This design comes from an exercise in tuning for small area and a short achievable clock period on the open sky130 flow, not from production work. The RTL was checked by simulation tests, not by an equivalence proof against the original design. The series may have gaps, and a smaller design here may also do less where the tests do not look. No activity file was given, so power comes from the tool's default toggle rates.

==> flow/design.v <==
module AdderWrapper #(
    parameter WORD_WIDTH = 32
) (
    input clk,
    input reset_n,
    input [WORD_WIDTH-1:0] a,
    input [WORD_WIDTH-1:0] b,
    output cout,
    output [WORD_WIDTH-1:0] y
);
Adder #(.WORD_WIDTH(WORD_WIDTH)) adder_unit (
    .a(a), .b(b), .cout(cout), .y(y)
);
endmodule
module Adder #(
    parameter WORD_WIDTH = 32
) (
    input [WORD_WIDTH-1:0] a,
    input [WORD_WIDTH-1:0] b,
    output cout,
    output [WORD_WIDTH-1:0] y
);
wire [WORD_WIDTH:0] carry;
assign carry[0] = 1'b0;
assign cout = carry[WORD_WIDTH];
genvar witer;
generate
    for (witer = 0; witer < WORD_WIDTH; witer = witer+1) begin: FADDERS
        FullAdder fadd(.a(a[witer]), .b(b[witer]), .Cin(carry[witer]), .s(y[witer]), .Cout(carry[witer+1]));
    end
endgenerate
endmodule
module FullAdder (
    input a,
    input b,
    input Cin,
    output s,
    output Cout
);
assign s = a ^ b ^ Cin;
assign Cout = (a & b) | (a & Cin) | (b & Cin);
endmodule
module MultiplierWrapper #(
    parameter WORD_WIDTH = 8
) (
    input clk,
    input reset_n,
    input [WORD_WIDTH-1:0] a,
    input [WORD_WIDTH-1:0] b,
    output [WORD_WIDTH*2-1:0] y
);
Multiplier #(.WORD_WIDTH(WORD_WIDTH)) mul_unit (
    .a(a), .b(b), .y(y)
);
endmodule
module Multiplier #(
    parameter WORD_WIDTH = 8
) (
    input [WORD_WIDTH-1:0] a,
    input [WORD_WIDTH-1:0] b,
    output [WORD_WIDTH*2-1:0] y
);
assign y = a * b;
endmodule
module ProcessingElementWS #(
    parameter WORD_WIDTH = 8
) (
    input clk,       
    input reset_n,   
    input [1:0] control,   
    input  [WORD_WIDTH-1:0]   a_in,   
    input  [WORD_WIDTH*4-1:0] d_in,   
    output [WORD_WIDTH-1:0]   a_out,   
    output [WORD_WIDTH*4-1:0] d_out    
);
reg [WORD_WIDTH-1:0]   a_out_reg;
reg [WORD_WIDTH*4-1:0] psum_stored;
reg [WORD_WIDTH*4-1:0] weight_stored;
assign a_out = a_out_reg;
assign d_out = (control == 2'b01) ? weight_stored : psum_stored;
wire [WORD_WIDTH-1:0] w_val,     
                      a_val;     
wire [WORD_WIDTH*2-1:0] y_val;   
assign w_val = weight_stored[WORD_WIDTH-1:0];
assign a_val = a_out_reg;
Multiplier #(.WORD_WIDTH(WORD_WIDTH)) mul_unit (
    .a(w_val), .b(a_val), .y(y_val)
);
wire [WORD_WIDTH*4-1:0] ext_y_val,    
                        ps_out_val;   
wire ps_out_cout;   
assign ext_y_val = { {WORD_WIDTH*2{1'b0}}, y_val };
Adder #(.WORD_WIDTH(WORD_WIDTH*4)) add_unit (
    .a(ext_y_val), .b(d_in), .y(ps_out_val), .cout(ps_out_cout)
);
always @(posedge clk or negedge reset_n) begin
    if (!reset_n) begin
        a_out_reg <= 0;
        psum_stored <= 0;
        weight_stored <= 0;
    end 
    else begin
        case (control)
            2'b00: begin   
                a_out_reg <= 0;
                psum_stored <= 0;
                weight_stored <= 0;
            end
            2'b01: begin   
                weight_stored <= d_in;
            end
            2'b10: begin   
                a_out_reg <= a_in;
                psum_stored <= ps_out_val;
            end
            default: begin
                a_out_reg <= 0;
                psum_stored <= 0;
                weight_stored <= 0;
            end
        endcase
    end
end
endmodule
module SystolicArrayWS #(
    parameter ARR_WIDTH  = 8,
    parameter ARR_HEIGHT = 8,
    parameter WORD_WIDTH = 8
) (
    input clk,       
    input reset_n,   
    input [1:0] control,   
    input [WORD_WIDTH*ARR_WIDTH-1:0]  w_in_vec,   
    input [WORD_WIDTH*ARR_HEIGHT-1:0] a_in_vec,   
    output [WORD_WIDTH*4*ARR_WIDTH-1:0] ps_out_vec   
);
wire [WORD_WIDTH*4-1:0] w_in   [0:ARR_WIDTH-1];
wire [WORD_WIDTH-1:0]   a_in   [0:ARR_HEIGHT-1];
wire [WORD_WIDTH*4-1:0] ps_out [0:ARR_WIDTH-1];
genvar w_in_idx;
genvar a_in_idx;
genvar ps_out_idx;
generate
    for (w_in_idx = 0; w_in_idx < ARR_WIDTH; w_in_idx = w_in_idx+1) begin
        assign w_in[w_in_idx] = { {WORD_WIDTH*3{1'b0}}, w_in_vec[(w_in_idx+1)*WORD_WIDTH-1:w_in_idx*WORD_WIDTH] };
    end
    for (a_in_idx = 0; a_in_idx < ARR_HEIGHT; a_in_idx = a_in_idx+1) begin
        assign a_in[a_in_idx] = a_in_vec[(a_in_idx+1)*WORD_WIDTH-1:a_in_idx*WORD_WIDTH];
    end
    for (ps_out_idx = 0; ps_out_idx < ARR_WIDTH; ps_out_idx = ps_out_idx+1) begin
        assign ps_out_vec[(ps_out_idx+1)*WORD_WIDTH*4-1:ps_out_idx*WORD_WIDTH*4] = ps_out[ps_out_idx];
    end
endgenerate
wire [WORD_WIDTH-1:0]   a_in_arr [0:ARR_HEIGHT*ARR_WIDTH-1];
wire [WORD_WIDTH*4-1:0] d_in_arr [0:ARR_HEIGHT*ARR_WIDTH-1];
wire [WORD_WIDTH-1:0]   a_out_arr [0:ARR_HEIGHT*ARR_WIDTH-1];
wire [WORD_WIDTH*4-1:0] d_out_arr [0:ARR_HEIGHT*ARR_WIDTH-1];
genvar ro_idx;
genvar co_idx;
generate
    for (ro_idx = 0; ro_idx < ARR_HEIGHT; ro_idx = ro_idx+1) begin
        for (co_idx = 0; co_idx < ARR_WIDTH; co_idx = co_idx+1) begin
            ProcessingElementWS #(
                .WORD_WIDTH(WORD_WIDTH)
            ) pe_unit (
                .clk(clk), .reset_n(reset_n),
                .control(control),
                .a_in(a_in_arr[ro_idx*ARR_WIDTH+co_idx]), .d_in(d_in_arr[ro_idx*ARR_WIDTH+co_idx]),
                .a_out(a_out_arr[ro_idx*ARR_WIDTH+co_idx]), .d_out(d_out_arr[ro_idx*ARR_WIDTH+co_idx])
            );
        end
    end
    for (ro_idx = 0; ro_idx < ARR_HEIGHT-1; ro_idx = ro_idx+1) begin
        for (co_idx = 0; co_idx < ARR_WIDTH; co_idx = co_idx+1) begin
            assign d_in_arr[(ro_idx+1)*ARR_WIDTH+co_idx] = d_out_arr[ro_idx*ARR_WIDTH+co_idx];
        end
    end
    for (co_idx = 0; co_idx < ARR_WIDTH-1; co_idx = co_idx+1) begin
        for (ro_idx = 0; ro_idx < ARR_HEIGHT; ro_idx = ro_idx+1) begin
            assign a_in_arr[ro_idx*ARR_WIDTH+co_idx+1] = a_out_arr[ro_idx*ARR_WIDTH+co_idx];
        end
    end
    for (co_idx = 0; co_idx < ARR_WIDTH; co_idx = co_idx+1) begin
        assign d_in_arr[co_idx] = (control == 2'b01) ? w_in[co_idx] : 0;
        assign ps_out[co_idx] = d_out_arr[(ARR_HEIGHT-1)*ARR_WIDTH+co_idx];
    end
    for (ro_idx = 0; ro_idx < ARR_HEIGHT; ro_idx = ro_idx+1) begin
        assign a_in_arr[ARR_WIDTH*ro_idx] = a_in[ro_idx];
    end
endgenerate
endmodule
==> flow/run.sh <==
#!/bin/bash
# synth_recipe.tcl (not shown) runs the flow's synth.tcl, then flattens the netlist and writes it again
# the make line also repeats each setting of config.mk as NAME=value (left out here)
make -C /OpenROAD-flow-scripts/flow DESIGN_CONFIG=/design/flow/config.mk WORK_HOME=/design/flow/orfs CLKGATE_MAP_FILE= SYNTH_SCRIPT=/design/flow/synth_recipe.tcl finish
==> flow/config.mk <==
export PLATFORM = sky130hd
export DESIGN_NAME = SystolicArrayWS
export DESIGN_NICKNAME = SystolicArrayWS
export VERILOG_FILES = /design/flow/design.v
export SDC_FILE = /design/flow/constraint.sdc
export NUM_CORES = 8
export LEC_CHECK = 0
export CAP_MARGIN = 20
export CORE_MARGIN = 2
export CORE_UTILIZATION = 40
export SLEW_MARGIN = 20
==> flow/constraint.sdc <==
create_clock -name core_clock -period 11.0 [get_ports {clk}]
set_input_delay 2.2000 -clock core_clock [delete_from_list [all_inputs] [get_ports {clk}]]
set_output_delay 2.2000 -clock core_clock [all_outputs]
set_load 0.01 [all_outputs]
Run 1, met2 routing:
Drawn at 1 px/micron.
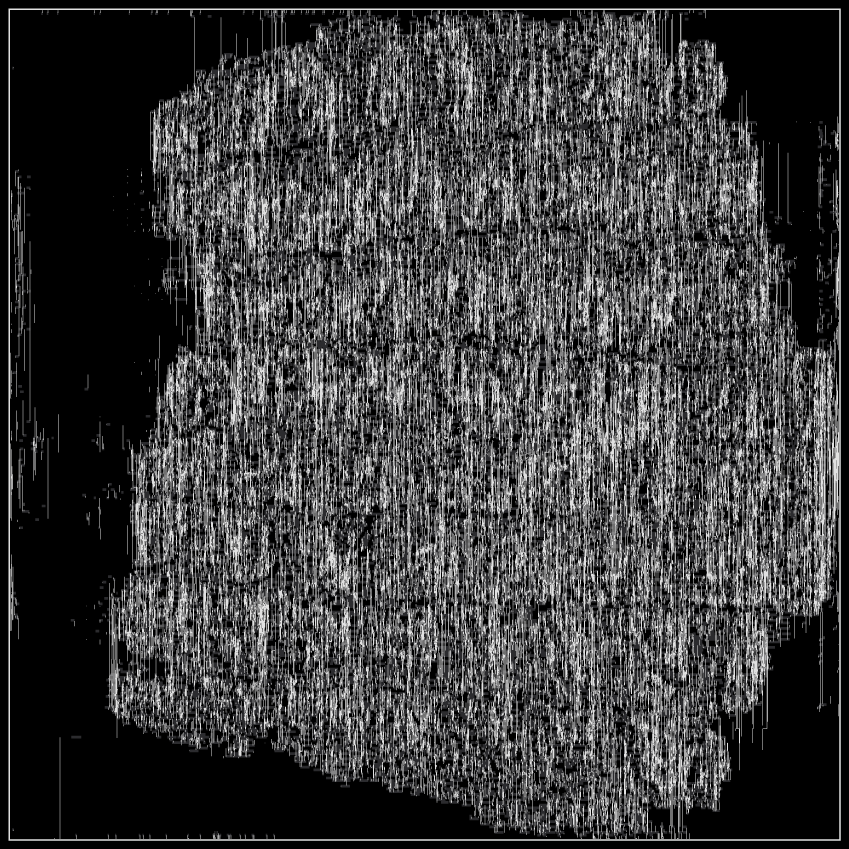
wire length on this layer: 313 mm
share of all routed wire: 43%
nets with wire on the layer: 27,549
main direction: vertical
routed wire length: 730,000 microns
met2 GRT Util: 0.321
via count: 193,000

Run 1, met3 routing:
Drawn at 1 px/micron.
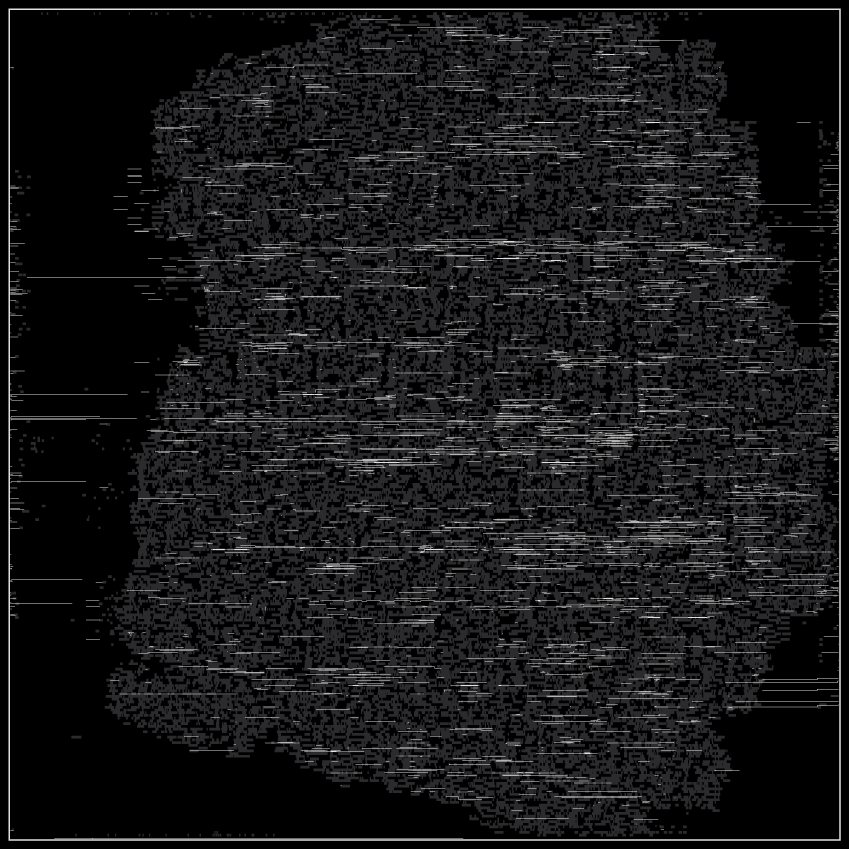
nets with wire on the layer: 1,591
wire length on this layer: 38.4 mm

Run 1, metal 4:
Drawn at 1 px/micron. Supply wires on this layer in gray.
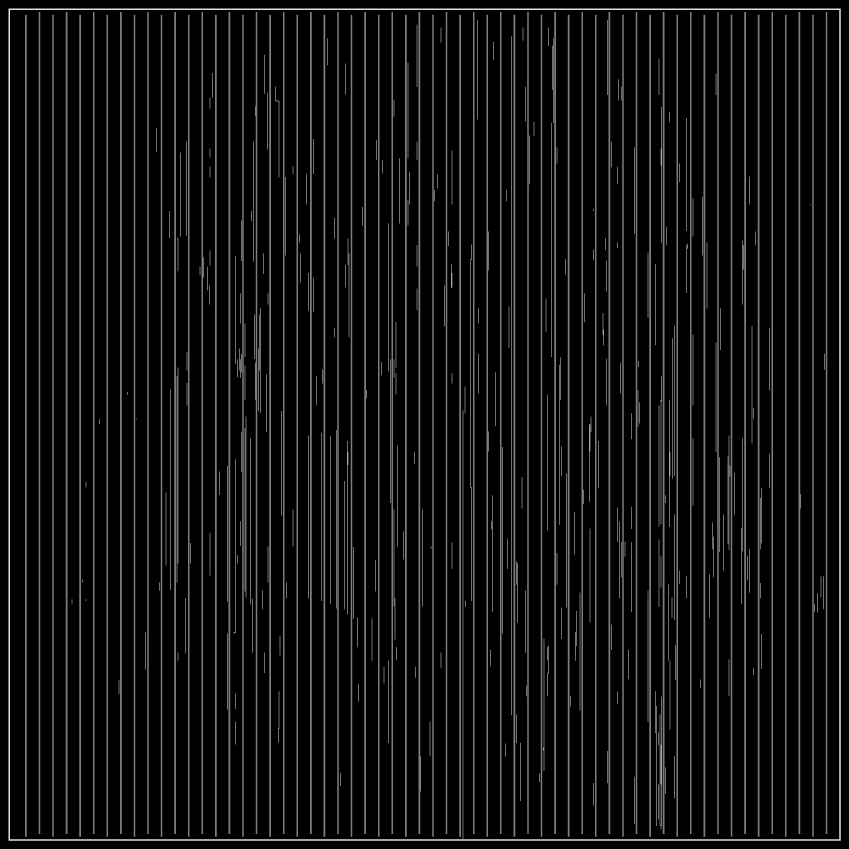
longest straight run: 679 microns
nets with wire on the layer: 195

-- run 1: placed cells by master (no fill, tap or decap), types with 39 or more instances in the layout --
cell	count
o31ai_1	62
buf_4	377
ha_1	2656
nor2b_1	128
fa_1	3164
o31a_1	49
clkbuf_16	360
nor2_1	342
a21oi_1	341
o21bai_1	60
nand2b_1	41
buf_12	50
clkbuf_8	75
a211o_1	41
nor3_1	92
and2_1	2381
xor2_1	264
a211oi_1	156
o41ai_1	43
o21ai_0	628
clkdlybuf4s50_1	321
conb_1	64
and3_1	43
a22o_1	1760
dfrtp_1	3008
mux2i_1	108
nand2_1	6719
clkinv_2	53
inv_1	3279
bufinv_16	39
nand3_1	66
o21a_1	175
clkbuf_1	55
a21o_1	341
xnor2_1	382
-- run 1: cell families after synthesis --
family / Yosys count / share of synthesized area
compound gates: 3853 / 0.107
buf+inv: 5087 / 0.0715
fa+ha+maj: 5856 / 0.357
other cells: 1 / 0.0000138
xor+xnor: 646 / 0.0208
mux: 108 / 0.00397
simple gates: 9911 / 0.163
flops: 3008 / 0.276
==> results.ini, run 1 <==
[power]
power.density_nw_per_um2=84.9
p_seq_frac=0.451
powerComb_mw=1.18
leakage_nw=163
combPwrFrac=0.047
power_leader=the clock network
p_clk_frac=0.502
swShare=0.250
power.switching_mw=6.30
irDropWorstVdd_uv=123
p_int_mw=18.9
p_seq_mw=11.4
pg_clk_mw=12.6
p_total_mw=25.2

[timing]
period_share=0.977
hold_viol=0
hold_ws_ns=0.454
setup-violations-final=0
drv_slew=0
timing.final.ws_setup_ns=0.253
max_freq_mhz=93.1
tightest_slew_ns=1.14
tns_ns=0
finClkSkew_ns=0.0547
slew_headroom=0.234
min_period_ns=10.75

[cts]
cts_sinks=3008
h-tree-depth=5
cts_tree=yes
numCtsBuffers=355
cts_hold_buf=0
cts.path.max_buffers=4
post_cts_resized=0
clk_pin_slew_ns=0.06
cts_root_buffer=clkbuf_16
post_cts_buffers=0
clk_latency_ns=1.05

[drt]
wl_per_cell_microns=19.7
first_pass_iters=5
drtIter0Drc=13500
met1_length_microns=362000
drt.antenna.violating_nets=0
met2WireLength_microns=313000
wl_met3_microns=38400
drc=0
top_layer=met5
drt-vias-per-instance=5.19

[floorplan]
row_count=303
core_area_sq_um=680000
fp.dieW_microns=829
io_pins=388
initial_core_util=0.401
taps=8997
die-area_sq_um=688000
die_h_microns=829

[critical_path]
critPathKind=in2reg
crit_cells=31
r2r-start=genblk4[6].genblk1[6].pe_unit.weight_stored[3]
slowest_stage=clkdlybuf4s50_1
r2r_end=genblk4[6].genblk1[6].pe_unit.psum_stored[21]
critPathBufInv=6
cp_max_fo=11
cp-start-kind=input pin
critPathTopFamily=adder cells
end_kind=flip-flop
crit_required_ns=11.89
startpoint=control[1]
rr_worst_depth=28
endpoint=genblk4[5].genblk1[7].pe_unit.psum_stored[20]
rrSetupSlack_ns=1.06
max_stage_delay_ns=0.50
arrival_ns=11.64
cp_common_cell=fa_1

[layout]
nets=33800
fillers=65000
clkbuf_count=489
area_growth_pct=8.84
nonClkBufAreaFrac=0.0242
seq_area_sq_um=75300
final_layout_size_suffix_gt1_frac=0.0405
final_cells=37100
clk_share=0.0418
n_antenna_cell=18
largest_reg_flops=1312
multi_input_area_share=0.600
multi_input_area_sq_um=178000
multi_input_gates=20400
largest_class=multi-input combinational cells
inv_count=3279
seq-cell-share=0.254
utilization=0.436
final_cell_area_sq_um=296000
n_all_buffers=755
flops_and_latches=3008

[place]
place_congestion=0.889
placed_cell_area_sq_um=284000
dpl.hpwl_microns=571000
port-buffer-count=323
place_ws_ns=-0.907
dp.cells=36500

[synthesis]
synthFlopType=dfrtp_1
synth_commonest_cells=6,719 x nand2_1, 3,279 x inv_1, 3,200 x fa_1
synth.top_cell.area_share=0.276
yosys-top-cells-area=dfrtp_1 28%, fa_1 24%, ha_1 12%
syn_area_per_cell_sq_um=9.57
synth.cell_area_sq_um=272000
ys_ff_latch=3008
synthCells=28500
synth_area_leader_cell=dfrtp_1
yosys_warnings=2
synth_cell_type_count=59
synth_edf_count=0
yosysMostFrequentCell=nand2_1
synth-seq-area-share=0.276
ys_async_sr_fraction=1.00

[grt]
gr-usage-met1=0.332
grt_max_degree=203
grt-busiest-layer=met1
grt_use_met3=0.0262
antenna_found_initial=43
grt_pass1_wl_microns=1180000
grtUsageTotal=0.214
grt_remaining_overflow=0
grt_pass1_vias=201000

[worst_hold_path]
hold_depth=2
hold_path.startpoint=genblk4[4].genblk1[5].pe_unit.weight_stored[18]
holdPathEnd=genblk4[5].genblk1[5].pe_unit.weight_stored[18]
min_path_type=reg2reg

[run]
maxCapViolCount=0

[outcome]
outcome=complete, no violations

--- run 2 (changed files replaced; the others as in run 1) ---
==> flow/design.v <==
module AdderWrapper #(
    parameter WORD_WIDTH = 32
) (
    input clk,
    input reset_n,
    input [WORD_WIDTH-1:0] a,
    input [WORD_WIDTH-1:0] b,
    output cout,
    output [WORD_WIDTH-1:0] y
);
Adder #(.WORD_WIDTH(WORD_WIDTH)) adder_unit (
    .a(a), .b(b), .cout(cout), .y(y)
);
endmodule
module Adder #(
    parameter WORD_WIDTH = 32
) (
    input [WORD_WIDTH-1:0] a,
    input [WORD_WIDTH-1:0] b,
    output cout,
    output [WORD_WIDTH-1:0] y
);
wire [WORD_WIDTH:0] carry;
assign carry[0] = 1'b0;
assign cout = carry[WORD_WIDTH];
genvar witer;
generate
    for (witer = 0; witer < WORD_WIDTH; witer = witer+1) begin: FADDERS
        FullAdder fadd(.a(a[witer]), .b(b[witer]), .Cin(carry[witer]), .s(y[witer]), .Cout(carry[witer+1]));
    end
endgenerate
endmodule
module FullAdder (
    input a,
    input b,
    input Cin,
    output s,
    output Cout
);
assign s = a ^ b ^ Cin;
assign Cout = (a & b) | (a & Cin) | (b & Cin);
endmodule
module MultiplierWrapper #(
    parameter WORD_WIDTH = 8
) (
    input clk,
    input reset_n,
    input [WORD_WIDTH-1:0] a,
    input [WORD_WIDTH-1:0] b,
    output [WORD_WIDTH*2-1:0] y
);
Multiplier #(.WORD_WIDTH(WORD_WIDTH)) mul_unit (
    .a(a), .b(b), .y(y)
);
endmodule
module Multiplier #(
    parameter WORD_WIDTH = 8
) (
    input [WORD_WIDTH-1:0] a,
    input [WORD_WIDTH-1:0] b,
    output [WORD_WIDTH*2-1:0] y
);
assign y = a * b;
endmodule
module ProcessingElementWS #(
    parameter WORD_WIDTH = 8,
    parameter PS_IN_W    = 16,    
    parameter PS_OUT_W   = 16
) (
    input clk,
    input reset_n,
    input ld,    
    input cp,    
    input  [WORD_WIDTH-1:0] a_in,
    input  [WORD_WIDTH-1:0] w_in,
    input  [(PS_IN_W>0?PS_IN_W:1)-1:0] ps_in,
    output [WORD_WIDTH-1:0] a_out,
    output [WORD_WIDTH-1:0] w_out,
    output [PS_OUT_W-1:0]   ps_out
);
reg [WORD_WIDTH-1:0] a_reg;
reg [WORD_WIDTH-1:0] w_reg;
reg [PS_OUT_W-1:0]   ps_reg;
assign a_out  = a_reg;
assign w_out  = w_reg;
assign ps_out = ps_reg;
wire [PS_OUT_W-1:0] ps_next;
generate
    if (PS_IN_W > 0) begin : g_acc
        assign ps_next = ps_in + w_reg * a_reg;
    end else begin : g_first
        assign ps_next = w_reg * a_reg;
    end
endgenerate
always @(posedge clk or negedge reset_n) begin
    if (!reset_n) begin
        a_reg  <= 0;
        w_reg  <= 0;
        ps_reg <= 0;
    end else if (cp) begin
        a_reg  <= a_in;
        ps_reg <= ps_next;
    end else if (ld) begin
        w_reg  <= w_in;
    end else begin
        a_reg  <= 0;
        w_reg  <= 0;
        ps_reg <= 0;
    end
end
endmodule
module SystolicArrayWS #(
    parameter ARR_WIDTH  = 8,
    parameter ARR_HEIGHT = 8,
    parameter WORD_WIDTH = 8
) (
    input clk,
    input reset_n,
    input [1:0] control,
    input [WORD_WIDTH*ARR_WIDTH-1:0]  w_in_vec,
    input [WORD_WIDTH*ARR_HEIGHT-1:0] a_in_vec,
    output [WORD_WIDTH*4*ARR_WIDTH-1:0] ps_out_vec
);
function integer psw;
    input integer r;
    begin
        psw = (r == 0) ? 16 : (r == 1) ? 17 : (r <= 3) ? 18 : 19;
    end
endfunction
localparam PW = 19;    
wire ld = ~control[1] &  control[0];
wire cp =  control[1] & ~control[0];
wire [WORD_WIDTH-1:0] a_w [0:ARR_HEIGHT-1][0:ARR_WIDTH];
wire [WORD_WIDTH-1:0] w_w [0:ARR_HEIGHT][0:ARR_WIDTH-1];
wire [PW-1:0]         p_w [0:ARR_HEIGHT][0:ARR_WIDTH-1];
genvar r, c;
generate
    for (r = 0; r < ARR_HEIGHT; r = r + 1) begin : g_a
        assign a_w[r][0] = a_in_vec[r*WORD_WIDTH +: WORD_WIDTH];
    end
    for (c = 0; c < ARR_WIDTH; c = c + 1) begin : g_w
        assign w_w[0][c] = w_in_vec[c*WORD_WIDTH +: WORD_WIDTH];
        assign p_w[0][c] = {PW{1'b0}};
    end
    for (r = 0; r < ARR_HEIGHT; r = r + 1) begin : g_row
        for (c = 0; c < ARR_WIDTH; c = c + 1) begin : g_col
            wire [psw(r)-1:0] ps_o;
            ProcessingElementWS #(
                .WORD_WIDTH(WORD_WIDTH),
                .PS_IN_W(r == 0 ? 0 : psw(r-1)),
                .PS_OUT_W(psw(r))
            ) pe_unit (
                .clk(clk), .reset_n(reset_n), .ld(ld), .cp(cp),
                .a_in(a_w[r][c]), .w_in(w_w[r][c]),
                .ps_in(p_w[r][c][(r == 0 ? 1 : psw(r-1))-1:0]),
                .a_out(a_w[r][c+1]), .w_out(w_w[r+1][c]), .ps_out(ps_o)
            );
            assign p_w[r+1][c] = {{(PW-psw(r)){1'b0}}, ps_o};
        end
    end
    for (c = 0; c < ARR_WIDTH; c = c + 1) begin : g_out
        assign ps_out_vec[c*32 +: 32] = ld ? {{(32-WORD_WIDTH){1'b0}}, w_w[ARR_HEIGHT][c]}
                                           : {{(32-PW){1'b0}}, p_w[ARR_HEIGHT][c]};
    end
endgenerate
endmodule
Run 2, met3 routing:
Drawn at 1 px/micron.
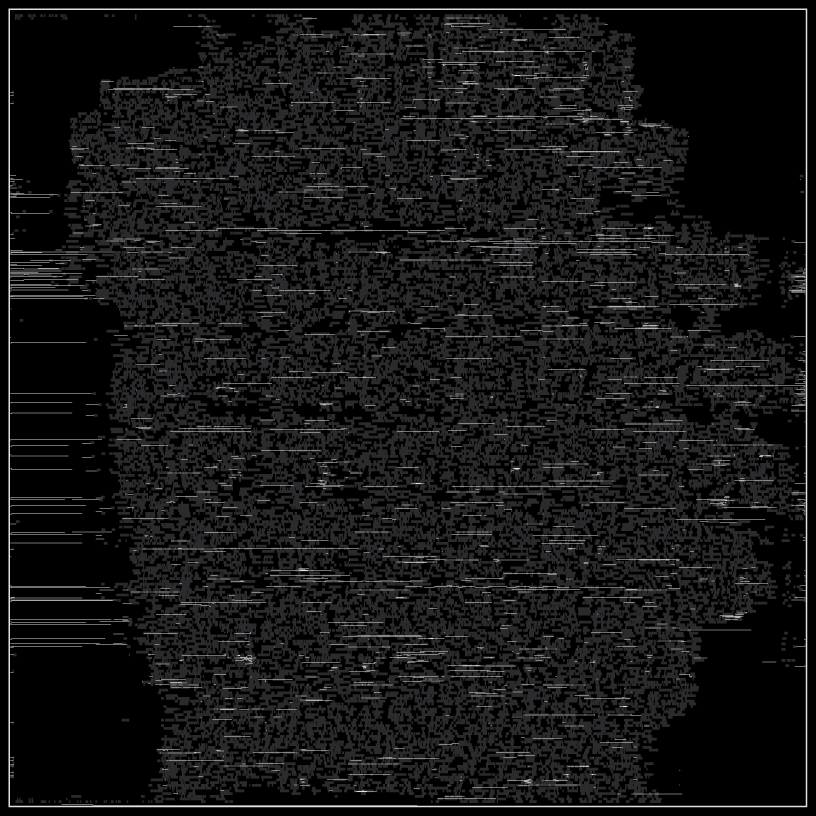
nets with wire on the layer: 975
share of all routed wire: 3.8%

Run 2, met2 routing:
Drawn at 1 px/micron.
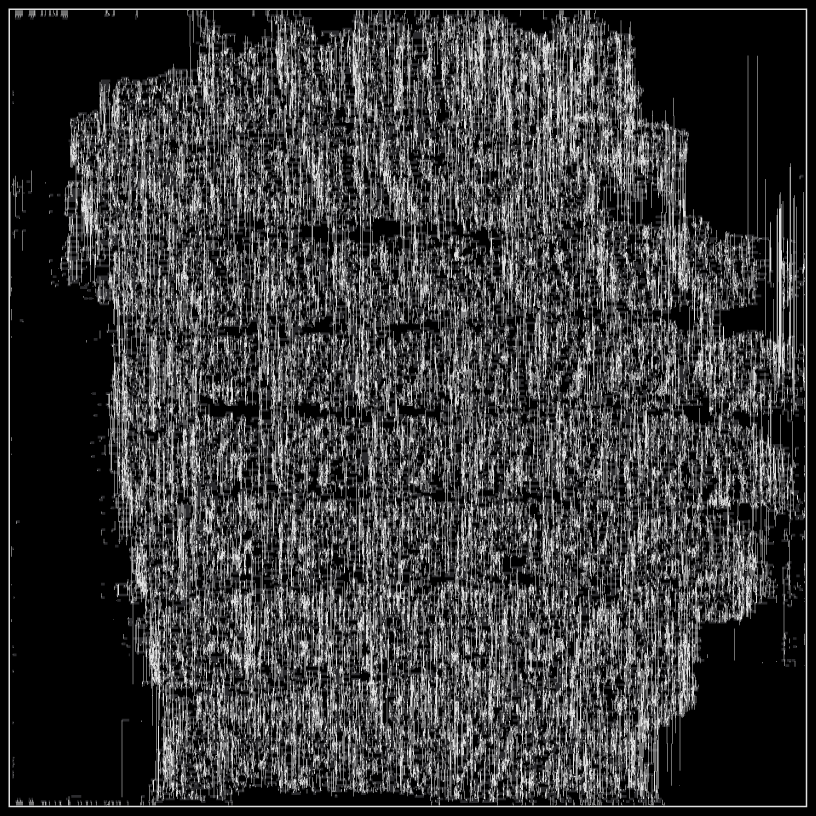
longest straight run: 214 microns
wire length on this layer: 270 mm
main direction: vertical

==> results.ini, run 2 <==
[run]
maxCapViolCount=0  ; unchanged

[cts]
cts_root_buffer=clkbuf_16
post_cts_buffers=0  ; unchanged
clk_pin_slew_ns=0.05  ; about the same
numCtsBuffers=283  ; -20%
h-tree-depth=5  ; unchanged
clk_latency_ns=0.99  ; -0.06 ns
cts_hold_buf=0  ; unchanged
cts.path.max_buffers=4  ; unchanged
cts_tree=yes
cts_sinks=2184  ; -27%
post_cts_resized=0  ; unchanged

[critical_path]
cp_max_fo=105  ; +94
slowest_stage=nor2b_4
crit_required_ns=8.80  ; -3.09 ns
cp-start-kind=input pin
arrival_ns=5.04  ; -6.60 ns
critPathBufInv=4  ; -2
rrSetupSlack_ns=4.21  ; +3.15 ns
critPathTopFamily=buffers and inverters
end_kind=output pin
max_stage_delay_ns=0.76  ; +0.26 ns
critPathKind=in2out
path_cells=buf_2 -> buf_4 -> nor2b_4 -> buf_12 -> mux2_2 -> clkdlybuf4s50_1

[timing]
tns_ns=0  ; unchanged
hold_viol=0  ; unchanged
max_freq_mhz=138  ; +48%
setup-violations-final=0  ; unchanged
rsz0062_at_grt=false
drv_slew=0  ; unchanged
period_share=0.658  ; -0.319
min_period_ns=7.24  ; -3.50 ns
tightest_slew_ns=1.02  ; -0.120 ns
finClkSkew_ns=0.0434  ; -0.0113 ns
timing.final.ws_setup_ns=3.76  ; +3.50 ns
hold_ws_ns=0.471  ; +0.0167 ns
slew_headroom=0.322  ; +0.0878

[synthesis]
synthFlopType=dfrtp_1
synth-seq-area-share=0.218  ; -0.0584
synthCells=27100  ; -4.9%
synthSimpleGateAreaFrac=0.149  ; -0.0132
yosysMostFrequentCell=inv_1
synth.cell_area_sq_um=251000  ; -7.9%
ys_ff_latch=2184  ; -27%
ys_async_sr_fraction=1.00  ; unchanged
synth_edf_count=0  ; unchanged
synthXorXnorAreaFrac=0.0514  ; +0.0306
yosys-top-cells-area=dfrtp_1 22%, fa_1 19%, ha_1 16%
synth-compound-area-share=0.151  ; +0.0438
synth_area_leader_cell=dfrtp_1
synth_cell_type_count=90  ; +53%
synth.top_cell.area_share=0.218  ; -0.0584
syn_area_per_cell_sq_um=9.26  ; -3.2%
synthAdderAreaFrac=0.349  ; -0.00794
yosys_warnings=7  ; +5
synth_commonest_cells=3,796 x inv_1, 3,224 x ha_1, 3,220 x and2_1
synth_top_family_by_area=adder cells
muxShareOfSynthArea=0.00360  ; -0.000372

[drt]
wl_per_cell_microns=17.4  ; -11%
drt.antenna.violating_nets=0  ; unchanged
drt-vias-per-instance=5.19  ; about the same
first_pass_iters=5  ; unchanged
wl_microns=613000  ; -16%
drtIter0Drc=9789  ; -27%
drc=0  ; unchanged
vias=183000  ; -5.3%

[power]
pg_clk_mw=9.78  ; -22%
p_int_mw=14.0  ; -26%
p_clk_frac=0.519  ; +0.017
power.density_nw_per_um2=69.8  ; -18%
leakage_nw=143  ; -12%
power.switching_mw=4.81  ; -24%
p_total_mw=18.9  ; -25%
combPwrFrac=0.041  ; -0.006
irDropWorstVdd_uv=118  ; -4.1%
p_seq_frac=0.440  ; -0.011
powerComb_mw=0.771  ; -35%
swShare=0.255  ; +0.00514
power_leader=the clock network
p_seq_mw=8.30  ; -27%

[layout]
layout_commonest_cell=inv_1
nets=32300  ; -4.4%
flops_and_latches=2184  ; -27%
utilization=0.433  ; -0.00318
largest_reg_flops=1160  ; -12%
seq_area_sq_um=54700  ; -27%
nonClkBufAreaFrac=0.0145  ; -0.00970
final_layout_size_suffix_gt1_frac=0.0259  ; -0.0146
layout_common_cells=3,796 x inv_1, 3,224 x ha_1, 3,220 x and2_1
clk_share=0.0358  ; -0.00601
final_cell_area_sq_um=270000  ; -8.9%
multi_input_area_share=0.656  ; +0.0555
multi_input_area_sq_um=177000  ; -0.43%
n_all_buffers=368  ; -51%
area_growth_pct=7.74
n_antenna_cell=19  ; +1
largest_class=multi-input combinational cells
fillers=60700  ; -6.7%
seq-cell-share=0.202  ; -0.0516
final_cells=35200  ; -5.3%
multi_input_gates=20000  ; -2.3%
inv_count=3796  ; +16%
clkbuf_count=369  ; -25%

[worst_hold_path]
min_path_type=reg2reg

[grt]
grtUsageTotal=0.194  ; -0.0202
grt_pass1_vias=186000  ; -7.6%
antenna_found_initial=63  ; +47%
grt_max_degree=172  ; -15%
grt_pass1_wl_microns=1020000  ; -14%
grt_remaining_overflow=0  ; unchanged

[place]
placed_cell_area_sq_um=260000  ; -8.2%
place_congestion=0.877  ; -1.3%
port-buffer-count=283  ; -12%
dp.cells=34600  ; -5.0%
place_ws_ns=3.73  ; +4.63 ns
dpl.hpwl_microns=480000  ; -16%

[floorplan]
taps=8322  ; -7.5%
die-area_sq_um=633000  ; -7.9%
io_pins=388  ; unchanged
row_count=290  ; -4.3%
initial_core_util=0.402  ; +0.00111
core_area_sq_um=624000  ; -8.2%
die_h_microns=796  ; -4.0%
fp.dieW_microns=796  ; -4.0%

[outcome]
outcome=complete, no violations

run 2: cell count changes in the layout (fill, tap and decap cells not counted), moves of 233 or more:
cell	change
a21o_1	+233
a21oi_1	+784
a22o_1	-584
and2_1	+839
buf_4	-328
dfrtp_1	-824
fa_1	-804
ha_1	+568
inv_1	+517
nand2_1	-4396
o21ai_0	+572
xnor2_1	+461
xor2_1	+363
run 2: per-layer routing:
metal  GRT usage  wire (microns)
met1       0.290          308000
met4      0.0337           11300
met3      0.0227           23300
met2       0.305          270000
met5           0             417
run 2: final timing paths:
check / start / cells after the start / end
setup / recovery: control[1] / 6 / ps_out_vec[71]
hold / removal: g_row[7].g_col[7].pe_unit.ps_reg[11] / 2 / g_row[7].g_col[7].pe_unit.ps_reg[11]
max in group asynchronous: reset_n / 3 / g_row[7].g_col[6].pe_unit.ps_reg[4]
setup reg to reg: g_row[7].g_col[0].pe_unit.w_reg[3] / 23 / g_row[7].g_col[0].pe_unit.ps_reg[18]
min in group asynchronous: reset_n / 1 / g_row[0].g_col[7].pe_unit.w_reg[3]
hold reg to reg: g_row[7].g_col[7].pe_unit.ps_reg[11] / 2 / g_row[7].g_col[7].pe_unit.ps_reg[11]
## Run 3: large edit since run 2, in outline
flow/design.v: 166 -> 1129 lines; modules unchanged: 0
  FA: new, 10 lines
  HA: new, 9 lines
  MAC_R0: new, 100 lines
  MAC_R1: new, 129 lines
  MAC_R2: new, 129 lines
  MAC_R3: new, 129 lines
  MAC_R4: new, 129 lines
  MAC_R5: new, 129 lines
  MAC_R6: new, 129 lines
  MAC_R7: new, 129 lines
  ProcessingElementWS: edited, 47 -> 52 lines
  SystolicArrayWS: edited, 55 -> 55 lines
  removed: AdderWrapper, Adder, FullAdder, MultiplierWrapper, Multiplier
==> module MAC_R6 as of run 3 <==
module MAC_R6 (
    input  [7:0] w,
    input  [7:0] a,
    input  [18:0] p,
    output [18:0] y
);
    wire [63:0] pp;
    genvar i, j;
    generate for (i = 0; i < 8; i = i + 1) begin : g_i
        for (j = 0; j < 8; j = j + 1) begin : g_j
            assign pp[i*8+j] = w[i] & a[j];
        end
    end endgenerate
    wire s1, c2;
    HA u_s1 (.a(pp[5]), .b(pp[12]), .s(s1), .co(c2));
    wire s3, c4;
    FA u_s3 (.a(pp[6]), .b(pp[13]), .ci(pp[20]), .s(s3), .co(c4));
    wire s5, c6;
    HA u_s5 (.a(pp[27]), .b(pp[34]), .s(s5), .co(c6));
    wire s7, c8;
    FA u_s7 (.a(pp[7]), .b(pp[14]), .ci(pp[21]), .s(s7), .co(c8));
    wire s9, c10;
    FA u_s9 (.a(pp[28]), .b(pp[35]), .ci(pp[42]), .s(s9), .co(c10));
    wire s11, c12;
    HA u_s11 (.a(pp[49]), .b(pp[56]), .s(s11), .co(c12));
    wire s13, c14;
    FA u_s13 (.a(pp[15]), .b(pp[22]), .ci(pp[29]), .s(s13), .co(c14));
    wire s15, c16;
    FA u_s15 (.a(pp[36]), .b(pp[43]), .ci(pp[50]), .s(s15), .co(c16));
    wire s17, c18;
    HA u_s17 (.a(pp[57]), .b(p[8]), .s(s17), .co(c18));
    wire s19, c20;
    FA u_s19 (.a(pp[23]), .b(pp[30]), .ci(pp[37]), .s(s19), .co(c20));
    wire s21, c22;
    FA u_s21 (.a(pp[44]), .b(pp[51]), .ci(pp[58]), .s(s21), .co(c22));
    wire s23, c24;
    FA u_s23 (.a(pp[31]), .b(pp[38]), .ci(pp[45]), .s(s23), .co(c24));
    wire s25, c26;
    HA u_s25 (.a(pp[3]), .b(pp[10]), .s(s25), .co(c26));
    wire s27, c28;
    FA u_s27 (.a(pp[4]), .b(pp[11]), .ci(pp[18]), .s(s27), .co(c28));
    wire s29, c30;
    HA u_s29 (.a(pp[25]), .b(pp[32]), .s(s29), .co(c30));
    wire s31, c32;
    FA u_s31 (.a(s1), .b(pp[19]), .ci(pp[26]), .s(s31), .co(c32));
    wire s33, c34;
    FA u_s33 (.a(pp[33]), .b(pp[40]), .ci(p[5]), .s(s33), .co(c34));
    wire s35, c36;
    FA u_s35 (.a(c2), .b(s3), .ci(s5), .s(s35), .co(c36));
    wire s37, c38;
    FA u_s37 (.a(pp[41]), .b(pp[48]), .ci(p[6]), .s(s37), .co(c38));
    wire s39, c40;
    FA u_s39 (.a(c4), .b(c6), .ci(s7), .s(s39), .co(c40));
    wire s41, c42;
    FA u_s41 (.a(s9), .b(s11), .ci(p[7]), .s(s41), .co(c42));
    wire s43, c44;
    FA u_s43 (.a(c8), .b(c10), .ci(c12), .s(s43), .co(c44));
    wire s45, c46;
    FA u_s45 (.a(s13), .b(s15), .ci(s17), .s(s45), .co(c46));
    wire s47, c48;
    FA u_s47 (.a(c14), .b(c16), .ci(c18), .s(s47), .co(c48));
    wire s49, c50;
    FA u_s49 (.a(s19), .b(s21), .ci(p[9]), .s(s49), .co(c50));
    wire s51, c52;
    FA u_s51 (.a(c20), .b(c22), .ci(s23), .s(s51), .co(c52));
    wire s53, c54;
    FA u_s53 (.a(pp[52]), .b(pp[59]), .ci(p[10]), .s(s53), .co(c54));
    wire s55, c56;
    FA u_s55 (.a(c24), .b(pp[39]), .ci(pp[46]), .s(s55), .co(c56));
    wire s57, c58;
    FA u_s57 (.a(pp[53]), .b(pp[60]), .ci(p[11]), .s(s57), .co(c58));
    wire s59, c60;
    FA u_s59 (.a(pp[47]), .b(pp[54]), .ci(pp[61]), .s(s59), .co(c60));
    wire s61, c62;
    HA u_s61 (.a(pp[2]), .b(pp[9]), .s(s61), .co(c62));
    wire s63, c64;
    FA u_s63 (.a(s25), .b(pp[17]), .ci(pp[24]), .s(s63), .co(c64));
    wire s65, c66;
    FA u_s65 (.a(c26), .b(s27), .ci(s29), .s(s65), .co(c66));
    wire s67, c68;
    FA u_s67 (.a(c28), .b(c30), .ci(s31), .s(s67), .co(c68));
    wire s69, c70;
    FA u_s69 (.a(c32), .b(c34), .ci(s35), .s(s69), .co(c70));
    wire s71, c72;
    FA u_s71 (.a(c36), .b(c38), .ci(s39), .s(s71), .co(c72));
    wire s73, c74;
    FA u_s73 (.a(c40), .b(c42), .ci(s43), .s(s73), .co(c74));
    wire s75, c76;
    FA u_s75 (.a(c44), .b(c46), .ci(s47), .s(s75), .co(c76));
    wire s77, c78;
    FA u_s77 (.a(c48), .b(c50), .ci(s51), .s(s77), .co(c78));
    wire s79, c80;
    FA u_s79 (.a(c52), .b(c54), .ci(s55), .s(s79), .co(c80));
    wire s81, c82;
    FA u_s81 (.a(c56), .b(c58), .ci(s59), .s(s81), .co(c82));
    wire s83, c84;
    FA u_s83 (.a(c60), .b(pp[55]), .ci(pp[62]), .s(s83), .co(c84));
    wire s85, c86;
    HA u_s85 (.a(pp[1]), .b(pp[8]), .s(s85), .co(c86));
    wire s87, c88;
    FA u_s87 (.a(s61), .b(pp[16]), .ci(p[2]), .s(s87), .co(c88));
    wire s89, c90;
    FA u_s89 (.a(c62), .b(s63), .ci(p[3]), .s(s89), .co(c90));
    wire s91, c92;
    FA u_s91 (.a(c64), .b(s65), .ci(p[4]), .s(s91), .co(c92));
    wire s93, c94;
    FA u_s93 (.a(c66), .b(s67), .ci(s33), .s(s93), .co(c94));
    wire s95, c96;
    FA u_s95 (.a(c68), .b(s69), .ci(s37), .s(s95), .co(c96));
    wire s97, c98;
    FA u_s97 (.a(c70), .b(s71), .ci(s41), .s(s97), .co(c98));
    wire s99, c100;
    FA u_s99 (.a(c72), .b(s73), .ci(s45), .s(s99), .co(c100));
    wire s101, c102;
    FA u_s101 (.a(c74), .b(s75), .ci(s49), .s(s101), .co(c102));
    wire s103, c104;
    FA u_s103 (.a(c76), .b(s77), .ci(s53), .s(s103), .co(c104));
    wire s105, c106;
    FA u_s105 (.a(c78), .b(s79), .ci(s57), .s(s105), .co(c106));
    wire s107, c108;
    FA u_s107 (.a(c80), .b(s81), .ci(p[12]), .s(s107), .co(c108));
    wire s109, c110;
    FA u_s109 (.a(c82), .b(s83), .ci(p[13]), .s(s109), .co(c110));
    wire s111, c112;
    FA u_s111 (.a(c84), .b(pp[63]), .ci(p[14]), .s(s111), .co(c112));
    wire [18:0] x = {p[18], p[17], p[16], c112, c110, c108, c106, c104, c102, c100, c98, c96, c94, c92, c90, c88, c86, s85, pp[0]};
    wire [18:0] z = {1'b0, 1'b0, 1'b0, p[15], s111, s109, s107, s105, s103, s101, s99, s97, s95, s93, s91, s89, s87, p[1], p[0]};
    assign y = x + z;
endmodule
==> module MAC_R5 as of run 3 <==
module MAC_R5 (
    input  [7:0] w,
    input  [7:0] a,
    input  [18:0] p,
    output [18:0] y
);
    wire [63:0] pp;
    genvar i, j;
    generate for (i = 0; i < 8; i = i + 1) begin : g_i
        for (j = 0; j < 8; j = j + 1) begin : g_j
            assign pp[i*8+j] = w[i] & a[j];
        end
    end endgenerate
    wire s1, c2;
    HA u_s1 (.a(pp[5]), .b(pp[12]), .s(s1), .co(c2));
    wire s3, c4;
    FA u_s3 (.a(pp[6]), .b(pp[13]), .ci(pp[20]), .s(s3), .co(c4));
    wire s5, c6;
    HA u_s5 (.a(pp[27]), .b(pp[34]), .s(s5), .co(c6));
    wire s7, c8;
    FA u_s7 (.a(pp[7]), .b(pp[14]), .ci(pp[21]), .s(s7), .co(c8));
    wire s9, c10;
    FA u_s9 (.a(pp[28]), .b(pp[35]), .ci(pp[42]), .s(s9), .co(c10));
    wire s11, c12;
    HA u_s11 (.a(pp[49]), .b(pp[56]), .s(s11), .co(c12));
    wire s13, c14;
    FA u_s13 (.a(pp[15]), .b(pp[22]), .ci(pp[29]), .s(s13), .co(c14));
    wire s15, c16;
    FA u_s15 (.a(pp[36]), .b(pp[43]), .ci(pp[50]), .s(s15), .co(c16));
    wire s17, c18;
    HA u_s17 (.a(pp[57]), .b(p[8]), .s(s17), .co(c18));
    wire s19, c20;
    FA u_s19 (.a(pp[23]), .b(pp[30]), .ci(pp[37]), .s(s19), .co(c20));
    wire s21, c22;
    FA u_s21 (.a(pp[44]), .b(pp[51]), .ci(pp[58]), .s(s21), .co(c22));
    wire s23, c24;
    FA u_s23 (.a(pp[31]), .b(pp[38]), .ci(pp[45]), .s(s23), .co(c24));
    wire s25, c26;
    HA u_s25 (.a(pp[3]), .b(pp[10]), .s(s25), .co(c26));
    wire s27, c28;
    FA u_s27 (.a(pp[4]), .b(pp[11]), .ci(pp[18]), .s(s27), .co(c28));
    wire s29, c30;
    HA u_s29 (.a(pp[25]), .b(pp[32]), .s(s29), .co(c30));
    wire s31, c32;
    FA u_s31 (.a(s1), .b(pp[19]), .ci(pp[26]), .s(s31), .co(c32));
    wire s33, c34;
    FA u_s33 (.a(pp[33]), .b(pp[40]), .ci(p[5]), .s(s33), .co(c34));
    wire s35, c36;
    FA u_s35 (.a(c2), .b(s3), .ci(s5), .s(s35), .co(c36));
    wire s37, c38;
    FA u_s37 (.a(pp[41]), .b(pp[48]), .ci(p[6]), .s(s37), .co(c38));
    wire s39, c40;
    FA u_s39 (.a(c4), .b(c6), .ci(s7), .s(s39), .co(c40));
    wire s41, c42;
    FA u_s41 (.a(s9), .b(s11), .ci(p[7]), .s(s41), .co(c42));
    wire s43, c44;
    FA u_s43 (.a(c8), .b(c10), .ci(c12), .s(s43), .co(c44));
    wire s45, c46;
    FA u_s45 (.a(s13), .b(s15), .ci(s17), .s(s45), .co(c46));
    wire s47, c48;
    FA u_s47 (.a(c14), .b(c16), .ci(c18), .s(s47), .co(c48));
    wire s49, c50;
    FA u_s49 (.a(s19), .b(s21), .ci(p[9]), .s(s49), .co(c50));
    wire s51, c52;
    FA u_s51 (.a(c20), .b(c22), .ci(s23), .s(s51), .co(c52));
    wire s53, c54;
    FA u_s53 (.a(pp[52]), .b(pp[59]), .ci(p[10]), .s(s53), .co(c54));
    wire s55, c56;
    FA u_s55 (.a(c24), .b(pp[39]), .ci(pp[46]), .s(s55), .co(c56));
    wire s57, c58;
    FA u_s57 (.a(pp[53]), .b(pp[60]), .ci(p[11]), .s(s57), .co(c58));
    wire s59, c60;
    FA u_s59 (.a(pp[47]), .b(pp[54]), .ci(pp[61]), .s(s59), .co(c60));
    wire s61, c62;
    HA u_s61 (.a(pp[2]), .b(pp[9]), .s(s61), .co(c62));
    wire s63, c64;
    FA u_s63 (.a(s25), .b(pp[17]), .ci(pp[24]), .s(s63), .co(c64));
    wire s65, c66;
    FA u_s65 (.a(c26), .b(s27), .ci(s29), .s(s65), .co(c66));
    wire s67, c68;
    FA u_s67 (.a(c28), .b(c30), .ci(s31), .s(s67), .co(c68));
    wire s69, c70;
    FA u_s69 (.a(c32), .b(c34), .ci(s35), .s(s69), .co(c70));
    wire s71, c72;
    FA u_s71 (.a(c36), .b(c38), .ci(s39), .s(s71), .co(c72));
    wire s73, c74;
    FA u_s73 (.a(c40), .b(c42), .ci(s43), .s(s73), .co(c74));
    wire s75, c76;
    FA u_s75 (.a(c44), .b(c46), .ci(s47), .s(s75), .co(c76));
    wire s77, c78;
    FA u_s77 (.a(c48), .b(c50), .ci(s51), .s(s77), .co(c78));
    wire s79, c80;
    FA u_s79 (.a(c52), .b(c54), .ci(s55), .s(s79), .co(c80));
    wire s81, c82;
    FA u_s81 (.a(c56), .b(c58), .ci(s59), .s(s81), .co(c82));
    wire s83, c84;
    FA u_s83 (.a(c60), .b(pp[55]), .ci(pp[62]), .s(s83), .co(c84));
    wire s85, c86;
    HA u_s85 (.a(pp[1]), .b(pp[8]), .s(s85), .co(c86));
    wire s87, c88;
    FA u_s87 (.a(s61), .b(pp[16]), .ci(p[2]), .s(s87), .co(c88));
    wire s89, c90;
    FA u_s89 (.a(c62), .b(s63), .ci(p[3]), .s(s89), .co(c90));
    wire s91, c92;
    FA u_s91 (.a(c64), .b(s65), .ci(p[4]), .s(s91), .co(c92));
    wire s93, c94;
    FA u_s93 (.a(c66), .b(s67), .ci(s33), .s(s93), .co(c94));
    wire s95, c96;
    FA u_s95 (.a(c68), .b(s69), .ci(s37), .s(s95), .co(c96));
    wire s97, c98;
    FA u_s97 (.a(c70), .b(s71), .ci(s41), .s(s97), .co(c98));
    wire s99, c100;
    FA u_s99 (.a(c72), .b(s73), .ci(s45), .s(s99), .co(c100));
    wire s101, c102;
    FA u_s101 (.a(c74), .b(s75), .ci(s49), .s(s101), .co(c102));
    wire s103, c104;
    FA u_s103 (.a(c76), .b(s77), .ci(s53), .s(s103), .co(c104));
    wire s105, c106;
    FA u_s105 (.a(c78), .b(s79), .ci(s57), .s(s105), .co(c106));
    wire s107, c108;
    FA u_s107 (.a(c80), .b(s81), .ci(p[12]), .s(s107), .co(c108));
    wire s109, c110;
    FA u_s109 (.a(c82), .b(s83), .ci(p[13]), .s(s109), .co(c110));
    wire s111, c112;
    FA u_s111 (.a(c84), .b(pp[63]), .ci(p[14]), .s(s111), .co(c112));
    wire [18:0] x = {p[18], p[17], p[16], c112, c110, c108, c106, c104, c102, c100, c98, c96, c94, c92, c90, c88, c86, s85, pp[0]};
    wire [18:0] z = {1'b0, 1'b0, 1'b0, p[15], s111, s109, s107, s105, s103, s101, s99, s97, s95, s93, s91, s89, s87, p[1], p[0]};
    assign y = x + z;
endmodule
==> module SystolicArrayWS as of run 3 <==
module SystolicArrayWS #(
    parameter ARR_WIDTH  = 8,
    parameter ARR_HEIGHT = 8,
    parameter WORD_WIDTH = 8
) (
    input clk,
    input reset_n,
    input [1:0] control,
    input [WORD_WIDTH*ARR_WIDTH-1:0]  w_in_vec,
    input [WORD_WIDTH*ARR_HEIGHT-1:0] a_in_vec,
    output [WORD_WIDTH*4*ARR_WIDTH-1:0] ps_out_vec
);
function integer psw;
    input integer r;
    begin
        psw = (r == 0) ? 16 : (r == 1) ? 17 : (r <= 3) ? 18 : 19;
    end
endfunction
localparam PW = 19;    
wire ld = ~control[1] &  control[0];
wire cp =  control[1] & ~control[0];
wire [WORD_WIDTH-1:0] a_w [0:ARR_HEIGHT-1][0:ARR_WIDTH];
wire [WORD_WIDTH-1:0] w_w [0:ARR_HEIGHT][0:ARR_WIDTH-1];
wire [PW-1:0]         p_w [0:ARR_HEIGHT][0:ARR_WIDTH-1];
genvar r, c;
generate
    for (r = 0; r < ARR_HEIGHT; r = r + 1) begin : g_a
        assign a_w[r][0] = a_in_vec[r*WORD_WIDTH +: WORD_WIDTH];
    end
    for (c = 0; c < ARR_WIDTH; c = c + 1) begin : g_w
        assign w_w[0][c] = w_in_vec[c*WORD_WIDTH +: WORD_WIDTH];
        assign p_w[0][c] = {PW{1'b0}};
    end
    for (r = 0; r < ARR_HEIGHT; r = r + 1) begin : g_row
        for (c = 0; c < ARR_WIDTH; c = c + 1) begin : g_col
            wire [psw(r)-1:0] ps_o;
            ProcessingElementWS #(
                .ROW(r),
                .PS_IN_W(r == 0 ? 1 : psw(r-1)),
                .PS_OUT_W(psw(r))
            ) pe_unit (
                .clk(clk), .reset_n(reset_n), .ld(ld), .cp(cp),
                .a_in(a_w[r][c]), .w_in(w_w[r][c]),
                .ps_in(p_w[r][c][(r == 0 ? 1 : psw(r-1))-1:0]),
                .a_out(a_w[r][c+1]), .w_out(w_w[r+1][c]), .ps_out(ps_o)
            );
            assign p_w[r+1][c] = {{(PW-psw(r)){1'b0}}, ps_o};
        end
    end
    for (c = 0; c < ARR_WIDTH; c = c + 1) begin : g_out
        assign ps_out_vec[c*32 +: 32] = ld ? {{(32-WORD_WIDTH){1'b0}}, w_w[ARR_HEIGHT][c]}
                                           : {{(32-PW){1'b0}}, p_w[ARR_HEIGHT][c]};
    end
endgenerate
endmodule
==> module ProcessingElementWS as of run 3 <==
module ProcessingElementWS #(
    parameter ROW      = 0,
    parameter PS_IN_W  = 1,     
    parameter PS_OUT_W = 16
) (
    input clk,
    input reset_n,
    input ld,    
    input cp,    
    input  [7:0]          a_in,
    input  [7:0]          w_in,
    input  [PS_IN_W-1:0]  ps_in,
    output [7:0]          a_out,
    output [7:0]          w_out,
    output [PS_OUT_W-1:0] ps_out
);
reg [7:0]          a_reg;
reg [7:0]          w_reg;
reg [PS_OUT_W-1:0] ps_reg;
assign a_out  = a_reg;
assign w_out  = w_reg;
assign ps_out = ps_reg;
wire [PS_OUT_W-1:0] ps_next;
generate
    case (ROW)
        0: MAC_R0 u_mac (.w(w_reg), .a(a_reg), .y(ps_next));
        1: MAC_R1 u_mac (.w(w_reg), .a(a_reg), .p(ps_in), .y(ps_next));
        2: MAC_R2 u_mac (.w(w_reg), .a(a_reg), .p(ps_in), .y(ps_next));
        3: MAC_R3 u_mac (.w(w_reg), .a(a_reg), .p(ps_in), .y(ps_next));
        4: MAC_R4 u_mac (.w(w_reg), .a(a_reg), .p(ps_in), .y(ps_next));
        5: MAC_R5 u_mac (.w(w_reg), .a(a_reg), .p(ps_in), .y(ps_next));
        6: MAC_R6 u_mac (.w(w_reg), .a(a_reg), .p(ps_in), .y(ps_next));
        default: MAC_R7 u_mac (.w(w_reg), .a(a_reg), .p(ps_in), .y(ps_next));
    endcase
endgenerate
always @(posedge clk or negedge reset_n) begin
    if (!reset_n) begin
        a_reg  <= 0;
        w_reg  <= 0;
        ps_reg <= 0;
    end else if (cp) begin
        a_reg  <= a_in;
        ps_reg <= ps_next;
    end else if (ld) begin
        w_reg  <= w_in;
    end else begin
        a_reg  <= 0;
        w_reg  <= 0;
        ps_reg <= 0;
    end
end
endmodule
==> module HA as of run 3 <==
module HA (
    input  a,
    input  b,
    output s,
    output co
);
assign s  = a ^ b;
assign co = a & b;
endmodule
Run 3, metal 4:
Drawn at 1 px/micron. Supply wires on this layer in gray.
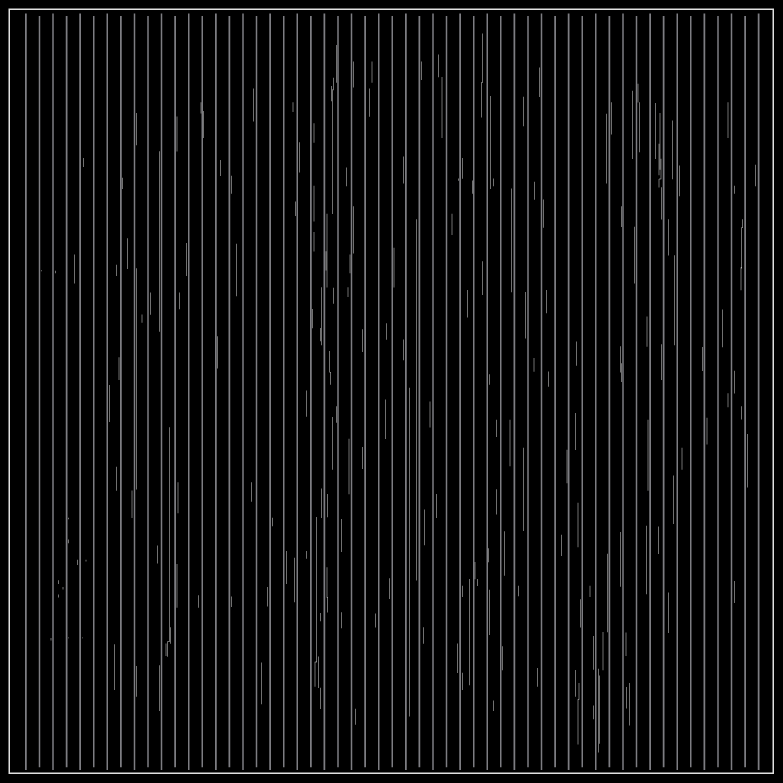
main direction: vertical
wire length on this layer: 7,350 microns
longest straight run: 361 microns

==> results.ini, run 3 <==
[power]
p_total_mw=18.7  ; -0.56%
swShare=0.253  ; -0.00200
combPwrFrac=0.041  ; about the same
power_leader=the clock network
leakage_nw=123  ; -14%
pg_clk_mw=9.69  ; -0.9%
p_int_mw=14.0  ; -0.30%
p_seq_mw=8.30  ; about the same
power.switching_mw=4.75  ; -1.3%
powerComb_mw=0.759  ; -2%
p_seq_frac=0.443  ; +0.003
p_clk_frac=0.517  ; -0.002
irDropWorstVdd_uv=106  ; -9.5%
power.density_nw_per_um2=75.7  ; +8.5%

[layout]
n_all_buffers=365  ; -0.82%
multi_input_area_share=0.614  ; -0.0416
layout_common_cells=4,762 x inv_1, 3,008 x fa_1, 2,902 x and2_1
fillers=55600  ; -8.5%
final_layout_size_suffix_gt1_frac=0.0301  ; +0.00418
seq_area_sq_um=54700  ; unchanged
multi_input_area_sq_um=152000  ; -14%
final_cell_area_sq_um=248000  ; -8.4%
clk_share=0.0389  ; +0.00309
final_cells=32000  ; -9.0%
multi_input_gates=16600  ; -17%
flops_and_latches=2184  ; unchanged
utilization=0.432  ; -0.000971
largest_class=multi-input combinational cells
inv_count=4762  ; +25%
n_antenna_cell=5  ; -14
nonClkBufAreaFrac=0.0156  ; +0.00109

[cts]
cts_hold_buf=0  ; unchanged
cts_sinks=2184  ; unchanged
h-tree-depth=5  ; unchanged
cts_tree=yes
numCtsBuffers=285  ; +0.71%
post_cts_buffers=0  ; unchanged
cts.path.max_buffers=4  ; unchanged
clk_latency_ns=0.98  ; about the same
clk_pin_slew_ns=0.06  ; about the same

[floorplan]
io_pins=388  ; unchanged
die-area_sq_um=581000  ; -8.2%
die_h_microns=763  ; -4.2%
initial_core_util=0.401  ; about the same
row_count=278  ; -4.1%
fp.dieW_microns=763  ; -4.2%
taps=7560  ; -9.2%

[timing]
rsz0062_at_grt=false
tns_ns=0  ; unchanged
hold_ws_ns=0.467  ; -0.00328 ns
hold_viol=0  ; unchanged
slew_headroom=0.247  ; -0.0743
timing.final.ws_setup_ns=3.50  ; -0.260 ns
max_freq_mhz=133  ; -3.5%
finClkSkew_ns=0.0525  ; +0.00911 ns

[drt]
drc=0  ; unchanged
drt.antenna.violating_nets=0  ; unchanged
top_layer=met5
met1_length_microns=281000  ; -8.7%
drtIter0Drc=8360  ; -15%
wl_met3_microns=18000  ; -23%
drt-vias-per-instance=4.97  ; -4.4%
first_pass_iters=6  ; +1

[outcome]
outcome=complete, no violations

[place]
dp.cells=31500  ; -9.2%
port-buffer-count=283  ; unchanged
place_ws_ns=3.46  ; -0.266 ns
place_congestion=0.834  ; -4.9%
placed_cell_area_sq_um=238000  ; -8.6%

[critical_path]
end_kind=output pin
r2r-start=g_row[7].g_col[7].pe_unit.w_reg[2]
rr_worst_depth=17  ; -26%
endpoint=ps_out_vec[36]
startpoint=control[0]
slowest_stage=nor2b_4
max_stage_delay_ns=0.79  ; +0.03 ns
crit_required_ns=8.80  ; about the same
r2r_end=g_row[7].g_col[7].pe_unit.ps_reg[17]
critPathKind=in2out
cp_max_fo=169  ; +61%
rrSetupSlack_ns=5.48  ; +1.27 ns
arrival_ns=5.30  ; +0.26 ns
path_cells=clkdlybuf4s50_1 -> nor2b_4 -> buf_12 -> mux2_2 -> clkdlybuf4s50_1

[synthesis]
synth.top_cell.area_share=0.262  ; +0.0437
yosys-top-cells-area=fa_1 26%, dfrtp_1 24%, ha_1 8.4%
synth.cell_area_sq_um=230000  ; -8.2%
synth_cell_type_count=91  ; +1.1%
synthFlopType=dfrtp_1
yosysMostFrequentCell=inv_1
synth_edf_count=0  ; unchanged
synth-seq-area-share=0.237  ; +0.0195
yosys_warnings=9  ; +2
ys_ff_latch=2184  ; unchanged
synth_commonest_cells=4,762 x inv_1, 3,008 x fa_1, 2,902 x and2_1
synth_area_leader_cell=fa_1
ys_async_sr_fraction=1.00  ; unchanged

[worst_hold_path]
holdPathEnd=g_row[1].g_col[3].pe_unit.ps_reg[14]
hold_path.startpoint=g_row[1].g_col[3].pe_unit.ps_reg[14]
min_path_type=reg2reg
hold_depth=2  ; unchanged

[grt]
grt_max_degree=192  ; +12%
grt_pass1_vias=166000  ; -11%
grt_use_met3=0.0204  ; -0.00229
grt_pass1_wl_microns=914000  ; -10%
antenna_found_initial=14  ; -78%
grt_remaining_overflow=0  ; unchanged
grtUsageTotal=0.189  ; -0.00470
grt-busiest-layer=met1

[run]
maxCapViolCount=0  ; unchanged

Run 3, met2 routing:
Drawn at 1 px/micron.
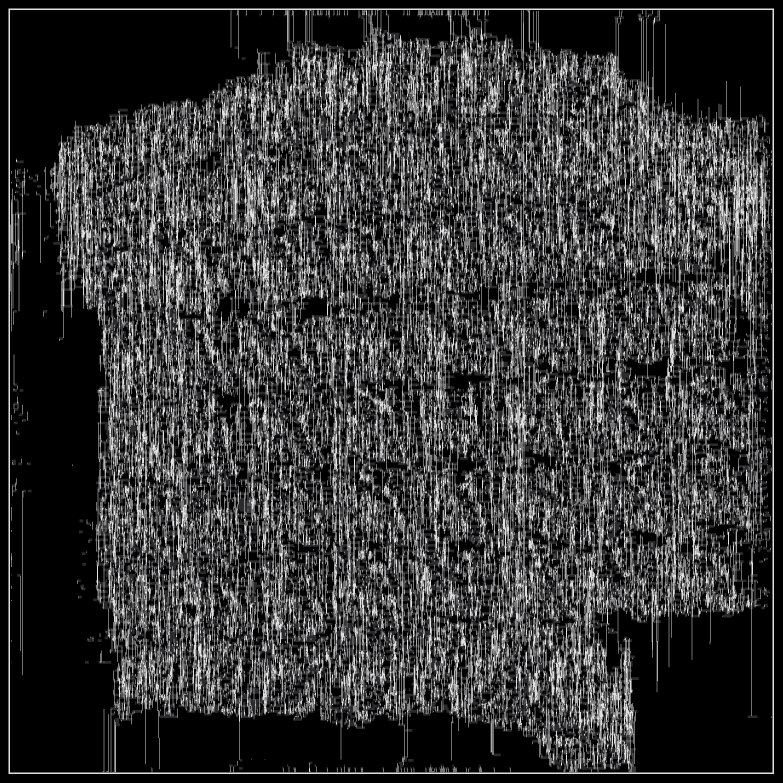
share of all routed wire: 43%
main direction: vertical
longest straight run: 184 microns
wire length on this layer: 233 mm
met2 GRT Util: 0.291
routed wire length: 540,000 microns
via count: 159,000

==> run 3: cell count changes after synthesis, sizes merged, moves of 68 or more <==
cell / previous run / this run
nand2: 2323 / 2508
o21bai: 230 / 97
a21o: 575 / 293
xor2: 629 / 462
xnor2: 843 / 409
and2: 3220 / 2903
o21a: 213 / 86
a221oi: 74 / 6
clkbuf: 1080 / 1345
fa: 2360 / 3008
ha: 3224 / 1536
a21oi: 1126 / 603
inv: 3796 / 4762
o21ai: 1421 / 1302
==> run 3: cells by family (layout without fill, tap and decap cells) <==
logic type | Yosys count | count (layout) | share of synthesized area
other | 1 | 109 | 0.0000163
AO/OA/AOI/OAI | 4205 | 4205 | 0.126
AND/OR/NAND/NOR | 6804 | 6804 | 0.151
adder cells (fa/ha/maj) | 4544 | 4544 | 0.345
multiplexers | 73 | 73 | 0.00352
flip-flops | 2184 | 2184 | 0.237
buffers and inverters | 6229 | 5639 | 0.103
XOR/XNOR | 871 | 871 | 0.0331
==> run 3: worst max-delay path, delay by kind of cell <==
family | cells | cell delay (ns)
AND/OR/NAND/NOR | 1 | 0.79
multiplexers | 1 | 0.42
buffers and inverters | 3 | 1.58
--- run 4 (diff from run 3) ---
--- a/flow/design.v
+++ b/flow/design.v
@@ -115,7 +115,12 @@
     FA u_s83 (.a(c60), .b(pp[55]), .ci(pp[62]), .s(s83), .co(c84));
     wire [15:0] x = {1'b0, c84, c82, c80, c78, c76, c74, c72, c70, c68, c66, c64, c62, s61, pp[1], pp[0]};
     wire [15:0] z = {1'b0, pp[63], s83, s81, s79, s77, s75, s73, s71, s69, s67, s65, s63, pp[16], pp[8], 1'b0};
-    assign y = x + z;
+    wire [16:0] cc;
+    assign cc[0] = 1'b0;
+    genvar k;
+    generate for (k = 0; k < 16; k = k + 1) begin : g_rc
+        FA u_fa (.a(x[k]), .b(z[k]), .ci(cc[k]), .s(y[k]), .co(cc[k+1]));
+    end endgenerate
 endmodule
 module MAC_R1 (
     input  [7:0] w,
@@ -244,7 +249,12 @@
     FA u_s111 (.a(c84), .b(pp[63]), .ci(p[14]), .s(s111), .co(c112));
     wire [16:0] x = {1'b0, c112, c110, c108, c106, c104, c102, c100, c98, c96, c94, c92, c90, c88, c86, s85, pp[0]};
     wire [16:0] z = {1'b0, p[15], s111, s109, s107, s105, s103, s101, s99, s97, s95, s93, s91, s89, s87, p[1], p[0]};
-    assign y = x + z;
+    wire [17:0] cc;
+    assign cc[0] = 1'b0;
+    genvar k;
+    generate for (k = 0; k < 17; k = k + 1) begin : g_rc
+        FA u_fa (.a(x[k]), .b(z[k]), .ci(cc[k]), .s(y[k]), .co(cc[k+1]));
+    end endgenerate
 endmodule
 module MAC_R2 (
     input  [7:0] w,
@@ -373,7 +383,12 @@
     FA u_s111 (.a(c84), .b(pp[63]), .ci(p[14]), .s(s111), .co(c112));
     wire [17:0] x = {1'b0, p[16], c112, c110, c108, c106, c104, c102, c100, c98, c96, c94, c92, c90, c88, c86, s85, pp[0]};
     wire [17:0] z = {1'b0, 1'b0, p[15], s111, s109, s107, s105, s103, s101, s99, s97, s95, s93, s91, s89, s87, p[1], p[0]};
-    assign y = x + z;
+    wire [18:0] cc;
+    assign cc[0] = 1'b0;
+    genvar k;
+    generate for (k = 0; k < 18; k = k + 1) begin : g_rc
+        FA u_fa (.a(x[k]), .b(z[k]), .ci(cc[k]), .s(y[k]), .co(cc[k+1]));
+    end endgenerate
 endmodule
 module MAC_R3 (
     input  [7:0] w,
@@ -502,7 +517,12 @@
     FA u_s111 (.a(c84), .b(pp[63]), .ci(p[14]), .s(s111), .co(c112));
     wire [17:0] x = {p[17], p[16], c112, c110, c108, c106, c104, c102, c100, c98, c96, c94, c92, c90, c88, c86, s85, pp[0]};
     wire [17:0] z = {1'b0, 1'b0, p[15], s111, s109, s107, s105, s103, s101, s99, s97, s95, s93, s91, s89, s87, p[1], p[0]};
-    assign y = x + z;
+    wire [18:0] cc;
+    assign cc[0] = 1'b0;
+    genvar k;
+    generate for (k = 0; k < 18; k = k + 1) begin : g_rc
+        FA u_fa (.a(x[k]), .b(z[k]), .ci(cc[k]), .s(y[k]), .co(cc[k+1]));
+    end endgenerate
 endmodule
 module MAC_R4 (
     input  [7:0] w,
@@ -631,7 +651,12 @@
     FA u_s111 (.a(c84), .b(pp[63]), .ci(p[14]), .s(s111), .co(c112));
     wire [18:0] x = {1'b0, p[17], p[16], c112, c110, c108, c106, c104, c102, c100, c98, c96, c94, c92, c90, c88, c86, s85, pp[0]};
     wire [18:0] z = {1'b0, 1'b0, 1'b0, p[15], s111, s109, s107, s105, s103, s101, s99, s97, s95, s93, s91, s89, s87, p[1], p[0]};
-    assign y = x + z;
+    wire [19:0] cc;
+    assign cc[0] = 1'b0;
+    genvar k;
+    generate for (k = 0; k < 19; k = k + 1) begin : g_rc
+        FA u_fa (.a(x[k]), .b(z[k]), .ci(cc[k]), .s(y[k]), .co(cc[k+1]));
+    end endgenerate
 endmodule
 module MAC_R5 (
     input  [7:0] w,
@@ -760,7 +785,12 @@
     FA u_s111 (.a(c84), .b(pp[63]), .ci(p[14]), .s(s111), .co(c112));
     wire [18:0] x = {p[18], p[17], p[16], c112, c110, c108, c106, c104, c102, c100, c98, c96, c94, c92, c90, c88, c86, s85, pp[0]};
     wire [18:0] z = {1'b0, 1'b0, 1'b0, p[15], s111, s109, s107, s105, s103, s101, s99, s97, s95, s93, s91, s89, s87, p[1], p[0]};
-    assign y = x + z;
+    wire [19:0] cc;
+    assign cc[0] = 1'b0;
+    genvar k;
+    generate for (k = 0; k < 19; k = k + 1) begin : g_rc
+        FA u_fa (.a(x[k]), .b(z[k]), .ci(cc[k]), .s(y[k]), .co(cc[k+1]));
+    end endgenerate
 endmodule
 module MAC_R6 (
     input  [7:0] w,
@@ -889,7 +919,12 @@
     FA u_s111 (.a(c84), .b(pp[63]), .ci(p[14]), .s(s111), .co(c112));
     wire [18:0] x = {p[18], p[17], p[16], c112, c110, c108, c106, c104, c102, c100, c98, c96, c94, c92, c90, c88, c86, s85, pp[0]};
     wire [18:0] z = {1'b0, 1'b0, 1'b0, p[15], s111, s109, s107, s105, s103, s101, s99, s97, s95, s93, s91, s89, s87, p[1], p[0]};
-    assign y = x + z;
+    wire [19:0] cc;
+    assign cc[0] = 1'b0;
+    genvar k;
+    generate for (k = 0; k < 19; k = k + 1) begin : g_rc
+        FA u_fa (.a(x[k]), .b(z[k]), .ci(cc[k]), .s(y[k]), .co(cc[k+1]));
+    end endgenerate
 endmodule
 module MAC_R7 (
     input  [7:0] w,
@@ -1018,7 +1053,12 @@
     FA u_s111 (.a(c84), .b(pp[63]), .ci(p[14]), .s(s111), .co(c112));
     wire [18:0] x = {p[18], p[17], p[16], c112, c110, c108, c106, c104, c102, c100, c98, c96, c94, c92, c90, c88, c86, s85, pp[0]};
     wire [18:0] z = {1'b0, 1'b0, 1'b0, p[15], s111, s109, s107, s105, s103, s101, s99, s97, s95, s93, s91, s89, s87, p[1], p[0]};
-    assign y = x + z;
+    wire [19:0] cc;
+    assign cc[0] = 1'b0;
+    genvar k;
+    generate for (k = 0; k < 19; k = k + 1) begin : g_rc
+        FA u_fa (.a(x[k]), .b(z[k]), .ci(cc[k]), .s(y[k]), .co(cc[k+1]));
+    end endgenerate
 endmodule
 module ProcessingElementWS #(
     parameter ROW      = 0,
==> results.ini, run 4 <==
[cts]
clk_latency_ns=0.96  ; -0.02 ns
post_cts_buffers=0  ; unchanged
cts_sinks=2184  ; unchanged
cts_tree=yes
numCtsBuffers=282  ; -1.1%
cts.path.max_buffers=4  ; unchanged
post_cts_resized=0
h-tree-depth=5  ; unchanged
cts_hold_buf=0  ; unchanged
cts_root_buffer=clkbuf_16
clk_pin_slew_ns=0.07  ; about the same

[synthesis]
synth_commonest_cells=4,345 x inv_1, 3,912 x fa_1, 3,200 x and2_1
synth-seq-area-share=0.263  ; +0.0259
ys_ff_latch=2184  ; unchanged
synthCells=18700
yosys-top-cells-area=fa_1 38%, dfrtp_1 26%, and2_1 9.6%
synth.top_cell.area_share=0.377  ; +0.116
syn_area_per_cell_sq_um=11.1
yosys_warnings=9  ; unchanged
synth_cell_type_count=20  ; -78%
ys_async_sr_fraction=1.00  ; unchanged
synth_edf_count=0  ; unchanged
yosysMostFrequentCell=inv_1
synth.cell_area_sq_um=208000  ; -9.8%
synth_area_leader_cell=fa_1
synthFlopType=dfrtp_1

[layout]
fillers=48500  ; -13%
nets=23000
final_cell_area_sq_um=224000  ; -9.4%
layout_common_cells=4,345 x inv_1, 3,912 x fa_1, 3,200 x and2_1
multi_input_area_sq_um=131000  ; -14%
multi_input_area_share=0.584  ; -0.0308
nonClkBufAreaFrac=0.0171  ; +0.00144
area_growth_pct=8.08
layout_commonest_cell=inv_1
largest_class=multi-input combinational cells
seq-cell-share=0.244
multi_input_gates=11100  ; -33%
final_cells=25400  ; -20%
clk_share=0.0443  ; +0.00548
largest_reg_flops=1160
n_antenna_cell=4  ; -1
n_all_buffers=365  ; unchanged
flops_and_latches=2184  ; unchanged
seq_area_sq_um=54700  ; unchanged
clkbuf_count=368
utilization=0.434  ; +0.00193
inv_count=4345  ; -8.8%
final_layout_size_suffix_gt1_frac=0.0335  ; +0.00338

[critical_path]
slowest_stage=fa_1
arrival_ns=9.49  ; +4.19 ns
cp_max_fo=10  ; -94%
cp-start-kind=flip-flop
cp_common_cell=fa_1
rrSetupSlack_ns=2.33  ; -3.15 ns
max_stage_delay_ns=0.54  ; -0.25 ns
end_kind=flip-flop
crit_required_ns=11.82  ; +3.02 ns
critPathTopFamily=adder cells
critPathBufInv=2  ; -1
critPathKind=reg2reg
path_cells=and2_1 -> ha_1 -> inv_1 -> fa_1 -> fa_1 -> fa_1 -> inv_1 -> fa_1 -> fa_1 -> fa_1 -> fa_1 -> fa_1 -> fa_1 -> fa_1 -> fa_1 -> fa_1 -> fa_1 -> fa_1 -> fa_1 -> ha_1 -> ha_1 -> xor2_1 -> a22o_1

[power]
leakage_nw=104  ; -15%
pg_clk_mw=9.98  ; +3.0%
power_leader=the clock network
p_clk_frac=0.525  ; +0.008
combPwrFrac=0.039  ; -0.002
swShare=0.246  ; -0.00706
irDropWorstVdd_uv=112  ; +5.0%
p_total_mw=19.0  ; +1.4%
p_int_mw=14.3  ; +2.4%
p_seq_frac=0.436  ; -0.007
p_seq_mw=8.29  ; about the same
power.switching_mw=4.68  ; -1.4%
powerComb_mw=0.743  ; -2%
power.density_nw_per_um2=84.8  ; +12%

[drt]
met2WireLength_microns=208000
drtIter0Drc=7292  ; -13%
wl_microns=473000  ; -12%
wl_met3_microns=19800  ; +10%
met1_length_microns=235000  ; -17%
first_pass_iters=5  ; -1
top_layer=met5
drt-vias-per-instance=4.86  ; -2.2%
wl_per_cell_microns=18.6
drc=0  ; unchanged
drt.antenna.violating_nets=0  ; unchanged

[timing]
drv_slew=0
period_share=0.788
tns_ns=0  ; unchanged
max_freq_mhz=115  ; -13%
timing.final.ws_setup_ns=2.33  ; -1.16 ns
setup-violations-final=0
min_period_ns=8.67
rsz0062_at_grt=false
slew_headroom=0.224  ; -0.0237
finClkSkew_ns=0.0629  ; +0.0104 ns
hold_ws_ns=0.479  ; +0.0118 ns
hold_viol=0  ; unchanged

[grt]
grt_max_degree=196  ; +2.1%
grt_pass1_vias=134000  ; -19%
grt-busiest-layer=met1
grt_remaining_overflow=0  ; unchanged
grtUsageTotal=0.187  ; -0.00259
gr-usage-met1=0.290
grt_pass1_wl_microns=783000  ; -14%
met2_usage=0.281  ; -0.0102
antenna_found_initial=16  ; +2

[floorplan]
io_pins=388  ; unchanged
die-area_sq_um=525000  ; -9.8%
fp.dieW_microns=724  ; -5.0%
row_count=264  ; -5.0%
die_h_microns=724  ; -5.0%
core_area_sq_um=517000
initial_core_util=0.401  ; about the same
taps=6916  ; -8.5%

[outcome]
outcome=complete, no violations

[place]
place_congestion=0.830  ; -0.49%
placed_cell_area_sq_um=214000  ; -9.9%
dp.cells=24900  ; -21%
place_ws_ns=2.31  ; -1.15 ns
port-buffer-count=283  ; unchanged
dpl.hpwl_microns=366000

[worst_hold_path]
min_path_type=reg2reg

[run]
maxCapViolCount=0  ; unchanged

==> run 4: cell count changes in the layout (fill, tap and decap cells not counted), sizes merged, moves of 471 or more <==
cell,previous run,this run
a21oi,603,0
nand2,2508,888
ha,1536,648
fa,3008,3912
nor2,471,0
a22o,1155,1960
o21ai,1302,0
==> run 4: final timing paths <==
path	cells past startpoint	end	start
hold / removal	1	g_row[7].g_col[5].pe_unit.ps_reg[1]	g_row[7].g_col[5].pe_unit.ps_reg[1]
max in group asynchronous	3	g_row[7].g_col[4].pe_unit.ps_reg[17]	reset_n
setup / recovery	23	g_row[7].g_col[2].pe_unit.ps_reg[18]	g_row[7].g_col[2].pe_unit.a_reg[2]
min in group asynchronous	1	g_row[0].g_col[7].pe_unit.w_reg[7]	reset_n
setup reg to reg	23	g_row[7].g_col[2].pe_unit.ps_reg[18]	g_row[7].g_col[2].pe_unit.a_reg[2]
hold reg to reg	1	g_row[7].g_col[5].pe_unit.ps_reg[1]	g_row[7].g_col[5].pe_unit.ps_reg[1]
==> run 4: cell families after synthesis <==
family          synth area share
flops                      0.263
simple gates               0.115
fa+ha+maj                  0.416
mux                      0.00347
compound gates            0.0922
xor+xnor                 0.00135
buf+inv                    0.108
other cells            0.0000181
Run 4, metal 4:
Drawn at 1 px/micron. Supply wires on this layer in gray.
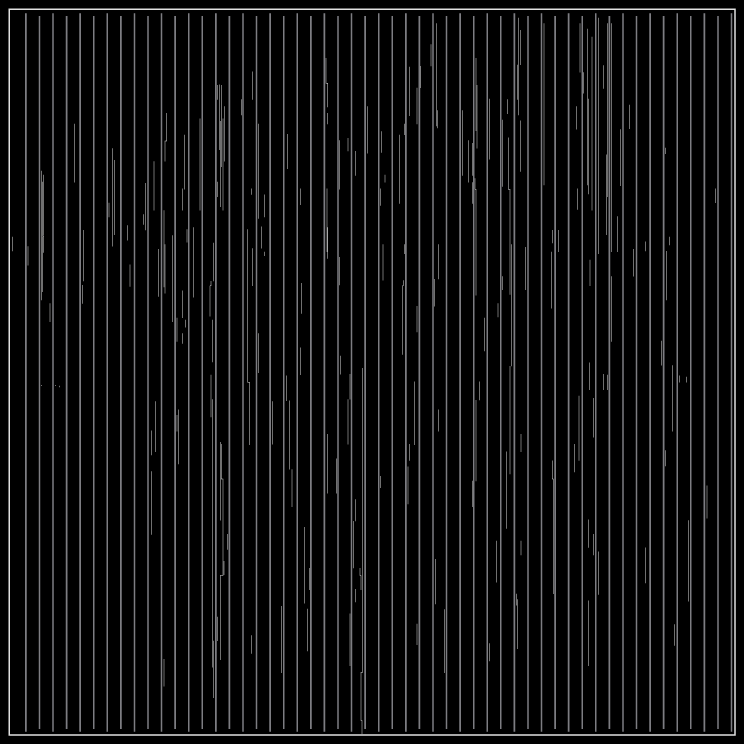
longest straight run: 304 microns
nets with wire on the layer: 101

Run 4, met3 routing:
Drawn at 1 px/micron.
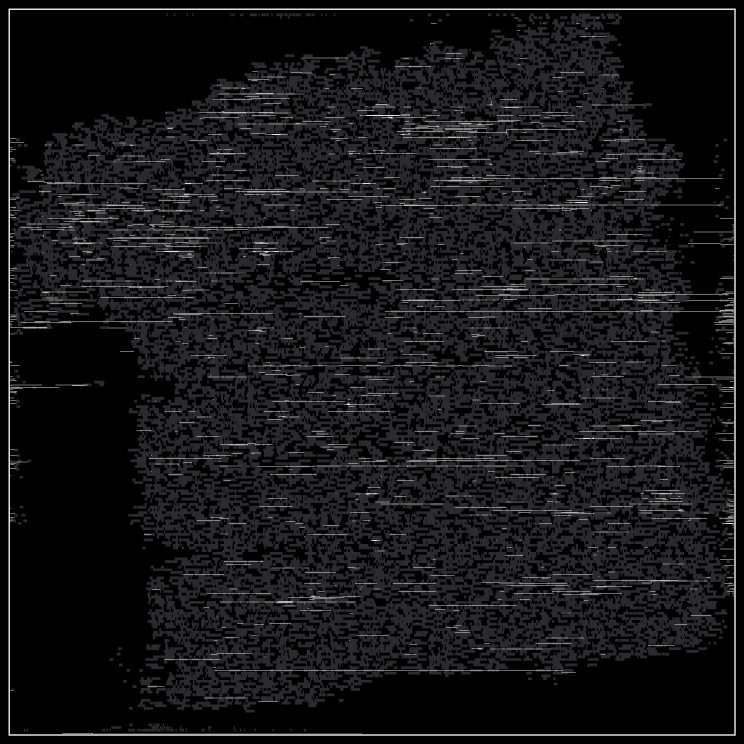
longest straight run: 348 microns
main direction: horizontal
nets with wire on the layer: 738
GR Util met3: 0.0231
via count: 124,000

## Run 5: large edit since run 4, in outline
flow/design.v: 1169 -> 2642 lines; modules unchanged: 2
  PPG: new, 7 lines
  NSP: new, 9 lines
  NSN: new, 9 lines
  NSNI: new, 9 lines
  DEC: new, 12 lines
  DECO: new, 8 lines
  OLO: new, 8 lines
  OHI: new, 7 lines
  MAC_R0: edited, 105 -> 181 lines
  MAC_R1: edited, 134 -> 221 lines
  MAC_R2: edited, 134 -> 220 lines
  MAC_R3: edited, 134 -> 221 lines
  MAC_R4: edited, 134 -> 220 lines
  MAC_R5: edited, 134 -> 223 lines
  MAC_R6: edited, 134 -> 223 lines
  MAC_R7: edited, 134 -> 331 lines
  PE_R0: new, 62 lines
  PE_R1: new, 64 lines
  PE_R2: new, 64 lines
  PE_R3: new, 64 lines
  PE_R4: new, 64 lines
  PE_R5: new, 64 lines
  PE_R6: new, 64 lines
  PE_R7: new, 54 lines
  SystolicArrayWS: edited, 55 -> 214 lines
  removed: ProcessingElementWS
==> module PE_R4 as of run 5 <==
module PE_R4 #(
    parameter COL = 0
) (
    input clk,
    input reset_n,
    input ld,     
    input cp,     
    input nld,
    input ncp,
    input  [7:0] a_in,    
    input  [7:0] w_in,    
    input  [17:0] ps_in,
    input  [2:0] pc_in,
    output [7:0] an_out,
    output [7:0] wn_out,
    output [2:0] pc_out,
    output [18:0] ps_out
);
reg [7:0] an_reg;
reg [7:0] wn_reg;
reg [18:0] ps_reg;
reg [2:0] pc_reg;
assign an_out = an_reg;
assign wn_out = wn_reg;
assign ps_out = ps_reg;
assign pc_out = pc_reg;
wire [7:0] an_next;
wire [7:0] wn_next;
wire [18:0] ps_sum;
wire [18:0] ps_next;
wire [2:0] pc_sum;
wire [2:0] pc_next;
MAC_R4 u_mac (.wn(wn_reg), .an(an_reg), .p(ps_in), .pc(pc_in), .yc(pc_sum), .y(ps_sum));
genvar i;
generate
    for (i = 0; i < 8; i = i + 1) begin : g_aw
        if (COL == 0) begin : g_a0
            NSNI u_nsa (.n1(ncp), .d(a_in[i]), .n2(nld), .q(an_reg[i]), .y(an_next[i]));
        end else begin : g_a
            NSN u_nsa (.n1(ncp), .d(a_in[i]), .n2(nld), .q(an_reg[i]), .y(an_next[i]));
        end
        NSN u_nsw (.n1(nld), .d(w_in[i]), .n2(ncp), .q(wn_reg[i]), .y(wn_next[i]));
    end
    for (i = 0; i < 19; i = i + 1) begin : g_ps
        NSP u_nsp (.e1(cp), .d(ps_sum[i]), .e2(ld), .q(ps_reg[i]), .y(ps_next[i]));
    end
    for (i = 0; i < 3; i = i + 1) begin : g_pc
        NSP u_nsc (.e1(cp), .d(pc_sum[i]), .e2(ld), .q(pc_reg[i]), .y(pc_next[i]));
    end
endgenerate
always @(posedge clk or negedge reset_n) begin
    if (!reset_n) begin
        an_reg <= 8'hff;
        wn_reg <= 8'hff;
        ps_reg <= 0;
        pc_reg <= 0;
    end else begin
        an_reg <= an_next;
        wn_reg <= wn_next;
        ps_reg <= ps_next;
        pc_reg <= pc_next;
    end
end
endmodule
==> module NSN as of run 5 <==
module NSN (
    input  n1,
    input  d,
    input  n2,
    input  q,
    output y
);
assign y = (n1 | d) & (n2 | q);
endmodule
==> module DECO as of run 5 <==
module DECO (
    input  [1:0] control,
    output ld,
    output nld
);
assign ld  = ~control[1] & control[0];
assign nld = control[1] | ~control[0];
endmodule
==> module PE_R2 as of run 5 <==
module PE_R2 #(
    parameter COL = 0
) (
    input clk,
    input reset_n,
    input ld,     
    input cp,     
    input nld,
    input ncp,
    input  [7:0] a_in,    
    input  [7:0] w_in,    
    input  [16:0] ps_in,
    input  [2:0] pc_in,
    output [7:0] an_out,
    output [7:0] wn_out,
    output [2:0] pc_out,
    output [17:0] ps_out
);
reg [7:0] an_reg;
reg [7:0] wn_reg;
reg [17:0] ps_reg;
reg [2:0] pc_reg;
assign an_out = an_reg;
assign wn_out = wn_reg;
assign ps_out = ps_reg;
assign pc_out = pc_reg;
wire [7:0] an_next;
wire [7:0] wn_next;
wire [17:0] ps_sum;
wire [17:0] ps_next;
wire [2:0] pc_sum;
wire [2:0] pc_next;
MAC_R2 u_mac (.wn(wn_reg), .an(an_reg), .p(ps_in), .pc(pc_in), .yc(pc_sum), .y(ps_sum));
genvar i;
generate
    for (i = 0; i < 8; i = i + 1) begin : g_aw
        if (COL == 0) begin : g_a0
            NSNI u_nsa (.n1(ncp), .d(a_in[i]), .n2(nld), .q(an_reg[i]), .y(an_next[i]));
        end else begin : g_a
            NSN u_nsa (.n1(ncp), .d(a_in[i]), .n2(nld), .q(an_reg[i]), .y(an_next[i]));
        end
        NSN u_nsw (.n1(nld), .d(w_in[i]), .n2(ncp), .q(wn_reg[i]), .y(wn_next[i]));
    end
    for (i = 0; i < 18; i = i + 1) begin : g_ps
        NSP u_nsp (.e1(cp), .d(ps_sum[i]), .e2(ld), .q(ps_reg[i]), .y(ps_next[i]));
    end
    for (i = 0; i < 3; i = i + 1) begin : g_pc
        NSP u_nsc (.e1(cp), .d(pc_sum[i]), .e2(ld), .q(pc_reg[i]), .y(pc_next[i]));
    end
endgenerate
always @(posedge clk or negedge reset_n) begin
    if (!reset_n) begin
        an_reg <= 8'hff;
        wn_reg <= 8'hff;
        ps_reg <= 0;
        pc_reg <= 0;
    end else begin
        an_reg <= an_next;
        wn_reg <= wn_next;
        ps_reg <= ps_next;
        pc_reg <= pc_next;
    end
end
endmodule
==> module PE_R7 as of run 5 <==
module PE_R7 #(
    parameter COL = 0
) (
    input clk,
    input reset_n,
    input ld,     
    input cp,     
    input nld,
    input ncp,
    input  [7:0] a_in,    
    input  [7:0] w_in,    
    input  [18:0] ps_in,
    input  [2:0] pc_in,
    output [7:0] an_out,
    output [7:0] wn_out,
    output [18:0] ps_out
);
reg [7:0] an_reg;
reg [7:0] wn_reg;
reg [18:0] ps_reg;
assign an_out = an_reg;
assign wn_out = wn_reg;
assign ps_out = ps_reg;
wire [7:0] an_next;
wire [7:0] wn_next;
wire [18:0] ps_sum;
wire [18:0] ps_next;
MAC_R7 u_mac (.wn(wn_reg), .an(an_reg), .p(ps_in), .pc(pc_in), .y(ps_sum));
genvar i;
generate
    for (i = 0; i < 8; i = i + 1) begin : g_aw
        if (COL == 0) begin : g_a0
            NSNI u_nsa (.n1(ncp), .d(a_in[i]), .n2(nld), .q(an_reg[i]), .y(an_next[i]));
        end else begin : g_a
            NSN u_nsa (.n1(ncp), .d(a_in[i]), .n2(nld), .q(an_reg[i]), .y(an_next[i]));
        end
        NSN u_nsw (.n1(nld), .d(w_in[i]), .n2(ncp), .q(wn_reg[i]), .y(wn_next[i]));
    end
    for (i = 0; i < 19; i = i + 1) begin : g_ps
        NSP u_nsp (.e1(cp), .d(ps_sum[i]), .e2(ld), .q(ps_reg[i]), .y(ps_next[i]));
    end
endgenerate
always @(posedge clk or negedge reset_n) begin
    if (!reset_n) begin
        an_reg <= 8'hff;
        wn_reg <= 8'hff;
        ps_reg <= 0;
    end else begin
        an_reg <= an_next;
        wn_reg <= wn_next;
        ps_reg <= ps_next;
    end
end
endmodule
==> module PE_R5 as of run 5 <==
module PE_R5 #(
    parameter COL = 0
) (
    input clk,
    input reset_n,
    input ld,     
    input cp,     
    input nld,
    input ncp,
    input  [7:0] a_in,    
    input  [7:0] w_in,    
    input  [18:0] ps_in,
    input  [2:0] pc_in,
    output [7:0] an_out,
    output [7:0] wn_out,
    output [2:0] pc_out,
    output [18:0] ps_out
);
reg [7:0] an_reg;
reg [7:0] wn_reg;
reg [18:0] ps_reg;
reg [2:0] pc_reg;
assign an_out = an_reg;
assign wn_out = wn_reg;
assign ps_out = ps_reg;
assign pc_out = pc_reg;
wire [7:0] an_next;
wire [7:0] wn_next;
wire [18:0] ps_sum;
wire [18:0] ps_next;
wire [2:0] pc_sum;
wire [2:0] pc_next;
MAC_R5 u_mac (.wn(wn_reg), .an(an_reg), .p(ps_in), .pc(pc_in), .yc(pc_sum), .y(ps_sum));
genvar i;
generate
    for (i = 0; i < 8; i = i + 1) begin : g_aw
        if (COL == 0) begin : g_a0
            NSNI u_nsa (.n1(ncp), .d(a_in[i]), .n2(nld), .q(an_reg[i]), .y(an_next[i]));
        end else begin : g_a
            NSN u_nsa (.n1(ncp), .d(a_in[i]), .n2(nld), .q(an_reg[i]), .y(an_next[i]));
        end
        NSN u_nsw (.n1(nld), .d(w_in[i]), .n2(ncp), .q(wn_reg[i]), .y(wn_next[i]));
    end
    for (i = 0; i < 19; i = i + 1) begin : g_ps
        NSP u_nsp (.e1(cp), .d(ps_sum[i]), .e2(ld), .q(ps_reg[i]), .y(ps_next[i]));
    end
    for (i = 0; i < 3; i = i + 1) begin : g_pc
        NSP u_nsc (.e1(cp), .d(pc_sum[i]), .e2(ld), .q(pc_reg[i]), .y(pc_next[i]));
    end
endgenerate
always @(posedge clk or negedge reset_n) begin
    if (!reset_n) begin
        an_reg <= 8'hff;
        wn_reg <= 8'hff;
        ps_reg <= 0;
        pc_reg <= 0;
    end else begin
        an_reg <= an_next;
        wn_reg <= wn_next;
        ps_reg <= ps_next;
        pc_reg <= pc_next;
    end
end
endmodule
==> module PPG as of run 5 <==
module PPG (
    input  a,
    input  b,
    output y
);
assign y = ~(a | b);
endmodule
==> module OHI as of run 5 <==
module OHI (
    input  nld,
    input  p,
    output y
);
assign y = nld & p;
endmodule
==> module PE_R0 as of run 5 <==
module PE_R0 #(
    parameter COL = 0
) (
    input clk,
    input reset_n,
    input ld,     
    input cp,     
    input nld,
    input ncp,
    input  [7:0] a_in,    
    input  [7:0] w_in,    
    output [7:0] an_out,
    output [7:0] wn_out,
    output [1:0] pc_out,
    output [15:0] ps_out
);
reg [7:0] an_reg;
reg [7:0] wn_reg;
reg [15:0] ps_reg;
reg [1:0] pc_reg;
assign an_out = an_reg;
assign wn_out = wn_reg;
assign ps_out = ps_reg;
assign pc_out = pc_reg;
wire [7:0] an_next;
wire [7:0] wn_next;
wire [15:0] ps_sum;
wire [15:0] ps_next;
wire [1:0] pc_sum;
wire [1:0] pc_next;
MAC_R0 u_mac (.wn(wn_reg), .an(an_reg), .yc(pc_sum), .y(ps_sum));
genvar i;
generate
    for (i = 0; i < 8; i = i + 1) begin : g_aw
        if (COL == 0) begin : g_a0
            NSNI u_nsa (.n1(ncp), .d(a_in[i]), .n2(nld), .q(an_reg[i]), .y(an_next[i]));
        end else begin : g_a
            NSN u_nsa (.n1(ncp), .d(a_in[i]), .n2(nld), .q(an_reg[i]), .y(an_next[i]));
        end
        NSNI u_nsw (.n1(nld), .d(w_in[i]), .n2(ncp), .q(wn_reg[i]), .y(wn_next[i]));
    end
    for (i = 0; i < 16; i = i + 1) begin : g_ps
        NSP u_nsp (.e1(cp), .d(ps_sum[i]), .e2(ld), .q(ps_reg[i]), .y(ps_next[i]));
    end
    for (i = 0; i < 2; i = i + 1) begin : g_pc
        NSP u_nsc (.e1(cp), .d(pc_sum[i]), .e2(ld), .q(pc_reg[i]), .y(pc_next[i]));
    end
endgenerate
always @(posedge clk or negedge reset_n) begin
    if (!reset_n) begin
        an_reg <= 8'hff;
        wn_reg <= 8'hff;
        ps_reg <= 0;
        pc_reg <= 0;
    end else begin
        an_reg <= an_next;
        wn_reg <= wn_next;
        ps_reg <= ps_next;
        pc_reg <= pc_next;
    end
end
endmodule
==> module DEC as of run 5 <==
module DEC (
    input  [1:0] control,
    output ld,
    output cp,
    output nld,
    output ncp
);
assign ld  = ~control[1] &  control[0];
assign cp  =  control[1] & ~control[0];
assign nld = ~ld;
assign ncp = ~cp;
endmodule
==> module NSP as of run 5 <==
module NSP (
    input  e1,
    input  d,
    input  e2,
    input  q,
    output y
);
assign y = (e1 & d) | (e2 & q);
endmodule
==> module NSNI as of run 5 <==
module NSNI (
    input  n1,
    input  d,
    input  n2,
    input  q,
    output y
);
assign y = (n1 | ~d) & (n2 | q);
endmodule
--- a/flow/config.mk
+++ b/flow/config.mk
@@ -8,4 +8,6 @@
 export CAP_MARGIN = 20
 export CORE_MARGIN = 2
-export CORE_UTILIZATION = 40
+export CORE_UTILIZATION = 55
 export SLEW_MARGIN = 20
+export SYNTH_HIERARCHICAL = 1
+export SYNTH_MINIMUM_KEEP_SIZE = 0
Run 5, the whole layout, all layers:
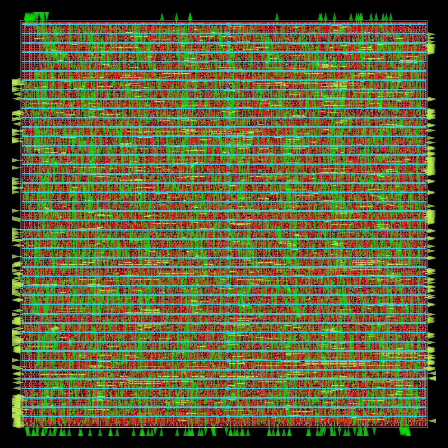
row count: 216
Die Wd: 593 microns
post-layout instance area: 210,000 sq um
I/O pin cnt: 388

Run 5, metal 1:
Drawn at 1 px/micron. Supply wires on this layer in gray.
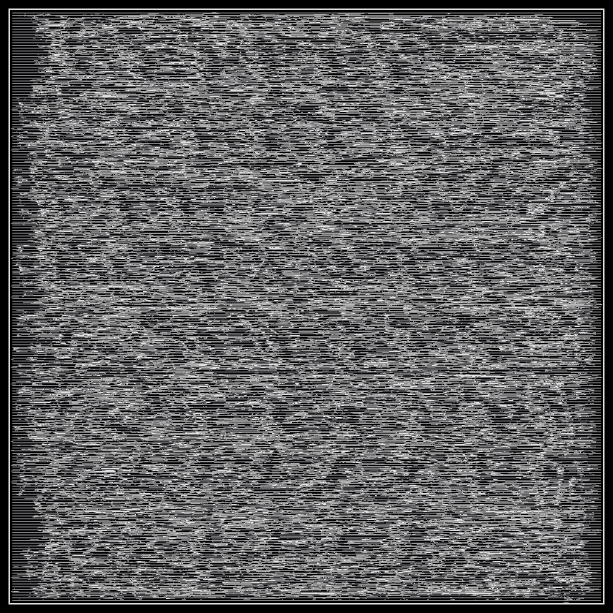
longest straight run: 72.7 microns
nets with wire on the layer: 18,406
main direction: horizontal
wire length on this layer: 223 mm

==> results.ini, run 5 <==
[critical_path]
slowest_stage=nor2b_1
startpoint=control[0]
cp_common_cell=clkdlybuf4s50_1
cp_max_fo=20  ; +10
critPathBufInv=3  ; +1
max_stage_delay_ns=0.82  ; +0.28 ns
endpoint=ps_out_vec[231]
r2r_end=g_row7[6].pe_unit.ps_reg[17]
r2r-start=g_row7[6].pe_unit.wn_reg[3]
critPathKind=in2out
cp-start-kind=input pin
end_kind=output pin
critPathTopFamily=buffers and inverters
rr_worst_depth=14  ; -39%
arrival_ns=4.75  ; -4.74 ns
crit_cells=5  ; -78%
path_cells=clkdlybuf4s50_1 -> buf_4 -> nor2b_1 -> mux2i_1 -> clkdlybuf4s50_1
rrSetupSlack_ns=5.91  ; +3.58 ns
crit_required_ns=8.80  ; -3.02 ns

[place]
port-buffer-count=283  ; unchanged
dp.cells=19700  ; -21%
placed_cell_area_sq_um=200000  ; -6.7%
dpl.hpwl_microns=334000  ; -8.7%
place_congestion=0.842  ; +1.5%

[grt]
grt-busiest-layer=met1
gr-usage-met1=0.426  ; +0.136
grt_pass1_wl_microns=755000  ; -3.6%
met2_usage=0.396  ; +0.116
grt_pass1_vias=134000  ; +0.30%
grtUsageTotal=0.265  ; +0.0781
antenna_found_initial=1  ; -15
grt_max_degree=215  ; +9.7%
grt_remaining_overflow=0  ; unchanged
grt_use_met3=0.0283  ; +0.00521

[layout]
seq_area_sq_um=59900  ; +9.7%
area_growth_pct=10.0
utilization=0.607  ; +0.173
layout_commonest_cell=nor2_1
multi_input_area_sq_um=129000  ; -1.2%
final_cells=20300  ; -20%
layout_common_cells=4,272 x nor2_1, 3,816 x fa_1, 1,320 x a22o_1, 1,320 x dfrtp_1, 1,024 x dfstp_2
fillers=27600  ; -43%
nets=20300  ; -12%
final_layout_size_suffix_gt1_frac=0.103  ; +0.0696

[floorplan]
initial_core_util=0.552  ; +0.150
core_area_sq_um=346000  ; -33%
die-area_sq_um=352000  ; -33%

[cts]
post_cts_buffers=0  ; unchanged
post_cts_resized=0  ; unchanged
numCtsBuffers=292  ; +3.5%
cts_tree=yes
clk_latency_ns=0.94  ; -0.02 ns
h-tree-depth=5  ; unchanged
cts_hold_buf=0  ; unchanged
cts_root_buffer=clkbuf_16
clk_pin_slew_ns=0.05  ; -0.02 ns
cts_sinks=2344  ; +7.3%
cts.path.max_buffers=4  ; unchanged

[synthesis]
yosys_warnings=71  ; +62
yosys-top-cells-area=fa_1 40%, dfrtp_1 17%, dfstp_2 14%
muxShareOfSynthArea=0.00336  ; -0.000117
syn_area_per_cell_sq_um=12.9  ; +17%
synth_edf_count=0  ; unchanged
ys_ff_latch=2344  ; +7.3%
synthCells=14800  ; -21%
synth-compound-area-share=0.116  ; +0.0237
synth.top_cell.area_share=0.400  ; +0.0228
synth_cell_type_count=41  ; +110%
synthFlopType=dfrtp_1
yosysMostFrequentCell=nor2_1
synth_area_leader_cell=fa_1
synth-seq-area-share=0.314  ; +0.0507
synthXorXnorAreaFrac=0.00367  ; +0.00232
synth_top_family_by_area=adder cells
synth_commonest_cells=4,272 x nor2_1, 3,816 x fa_1, 1,320 x a22o_1, 1,320 x dfrtp_1, 1,024 x dfstp_2
synthAdderAreaFrac=0.461  ; +0.0441
synth.cell_area_sq_um=191000  ; -8.0%
ys_async_sr_fraction=1.00  ; unchanged
synthSimpleGateAreaFrac=0.0919  ; -0.0234

[drt]
wl_microns=452000  ; -4.4%
drt.antenna.violating_nets=0  ; unchanged
drt-vias-per-instance=6.00  ; +24%
met1_length_microns=223000  ; -4.9%
drtIter0Drc=8286  ; +14%
drc=0  ; unchanged
wl_met3_microns=19900  ; +0.98%
first_pass_iters=6  ; +1
vias=122000  ; -1.7%
top_layer=met4
wl_per_cell_microns=22.3  ; +20%
met2WireLength_microns=202000  ; -3.2%

[worst_hold_path]
min_path_type=reg2reg
hold_depth=1  ; unchanged
hold_path.startpoint=g_row7[1].pe_unit.ps_reg[14]
holdPathEnd=g_row7[1].pe_unit.ps_reg[14]

[timing]
max_freq_mhz=144  ; +25%
drv_slew=0  ; unchanged
setup-violations-final=0  ; unchanged
hold_viol=0  ; unchanged
tightest_slew_ns=1.25
hold_ws_ns=0.482  ; +0.00233 ns
min_period_ns=6.95  ; -1.72 ns
period_share=0.632  ; -0.156
rsz0062_at_grt=false
slew_headroom=0.167  ; -0.0561
finClkSkew_ns=0.0336  ; -0.0293 ns

[power]
irDropWorstVdd_uv=102  ; -8.7%
leakage_nw=104  ; -0.35%
power.density_nw_per_um2=94.3  ; +11%

[outcome]
outcome=complete, no violations

[run]
maxCapViolCount=0  ; unchanged

[run 5: cell types whose count changed in the layout (fill, tap and decap cells not counted), moves of 864 or more]
cell | before | now
inv_1 | 4345 | 336
nor2_1 | 0 | 4272
o22a_1 | 0 | 896
dfstp_2 | 0 | 1024
and2_1 | 3200 | 88
dfrtp_1 | 2184 | 1320
nand2_1 | 888 | 24
[run 5: through the flow]
| step | TNS (ns) | total power, mW | setup slack, ns |
|---|---|---|---|
| finish | 0 | 19.8 | 4.05 |
| global route | 0 | 20.5 | 3.86 |
| CTS | 0 | 20.1 | 3.99 |
| detailed placement | 0 | 9.89 | 4.01 |
| global placement | 0 | 9.87 | 4.02 |
| floorplan | -9580.05 | 9.46 | -6.21 |
[run 5: layout make-up]
type / count / share of cell area
Antenna cell: 1 / 0.0000119
Clock buffer: 420 / 0.0405
Clock inverter: 120 / 0.00734
Inverter: 336 / 0.00600
Multi-Input combinational cell: 12100 / 0.616
Sequential cell: 2344 / 0.285
Tap cell: 4578 / 0.0273
Timing Repair Buffer: 353 / 0.0179
[run 5: report_power, final]
group | switching, mW | internal, mW
logic | 0.583 | 0.189
clock network | 3.94 | 6.12
registers | 0.211 | 8.76
Run 5, metal 4:
Drawn at 1 px/micron. Supply wires on this layer in gray.
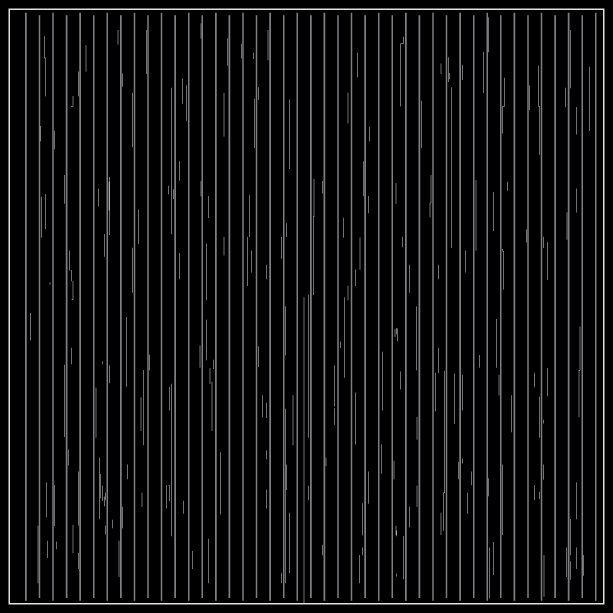

--- run 6 (diff from run 5) ---
--- a/flow/config.mk
+++ b/flow/config.mk
@@ -8,6 +8,7 @@
 export CAP_MARGIN = 20
 export CORE_MARGIN = 2
 export CORE_UTILIZATION = 55
+export SETUP_SLACK_MARGIN = 5.0
 export SLEW_MARGIN = 20
 export SYNTH_HIERARCHICAL = 1
 export SYNTH_MINIMUM_KEEP_SIZE = 0
Run 6, metal 4:
Drawn at 1 px/micron. Supply wires on this layer in gray.
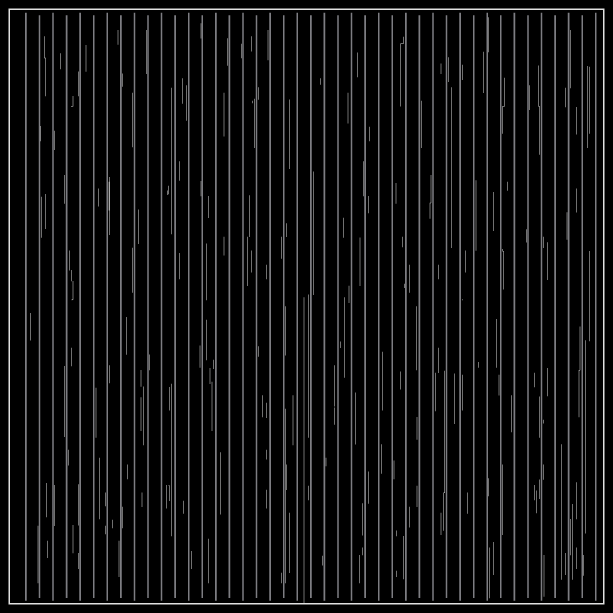
longest straight run: 305 microns
nets with wire on the layer: 100
share of all routed wire: 1.6%
routed wire length: 453,000 microns
via count: 122,000

==> results.ini, run 6 <==
[outcome]
outcome=complete, no violations

[critical_path]
critPathKind=in2out
startpoint=control[0]
endpoint=ps_out_vec[32]
path_cells=buf_4 -> buf_12 -> nor2b_4 -> mux2i_1 -> clkdlybuf4s50_1
cp_max_fo=10  ; -50%
crit_required_ns=8.80  ; about the same
rrSetupSlack_ns=5.93  ; +0.02 ns
r2r-start=g_row7[6].pe_unit.wn_reg[3]
max_stage_delay_ns=0.57  ; -0.25 ns
slowest_stage=clkdlybuf4s50_1
rr_worst_depth=14  ; unchanged
arrival_ns=3.71  ; -1.04 ns
r2r_end=g_row7[6].pe_unit.ps_reg[17]
end_kind=output pin
cp-start-kind=input pin

[timing]
slew_headroom=0.169  ; +0.00191
hold_viol=0  ; unchanged
drv_slew=0  ; unchanged
finClkSkew_ns=0.0370  ; +0.00341 ns
max_freq_mhz=169  ; +18%
rsz0062_at_grt=false
min_period_ns=5.91  ; -1.04 ns
tightest_slew_ns=1.25  ; -0.00287 ns
timing.final.ws_setup_ns=5.09  ; +1.04 ns
period_share=0.537  ; -0.0944
tns_ns=0  ; unchanged
hold_ws_ns=0.481  ; -0.000297 ns
setup-violations-final=0  ; unchanged

[place]
placed_cell_area_sq_um=200000  ; unchanged
dpl.hpwl_microns=334000  ; unchanged
place_congestion=0.842  ; unchanged
port-buffer-count=283  ; unchanged
place_ws_ns=4.01  ; unchanged
dp.cells=19700  ; unchanged

[synthesis]
synth_edf_count=0  ; unchanged
synthCells=14800  ; unchanged
synthFlopType=dfrtp_1
synth_cell_type_count=41  ; unchanged
syn_area_per_cell_sq_um=12.9  ; unchanged
ys_ff_latch=2344  ; unchanged
synth.cell_area_sq_um=191000  ; unchanged
synth_commonest_cells=4,272 x nor2_1, 3,816 x fa_1, 1,320 x a22o_1, 1,320 x dfrtp_1, 1,024 x dfstp_2
yosysMostFrequentCell=nor2_1
yosys-top-cells-area=fa_1 40%, dfrtp_1 17%, dfstp_2 14%
synth.top_cell.area_share=0.400  ; unchanged
synth-seq-area-share=0.314  ; unchanged
synth_area_leader_cell=fa_1
yosys_warnings=71  ; unchanged
ys_async_sr_fraction=1.00  ; unchanged

[grt]
grt_remaining_overflow=0  ; unchanged
grt_pass1_vias=134000  ; +0.091%
antenna_found_initial=1  ; unchanged
grtUsageTotal=0.266  ; +0.00100
grt-busiest-layer=met1
met2_usage=0.399  ; +0.00215
grt_pass1_wl_microns=757000  ; +0.26%
grt_max_degree=215  ; unchanged
gr-usage-met1=0.426  ; about the same

[power]
irDropWorstVdd_uv=102  ; about the same
power.density_nw_per_um2=94.2  ; about the same
leakage_nw=104  ; +0.21%
p_total_mw=19.8  ; about the same

[drt]
drt.antenna.violating_nets=0  ; unchanged
top_layer=met4
met2WireLength_microns=202000  ; +0.41%
drc=0  ; unchanged
met1_length_microns=223000  ; about the same
first_pass_iters=5  ; -1
wl_met3_microns=20100  ; +0.97%
wl_per_cell_microns=22.3  ; +0.21%
drtIter0Drc=8373  ; +1.0%
drt-vias-per-instance=6.00  ; about the same

[worst_hold_path]
hold_path.startpoint=g_row7[1].pe_unit.ps_reg[14]
min_path_type=reg2reg
holdPathEnd=g_row7[1].pe_unit.ps_reg[14]
hold_depth=1  ; unchanged

[layout]
nets=20300  ; +0.089%
final_layout_size_suffix_gt1_frac=0.105  ; +0.00211
fillers=27600  ; -0.17%
final_cell_area_sq_um=210000  ; +0.16%
layout_commonest_cell=nor2_1
layout_common_cells=4,272 x nor2_1, 3,816 x fa_1, 1,320 x a22o_1, 1,320 x dfrtp_1, 1,024 x dfstp_2
utilization=0.608  ; +0.000969
area_growth_pct=10.2
multi_input_area_sq_um=129000  ; about the same
final_cells=20300  ; +0.089%
seq_area_sq_um=59900  ; unchanged

[cts]
cts_root_buffer=clkbuf_16
numCtsBuffers=292  ; unchanged
clk_latency_ns=0.93  ; about the same
cts_sinks=2344  ; unchanged
cts_tree=yes
clk_pin_slew_ns=0.05  ; about the same
h-tree-depth=5  ; unchanged
cts.path.max_buffers=4  ; unchanged

[floorplan]
core_area_sq_um=346000  ; unchanged
row_count=216  ; unchanged
die-area_sq_um=352000  ; unchanged
fp.dieW_microns=593  ; unchanged
die_h_microns=593
initial_core_util=0.552  ; unchanged
io_pins=388  ; unchanged

[run]
maxCapViolCount=0  ; unchanged

Run 6, met3 routing:
Drawn at 1 px/micron.
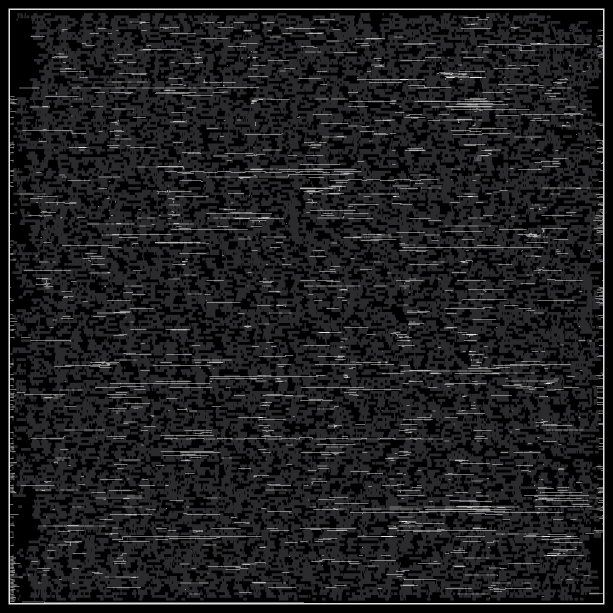
nets with wire on the layer: 1,164
longest straight run: 259 microns
share of all routed wire: 4.5%
GR Util met3: 0.0283

[run 6: cells by family after synthesis]
logic type	share of synthesized area
flip-flops	0.314
AND/OR/NAND/NOR	0.0919
multiplexers	0.00336
adder cells (fa/ha/maj)	0.461
other	0.0000196
XOR/XNOR	0.00367
buffers and inverters	0.0107
AO/OA/AOI/OAI	0.116
[run 6: area by class of cell]
type,count,area share
Antenna cell,1,0.0000119
Clock buffer,420,0.0404
Clock inverter,120,0.00733
Inverter,336,0.00599
Multi-Input combinational cell,12100,0.615
Sequential cell,2344,0.285
Tap cell,4578,0.0272
Timing Repair Buffer,370,0.0190
[run 6: power by group]
group	internal (mW)	total [mW]	switching [mW]
combinational	0.199	0.787	0.588
sequential	8.76	8.97	0.211
clock	6.12	10.1	3.94
total	15.1	19.8	4.74
[run 6: timing repair]
action	4_1_cts	5_1_grt
gates resized for setup	46	1
endpoints found under the setup margin	152	1
hold buffers	0	0
pin swaps	0	0
buffers inserted	15	0
cloned	3	0
endpoints found under the hold margin	0	0
[run 6: critical path: cells and delay by family]
family / cells / cell delay [ns]
buffers and inverters: 3 / 0.93
multiplexers: 1 / 0.24
AND/OR/NAND/NOR: 1 / 0.33
==> run 7: too many edits to list; what changed since run 6 <==
flow/design.v: 2642 -> 2646 lines; modules unchanged: 10
  MAC_R0: edited, 181 -> 182 lines
  MAC_R1: edited, 221 -> 223 lines
  MAC_R2: edited, 220 -> 219 lines
  MAC_R3: edited, 221 -> 222 lines
  MAC_R4: edited, 220 -> 221 lines
  MAC_R5: edited, 223 -> 224 lines
  MAC_R6: edited, 223 -> 224 lines
  MAC_R7: edited, 331 -> 329 lines
  PE_R0: edited, 62 -> 62 lines
  PE_R1: edited, 64 -> 64 lines
  PE_R2: edited, 64 -> 64 lines
  PE_R3: edited, 64 -> 64 lines
  PE_R4: edited, 64 -> 64 lines
  PE_R5: edited, 64 -> 64 lines
  PE_R6: edited, 64 -> 64 lines
  PE_R7: edited, 54 -> 54 lines
  SystolicArrayWS: edited, 214 -> 214 lines
==> module PE_R1 as of run 7 <==
module PE_R1 #(
    parameter COL = 0
) (
    input clk,
    input reset_n,
    input ld,     
    input cp,     
    input nld,
    input ncp,
    input  [7:0] a_in,    
    input  [7:0] w_in,    
    input  [15:0] ps_in,
    input  [0:0] pc_in,
    output [7:0] an_out,
    output [7:0] wn_out,
    output [1:0] pc_out,
    output [16:0] ps_out
);
reg [7:0] an_reg;
reg [7:0] wn_reg;
reg [16:0] ps_reg;
reg [1:0] pc_reg;
assign an_out = an_reg;
assign wn_out = wn_reg;
assign ps_out = ps_reg;
assign pc_out = pc_reg;
wire [7:0] an_next;
wire [7:0] wn_next;
wire [16:0] ps_sum;
wire [16:0] ps_next;
wire [1:0] pc_sum;
wire [1:0] pc_next;
MAC_R1 u_mac (.wn(wn_reg), .an(an_reg), .p(ps_in), .pc(pc_in), .yc(pc_sum), .y(ps_sum));
genvar i;
generate
    for (i = 0; i < 8; i = i + 1) begin : g_aw
        if (COL == 0) begin : g_a0
            NSNI u_nsa (.n1(ncp), .d(a_in[i]), .n2(nld), .q(an_reg[i]), .y(an_next[i]));
        end else begin : g_a
            NSN u_nsa (.n1(ncp), .d(a_in[i]), .n2(nld), .q(an_reg[i]), .y(an_next[i]));
        end
        NSN u_nsw (.n1(nld), .d(w_in[i]), .n2(ncp), .q(wn_reg[i]), .y(wn_next[i]));
    end
    for (i = 0; i < 17; i = i + 1) begin : g_ps
        NSP u_nsp (.e1(cp), .d(ps_sum[i]), .e2(ld), .q(ps_reg[i]), .y(ps_next[i]));
    end
    for (i = 0; i < 2; i = i + 1) begin : g_pc
        NSP u_nsc (.e1(cp), .d(pc_sum[i]), .e2(ld), .q(pc_reg[i]), .y(pc_next[i]));
    end
endgenerate
always @(posedge clk or negedge reset_n) begin
    if (!reset_n) begin
        an_reg <= 8'hff;
        wn_reg <= 8'hff;
        ps_reg <= 0;
        pc_reg <= 0;
    end else begin
        an_reg <= an_next;
        wn_reg <= wn_next;
        ps_reg <= ps_next;
        pc_reg <= pc_next;
    end
end
endmodule
==> module PE_R7 as of run 7 <==
module PE_R7 #(
    parameter COL = 0
) (
    input clk,
    input reset_n,
    input ld,     
    input cp,     
    input nld,
    input ncp,
    input  [7:0] a_in,    
    input  [7:0] w_in,    
    input  [18:0] ps_in,
    input  [1:0] pc_in,
    output [7:0] an_out,
    output [7:0] wn_out,
    output [18:0] ps_out
);
reg [7:0] an_reg;
reg [7:0] wn_reg;
reg [18:0] ps_reg;
assign an_out = an_reg;
assign wn_out = wn_reg;
assign ps_out = ps_reg;
wire [7:0] an_next;
wire [7:0] wn_next;
wire [18:0] ps_sum;
wire [18:0] ps_next;
MAC_R7 u_mac (.wn(wn_reg), .an(an_reg), .p(ps_in), .pc(pc_in), .y(ps_sum));
genvar i;
generate
    for (i = 0; i < 8; i = i + 1) begin : g_aw
        if (COL == 0) begin : g_a0
            NSNI u_nsa (.n1(ncp), .d(a_in[i]), .n2(nld), .q(an_reg[i]), .y(an_next[i]));
        end else begin : g_a
            NSN u_nsa (.n1(ncp), .d(a_in[i]), .n2(nld), .q(an_reg[i]), .y(an_next[i]));
        end
        NSN u_nsw (.n1(nld), .d(w_in[i]), .n2(ncp), .q(wn_reg[i]), .y(wn_next[i]));
    end
    for (i = 0; i < 19; i = i + 1) begin : g_ps
        NSP u_nsp (.e1(cp), .d(ps_sum[i]), .e2(ld), .q(ps_reg[i]), .y(ps_next[i]));
    end
endgenerate
always @(posedge clk or negedge reset_n) begin
    if (!reset_n) begin
        an_reg <= 8'hff;
        wn_reg <= 8'hff;
        ps_reg <= 0;
    end else begin
        an_reg <= an_next;
        wn_reg <= wn_next;
        ps_reg <= ps_next;
    end
end
endmodule
==> flow/flow/run.sh (new file) <==
#!/bin/bash
# Layout flow: the standard ORFS flow (standard.sh), with
#  - pin regions that follow the array's dataflow (io.tcl),
#  - timing repair aimed below the clock period (SETUP_SLACK_MARGIN),
#  - small port buffers (every port still gets one),
#  - other settings from settings.sh.
# Each tool's output stays in orfs/logs/; standard.sh's own output goes to standard.log.
set -euo pipefail
here=$(pwd)
source "$here/flow/settings.sh"
bash "$here/standard.sh" \
  IO_CONSTRAINTS="$here/flow/io.tcl" \
  SETUP_SLACK_MARGIN="$MARGIN" \
  BUFFER_PORTS_ARGS="-buffer_cell $PORT_BUF" \
  $EXTRA \
  finish > "$here/standard.log" 2>&1
==> flow/flow/io.tcl (new file) <==
# Pin regions that follow the array's dataflow: activations enter on the left
# (row 0 at the top), weights on the top (column 0 at the left), partial sums
# leave at the bottom (column 0 at the left), with control in the middle of
# the bottom edge, next to the output multiplexers it drives.
set block [ord::get_db_block]
set die [$block getDieArea]
set dbu [$block getDbUnitsPerMicron]
set w [expr {double([$die xMax] - [$die xMin]) / $dbu}]
set h [expr {double([$die yMax] - [$die yMin]) / $dbu}]
set m 4.0

proc seg {len n k m} {
  set step [expr {($len - 2 * $m) / $n}]
  set lo [expr {$m + $k * $step}]
  set hi [expr {$lo + $step}]
  return [list [format %.2f $lo] [format %.2f $hi]]
}

for {set c 0} {$c < 8} {incr c} {
  set pins {}
  for {set b 0} {$b < 32} {incr b} { lappend pins "ps_out_vec\[[expr {32 * $c + $b}]\]" }
  lassign [seg $w 8 $c $m] lo hi
  set_io_pin_constraint -pin_names $pins -region bottom:$lo-$hi

  set pins {}
  for {set b 0} {$b < 8} {incr b} { lappend pins "w_in_vec\[[expr {8 * $c + $b}]\]" }
  set_io_pin_constraint -pin_names $pins -region top:$lo-$hi
}
for {set r 0} {$r < 8} {incr r} {
  set pins {}
  for {set b 0} {$b < 8} {incr b} { lappend pins "a_in_vec\[[expr {8 * $r + $b}]\]" }
  # row 0 at the top of the left edge
  lassign [seg $h 8 [expr {7 - $r}] $m] lo hi
  set_io_pin_constraint -pin_names $pins -region left:$lo-$hi
}
set mid [expr {$w / 2.0}]
set_io_pin_constraint -pin_names {control[0] control[1]} \
  -region bottom:[format %.2f [expr {$mid - 15}]]-[format %.2f [expr {$mid + 15}]]
==> flow/flow/settings.sh (new file) <==
MARGIN=5.75
PORT_BUF=sky130_fd_sc_hd__buf_2
EXTRA="CTS_CLUSTER_SIZE=30 CTS_CLUSTER_DIAMETER=100"
==> flow/standard.sh (new file) <==
#!/bin/bash
# synth_recipe.tcl (not shown) runs the flow's synth.tcl, then flattens the netlist and writes it again
# the make line also repeats each setting of config.mk as NAME=value (left out here)
make -C /OpenROAD-flow-scripts/flow DESIGN_CONFIG=/design/flow/config.mk WORK_HOME=/design/flow/orfs CLKGATE_MAP_FILE= SYNTH_SCRIPT=/design/flow/synth_recipe.tcl "${@:-finish}"
--- a/flow/config.mk
+++ b/flow/config.mk
@@ -9,5 +9,4 @@
 export CORE_MARGIN = 2
 export CORE_UTILIZATION = 55
-export SETUP_SLACK_MARGIN = 5.0
 export SLEW_MARGIN = 20
 export SYNTH_HIERARCHICAL = 1
removed: flow/run.sh
==> results.ini, run 7 <==
[synthesis]
synth_edf_count=0  ; unchanged
yosysMostFrequentCell=nor2_1
synth-seq-area-share=0.310  ; -0.00421
synthFlopType=dfrtp_1
syn_area_per_cell_sq_um=12.9  ; -0.20%
synthCells=14700  ; -0.81%
synth_area_leader_cell=fa_1
yosys_warnings=71  ; unchanged
synth_cell_type_count=41  ; unchanged
synth.cell_area_sq_um=189000  ; -1.0%
yosys-top-cells-area=fa_1 41%, dfrtp_1 17%, dfstp_2 14%

[floorplan]
io_pins=388  ; unchanged
initial_core_util=0.552  ; about the same

[timing]
period_share=0.476  ; -0.0609
min_period_ns=5.24  ; -0.669 ns
setup-violations-final=0  ; unchanged
slew_headroom=0.230  ; +0.0611
hold_ws_ns=0.506  ; +0.0244 ns
tns_ns=0  ; unchanged
tightest_slew_ns=1.15  ; -0.0916 ns
finClkSkew_ns=0.0336  ; -0.00342 ns
drv_slew=0  ; unchanged
rsz0062_at_grt=true

[drt]
wl_per_cell_microns=22.4  ; +0.12%
first_pass_iters=6  ; +1
drtIter0Drc=6935  ; -17%
drc=0  ; unchanged
drt.antenna.violating_nets=0  ; unchanged

[critical_path]
critPathTopFamily=buffers and inverters
endpoint=ps_out_vec[6]
path_cells=buf_16 -> nor2b_4 -> buf_12 -> mux2i_2 -> buf_2
cp_max_fo=8  ; -2
end_kind=output pin
slowest_stage=mux2i_2
critPathBufInv=3  ; unchanged
rrSetupSlack_ns=5.81  ; -0.12 ns
cp-start-kind=input pin
critPathKind=in2out
rr_worst_depth=12  ; -2
r2r-start=g_row1[6].pe_unit.an_reg[5]

[grt]
grt_pass1_vias=140000  ; +4.3%
grt_max_degree=199  ; -7.4%
antenna_found_initial=1  ; unchanged
grt_pass1_wl_microns=747000  ; -1.3%

[layout]
layout_common_cells=4,269 x nor2_1, 3,820 x fa_1, 1,264 x a22o_1, 1,264 x dfrtp_1, 1,024 x dfstp_2
final_cells=20100  ; -0.80%
final_cell_area_sq_um=204000  ; -2.9%
multi_input_area_sq_um=129000  ; -0.39%
utilization=0.596  ; -0.0119
nets=20300  ; -0.020%

[cts]
clk_latency_ns=0.91  ; -0.02 ns
cts_tree=yes
cts.path.max_buffers=4  ; unchanged
cts_hold_buf=0  ; unchanged
cts_root_buffer=clkbuf_16
numCtsBuffers=135  ; -54%

[power]
irDropWorstVdd_uv=109  ; +6.4%
power.switching_mw=4.25  ; -10%
p_int_mw=11.5  ; -24%
p_seq_mw=8.74  ; -2.6%
power_leader=sequential cells
combPwrFrac=0.050  ; +0.010
leakage_nw=102  ; -1.9%
pg_clk_mw=6.21  ; -39%

[run]
maxCapViolCount=0  ; unchanged

[place]
place_congestion=0.857  ; +1.8%
port-buffer-count=283  ; unchanged
dpl.hpwl_microns=334000  ; about the same
place_ws_ns=4.76  ; +0.748 ns
placed_cell_area_sq_um=197000  ; -1.7%

[worst_hold_path]
hold_path.startpoint=g_row7[0].pe_unit.ps_reg[10]
holdPathEnd=g_row7[0].pe_unit.ps_reg[10]
hold_depth=1  ; unchanged

[outcome]
outcome=complete, no violations

run 7: cell types whose count changed after synthesis:
cell / before / now
fa_1: 3816 / 3824
dfrtp_1: 1320 / 1264
ha_1: 920 / 904
a22o_1: 1320 / 1264
run 7: layout make-up:
class / instances / area share
inverter: 336 / 0.00618
clock inverter: 89 / 0.00652
timing repair buffer: 652 / 0.0240
clock buffer: 148 / 0.0175
sequential: 2288 / 0.287
multi-input combinational: 12000 / 0.631
antenna: 2 / 0.0000245
tap: 4557 / 0.0279
run 7: cell families after synthesis:
kind of cell | Yosys count | share of synthesized area
simple gates | 4516 | 0.0928
flops | 2288 | 0.310
other cells | 1 | 0.0000198
xor+xnor | 80 | 0.00371
compound gates | 2552 | 0.114
mux | 64 | 0.00339
fa+ha+maj | 4728 | 0.465
buf+inv | 440 | 0.0108
run 7: timing repair:
action / 4_1_cts / 5_1_grt
gates resized for setup: 34 / 13
gates cloned: 1 / 3
pin swaps: 0 / 2
setup endpoints to repair: 152 / 74
buffers inserted: 10 / 291
run 7: layer usage:
layer,track usage,part of all wire,vias to the layer above
met4,0.0688,0.025,0
li1,-,-,51500
met2,0.493,0.56,2169
met3,0.0197,0.026,661
met1,0.336,0.39,67000
met5,0,0,-
Run 7, met3 routing:
Drawn at 1 px/micron.
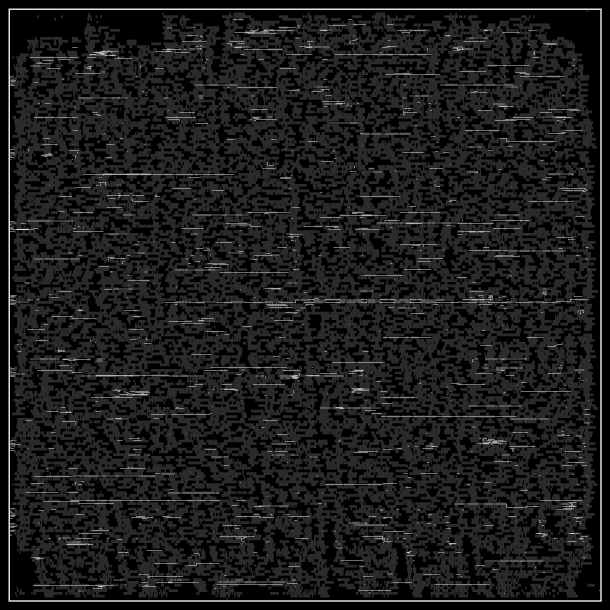
longest straight run: 150 microns
main direction: horizontal

Run 7, metal 1:
Drawn at 1 px/micron. Supply wires on this layer in gray.
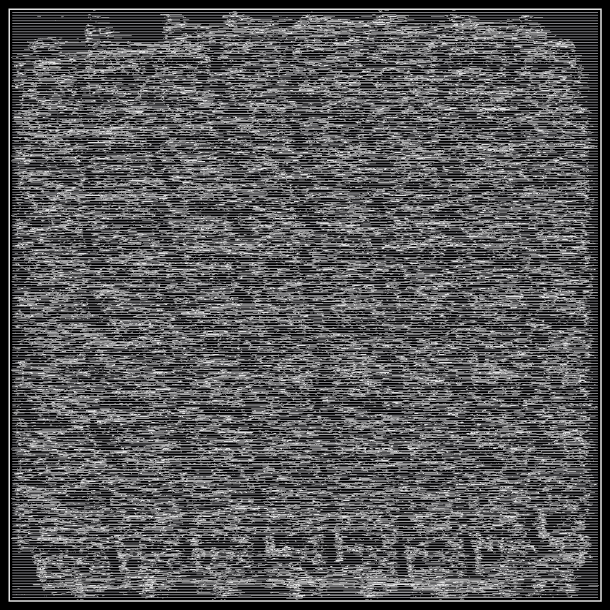
main direction: horizontal
share of all routed wire: 39%
M1 GR Usage: 0.336
via count: 121,000
routed wire length: 450,000 microns


==> notes/layouts.md <==
Pictures saved along the way, in no particular order.

The whole layout, all layers.
panel A
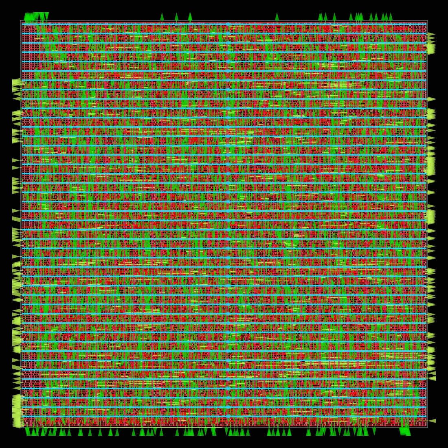
panel B
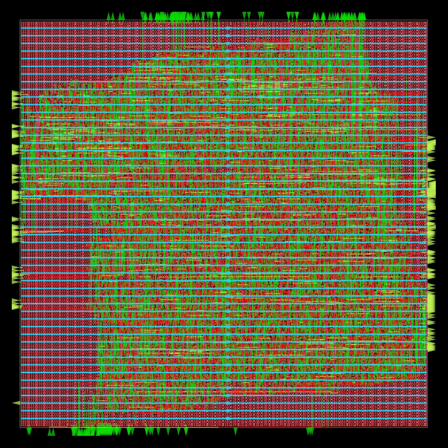
panel C
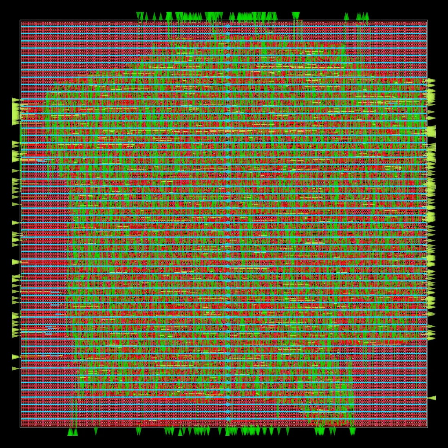
panel D
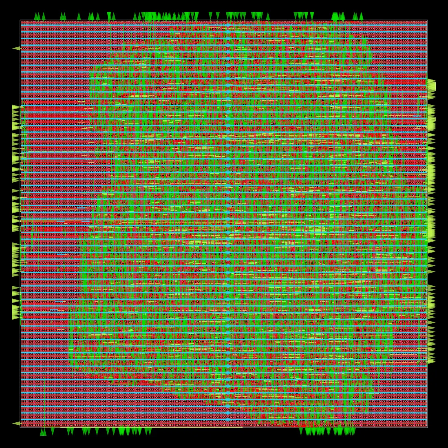
panel E
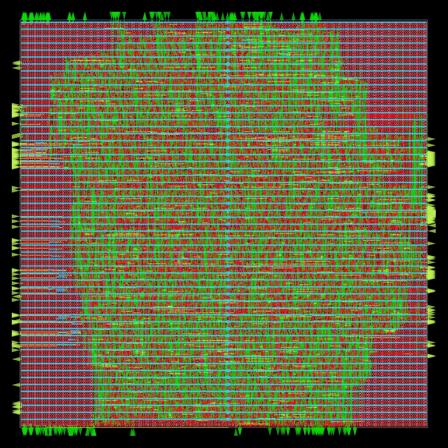
panel F
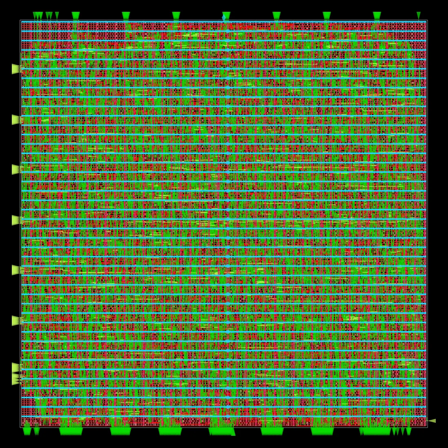
run 4 -> panel B
run 2 -> panel E
run 6 -> panel A
run 3 -> panel C
run 1 -> panel D
run 7 -> panel F
- most wire: panel D


==> screenshots <==
Met2 routing.
Drawn at 1 px/micron.
shot_01.png
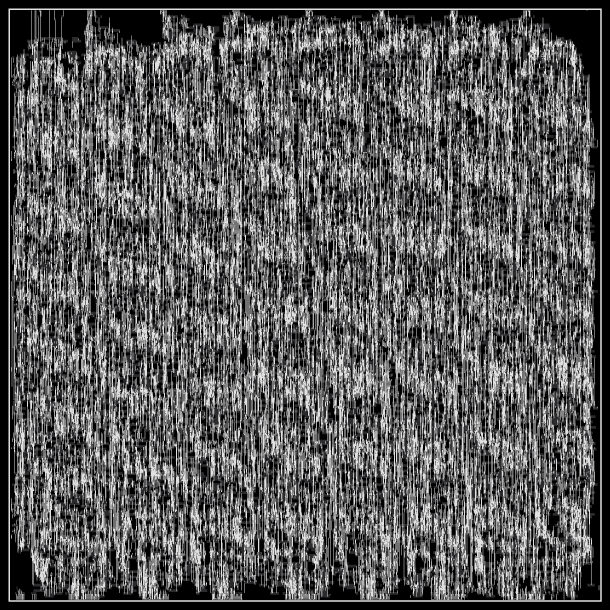
shot_02.png
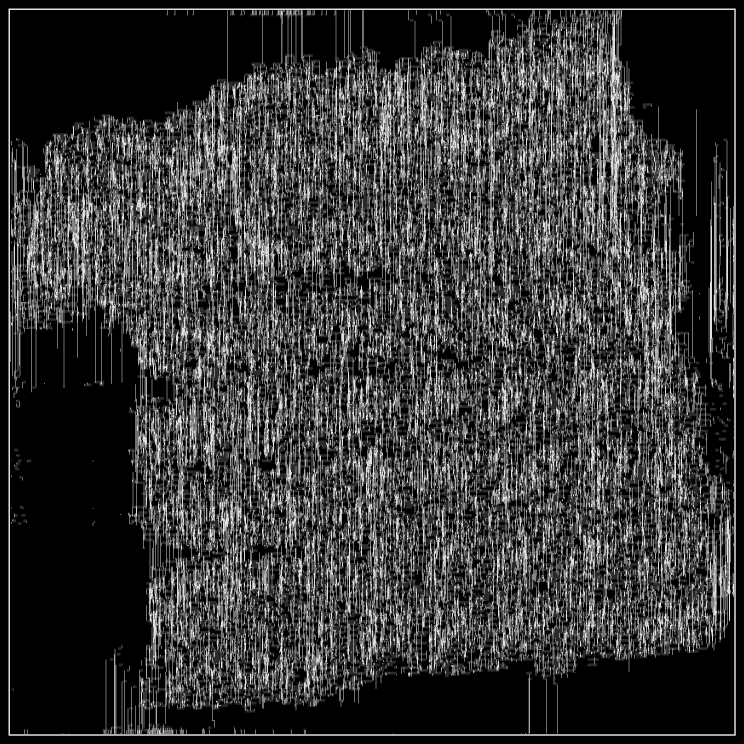
shot_03.png
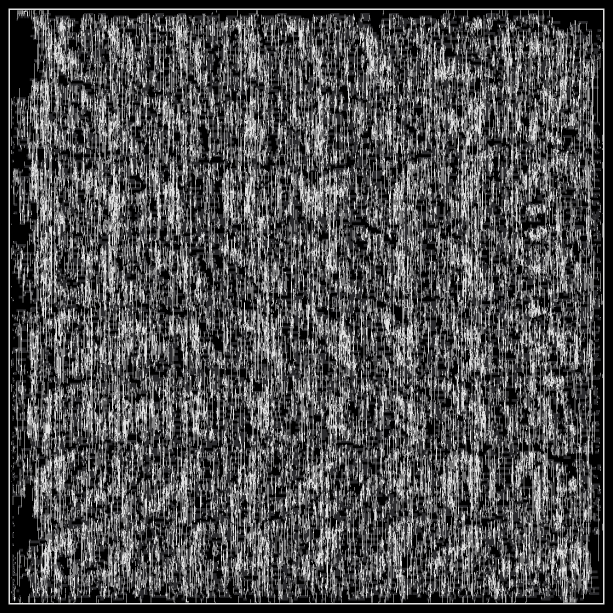
shot_01.png: run 7
shot_02.png: run 4
shot_03.png: run 5
The one with the largest die is shot_02.png.

Key to shot_01.png:
wire length on this layer: 253 mm
main direction: vertical
nets with wire on the layer: 18,877
longest straight run: 91.8 microns
share of all routed wire: 56%

==> static timing again, ports no longer ideal <==
The flow's constraints put no driver on any port. The routed layouts listed below were extracted and timed again, unchanged, in two steps. Step 1 assumes that a clkbuf_16 drives the clock port and a buf_2 every other input. Step 2 times the ports against the registers' clock, not the clock port: input delays grow and output delays shrink by t, the midpoint of the rising clock arrivals with the driver on. Three values: ideal, step 1, step 2; two values: the first two.
run	t (ns)	setup slack, ns	pins driven straight from the clock port
run 1	1.141	0.253 / 0.244 / -0.897	1
run 2	1.088	3.758 / 3.740 / 3.740	1
run 3	1.088	3.498 / 3.472 / 3.472	1
run 4	1.050	2.334 / 2.334 / 2.334	1
run 5	1.020	4.052 / 4.026 / 4.026	1
run 6	1.022	5.090 / 5.062 / 5.062	1
run 7	1.014	5.759 / 5.530 / 5.488	1
Met with ideal ports but missed after step 2: setup timing in run 1. The setup slack of run 1, which loses most, moves by -0.009 ns with the drivers and by -1.150 ns with both steps.
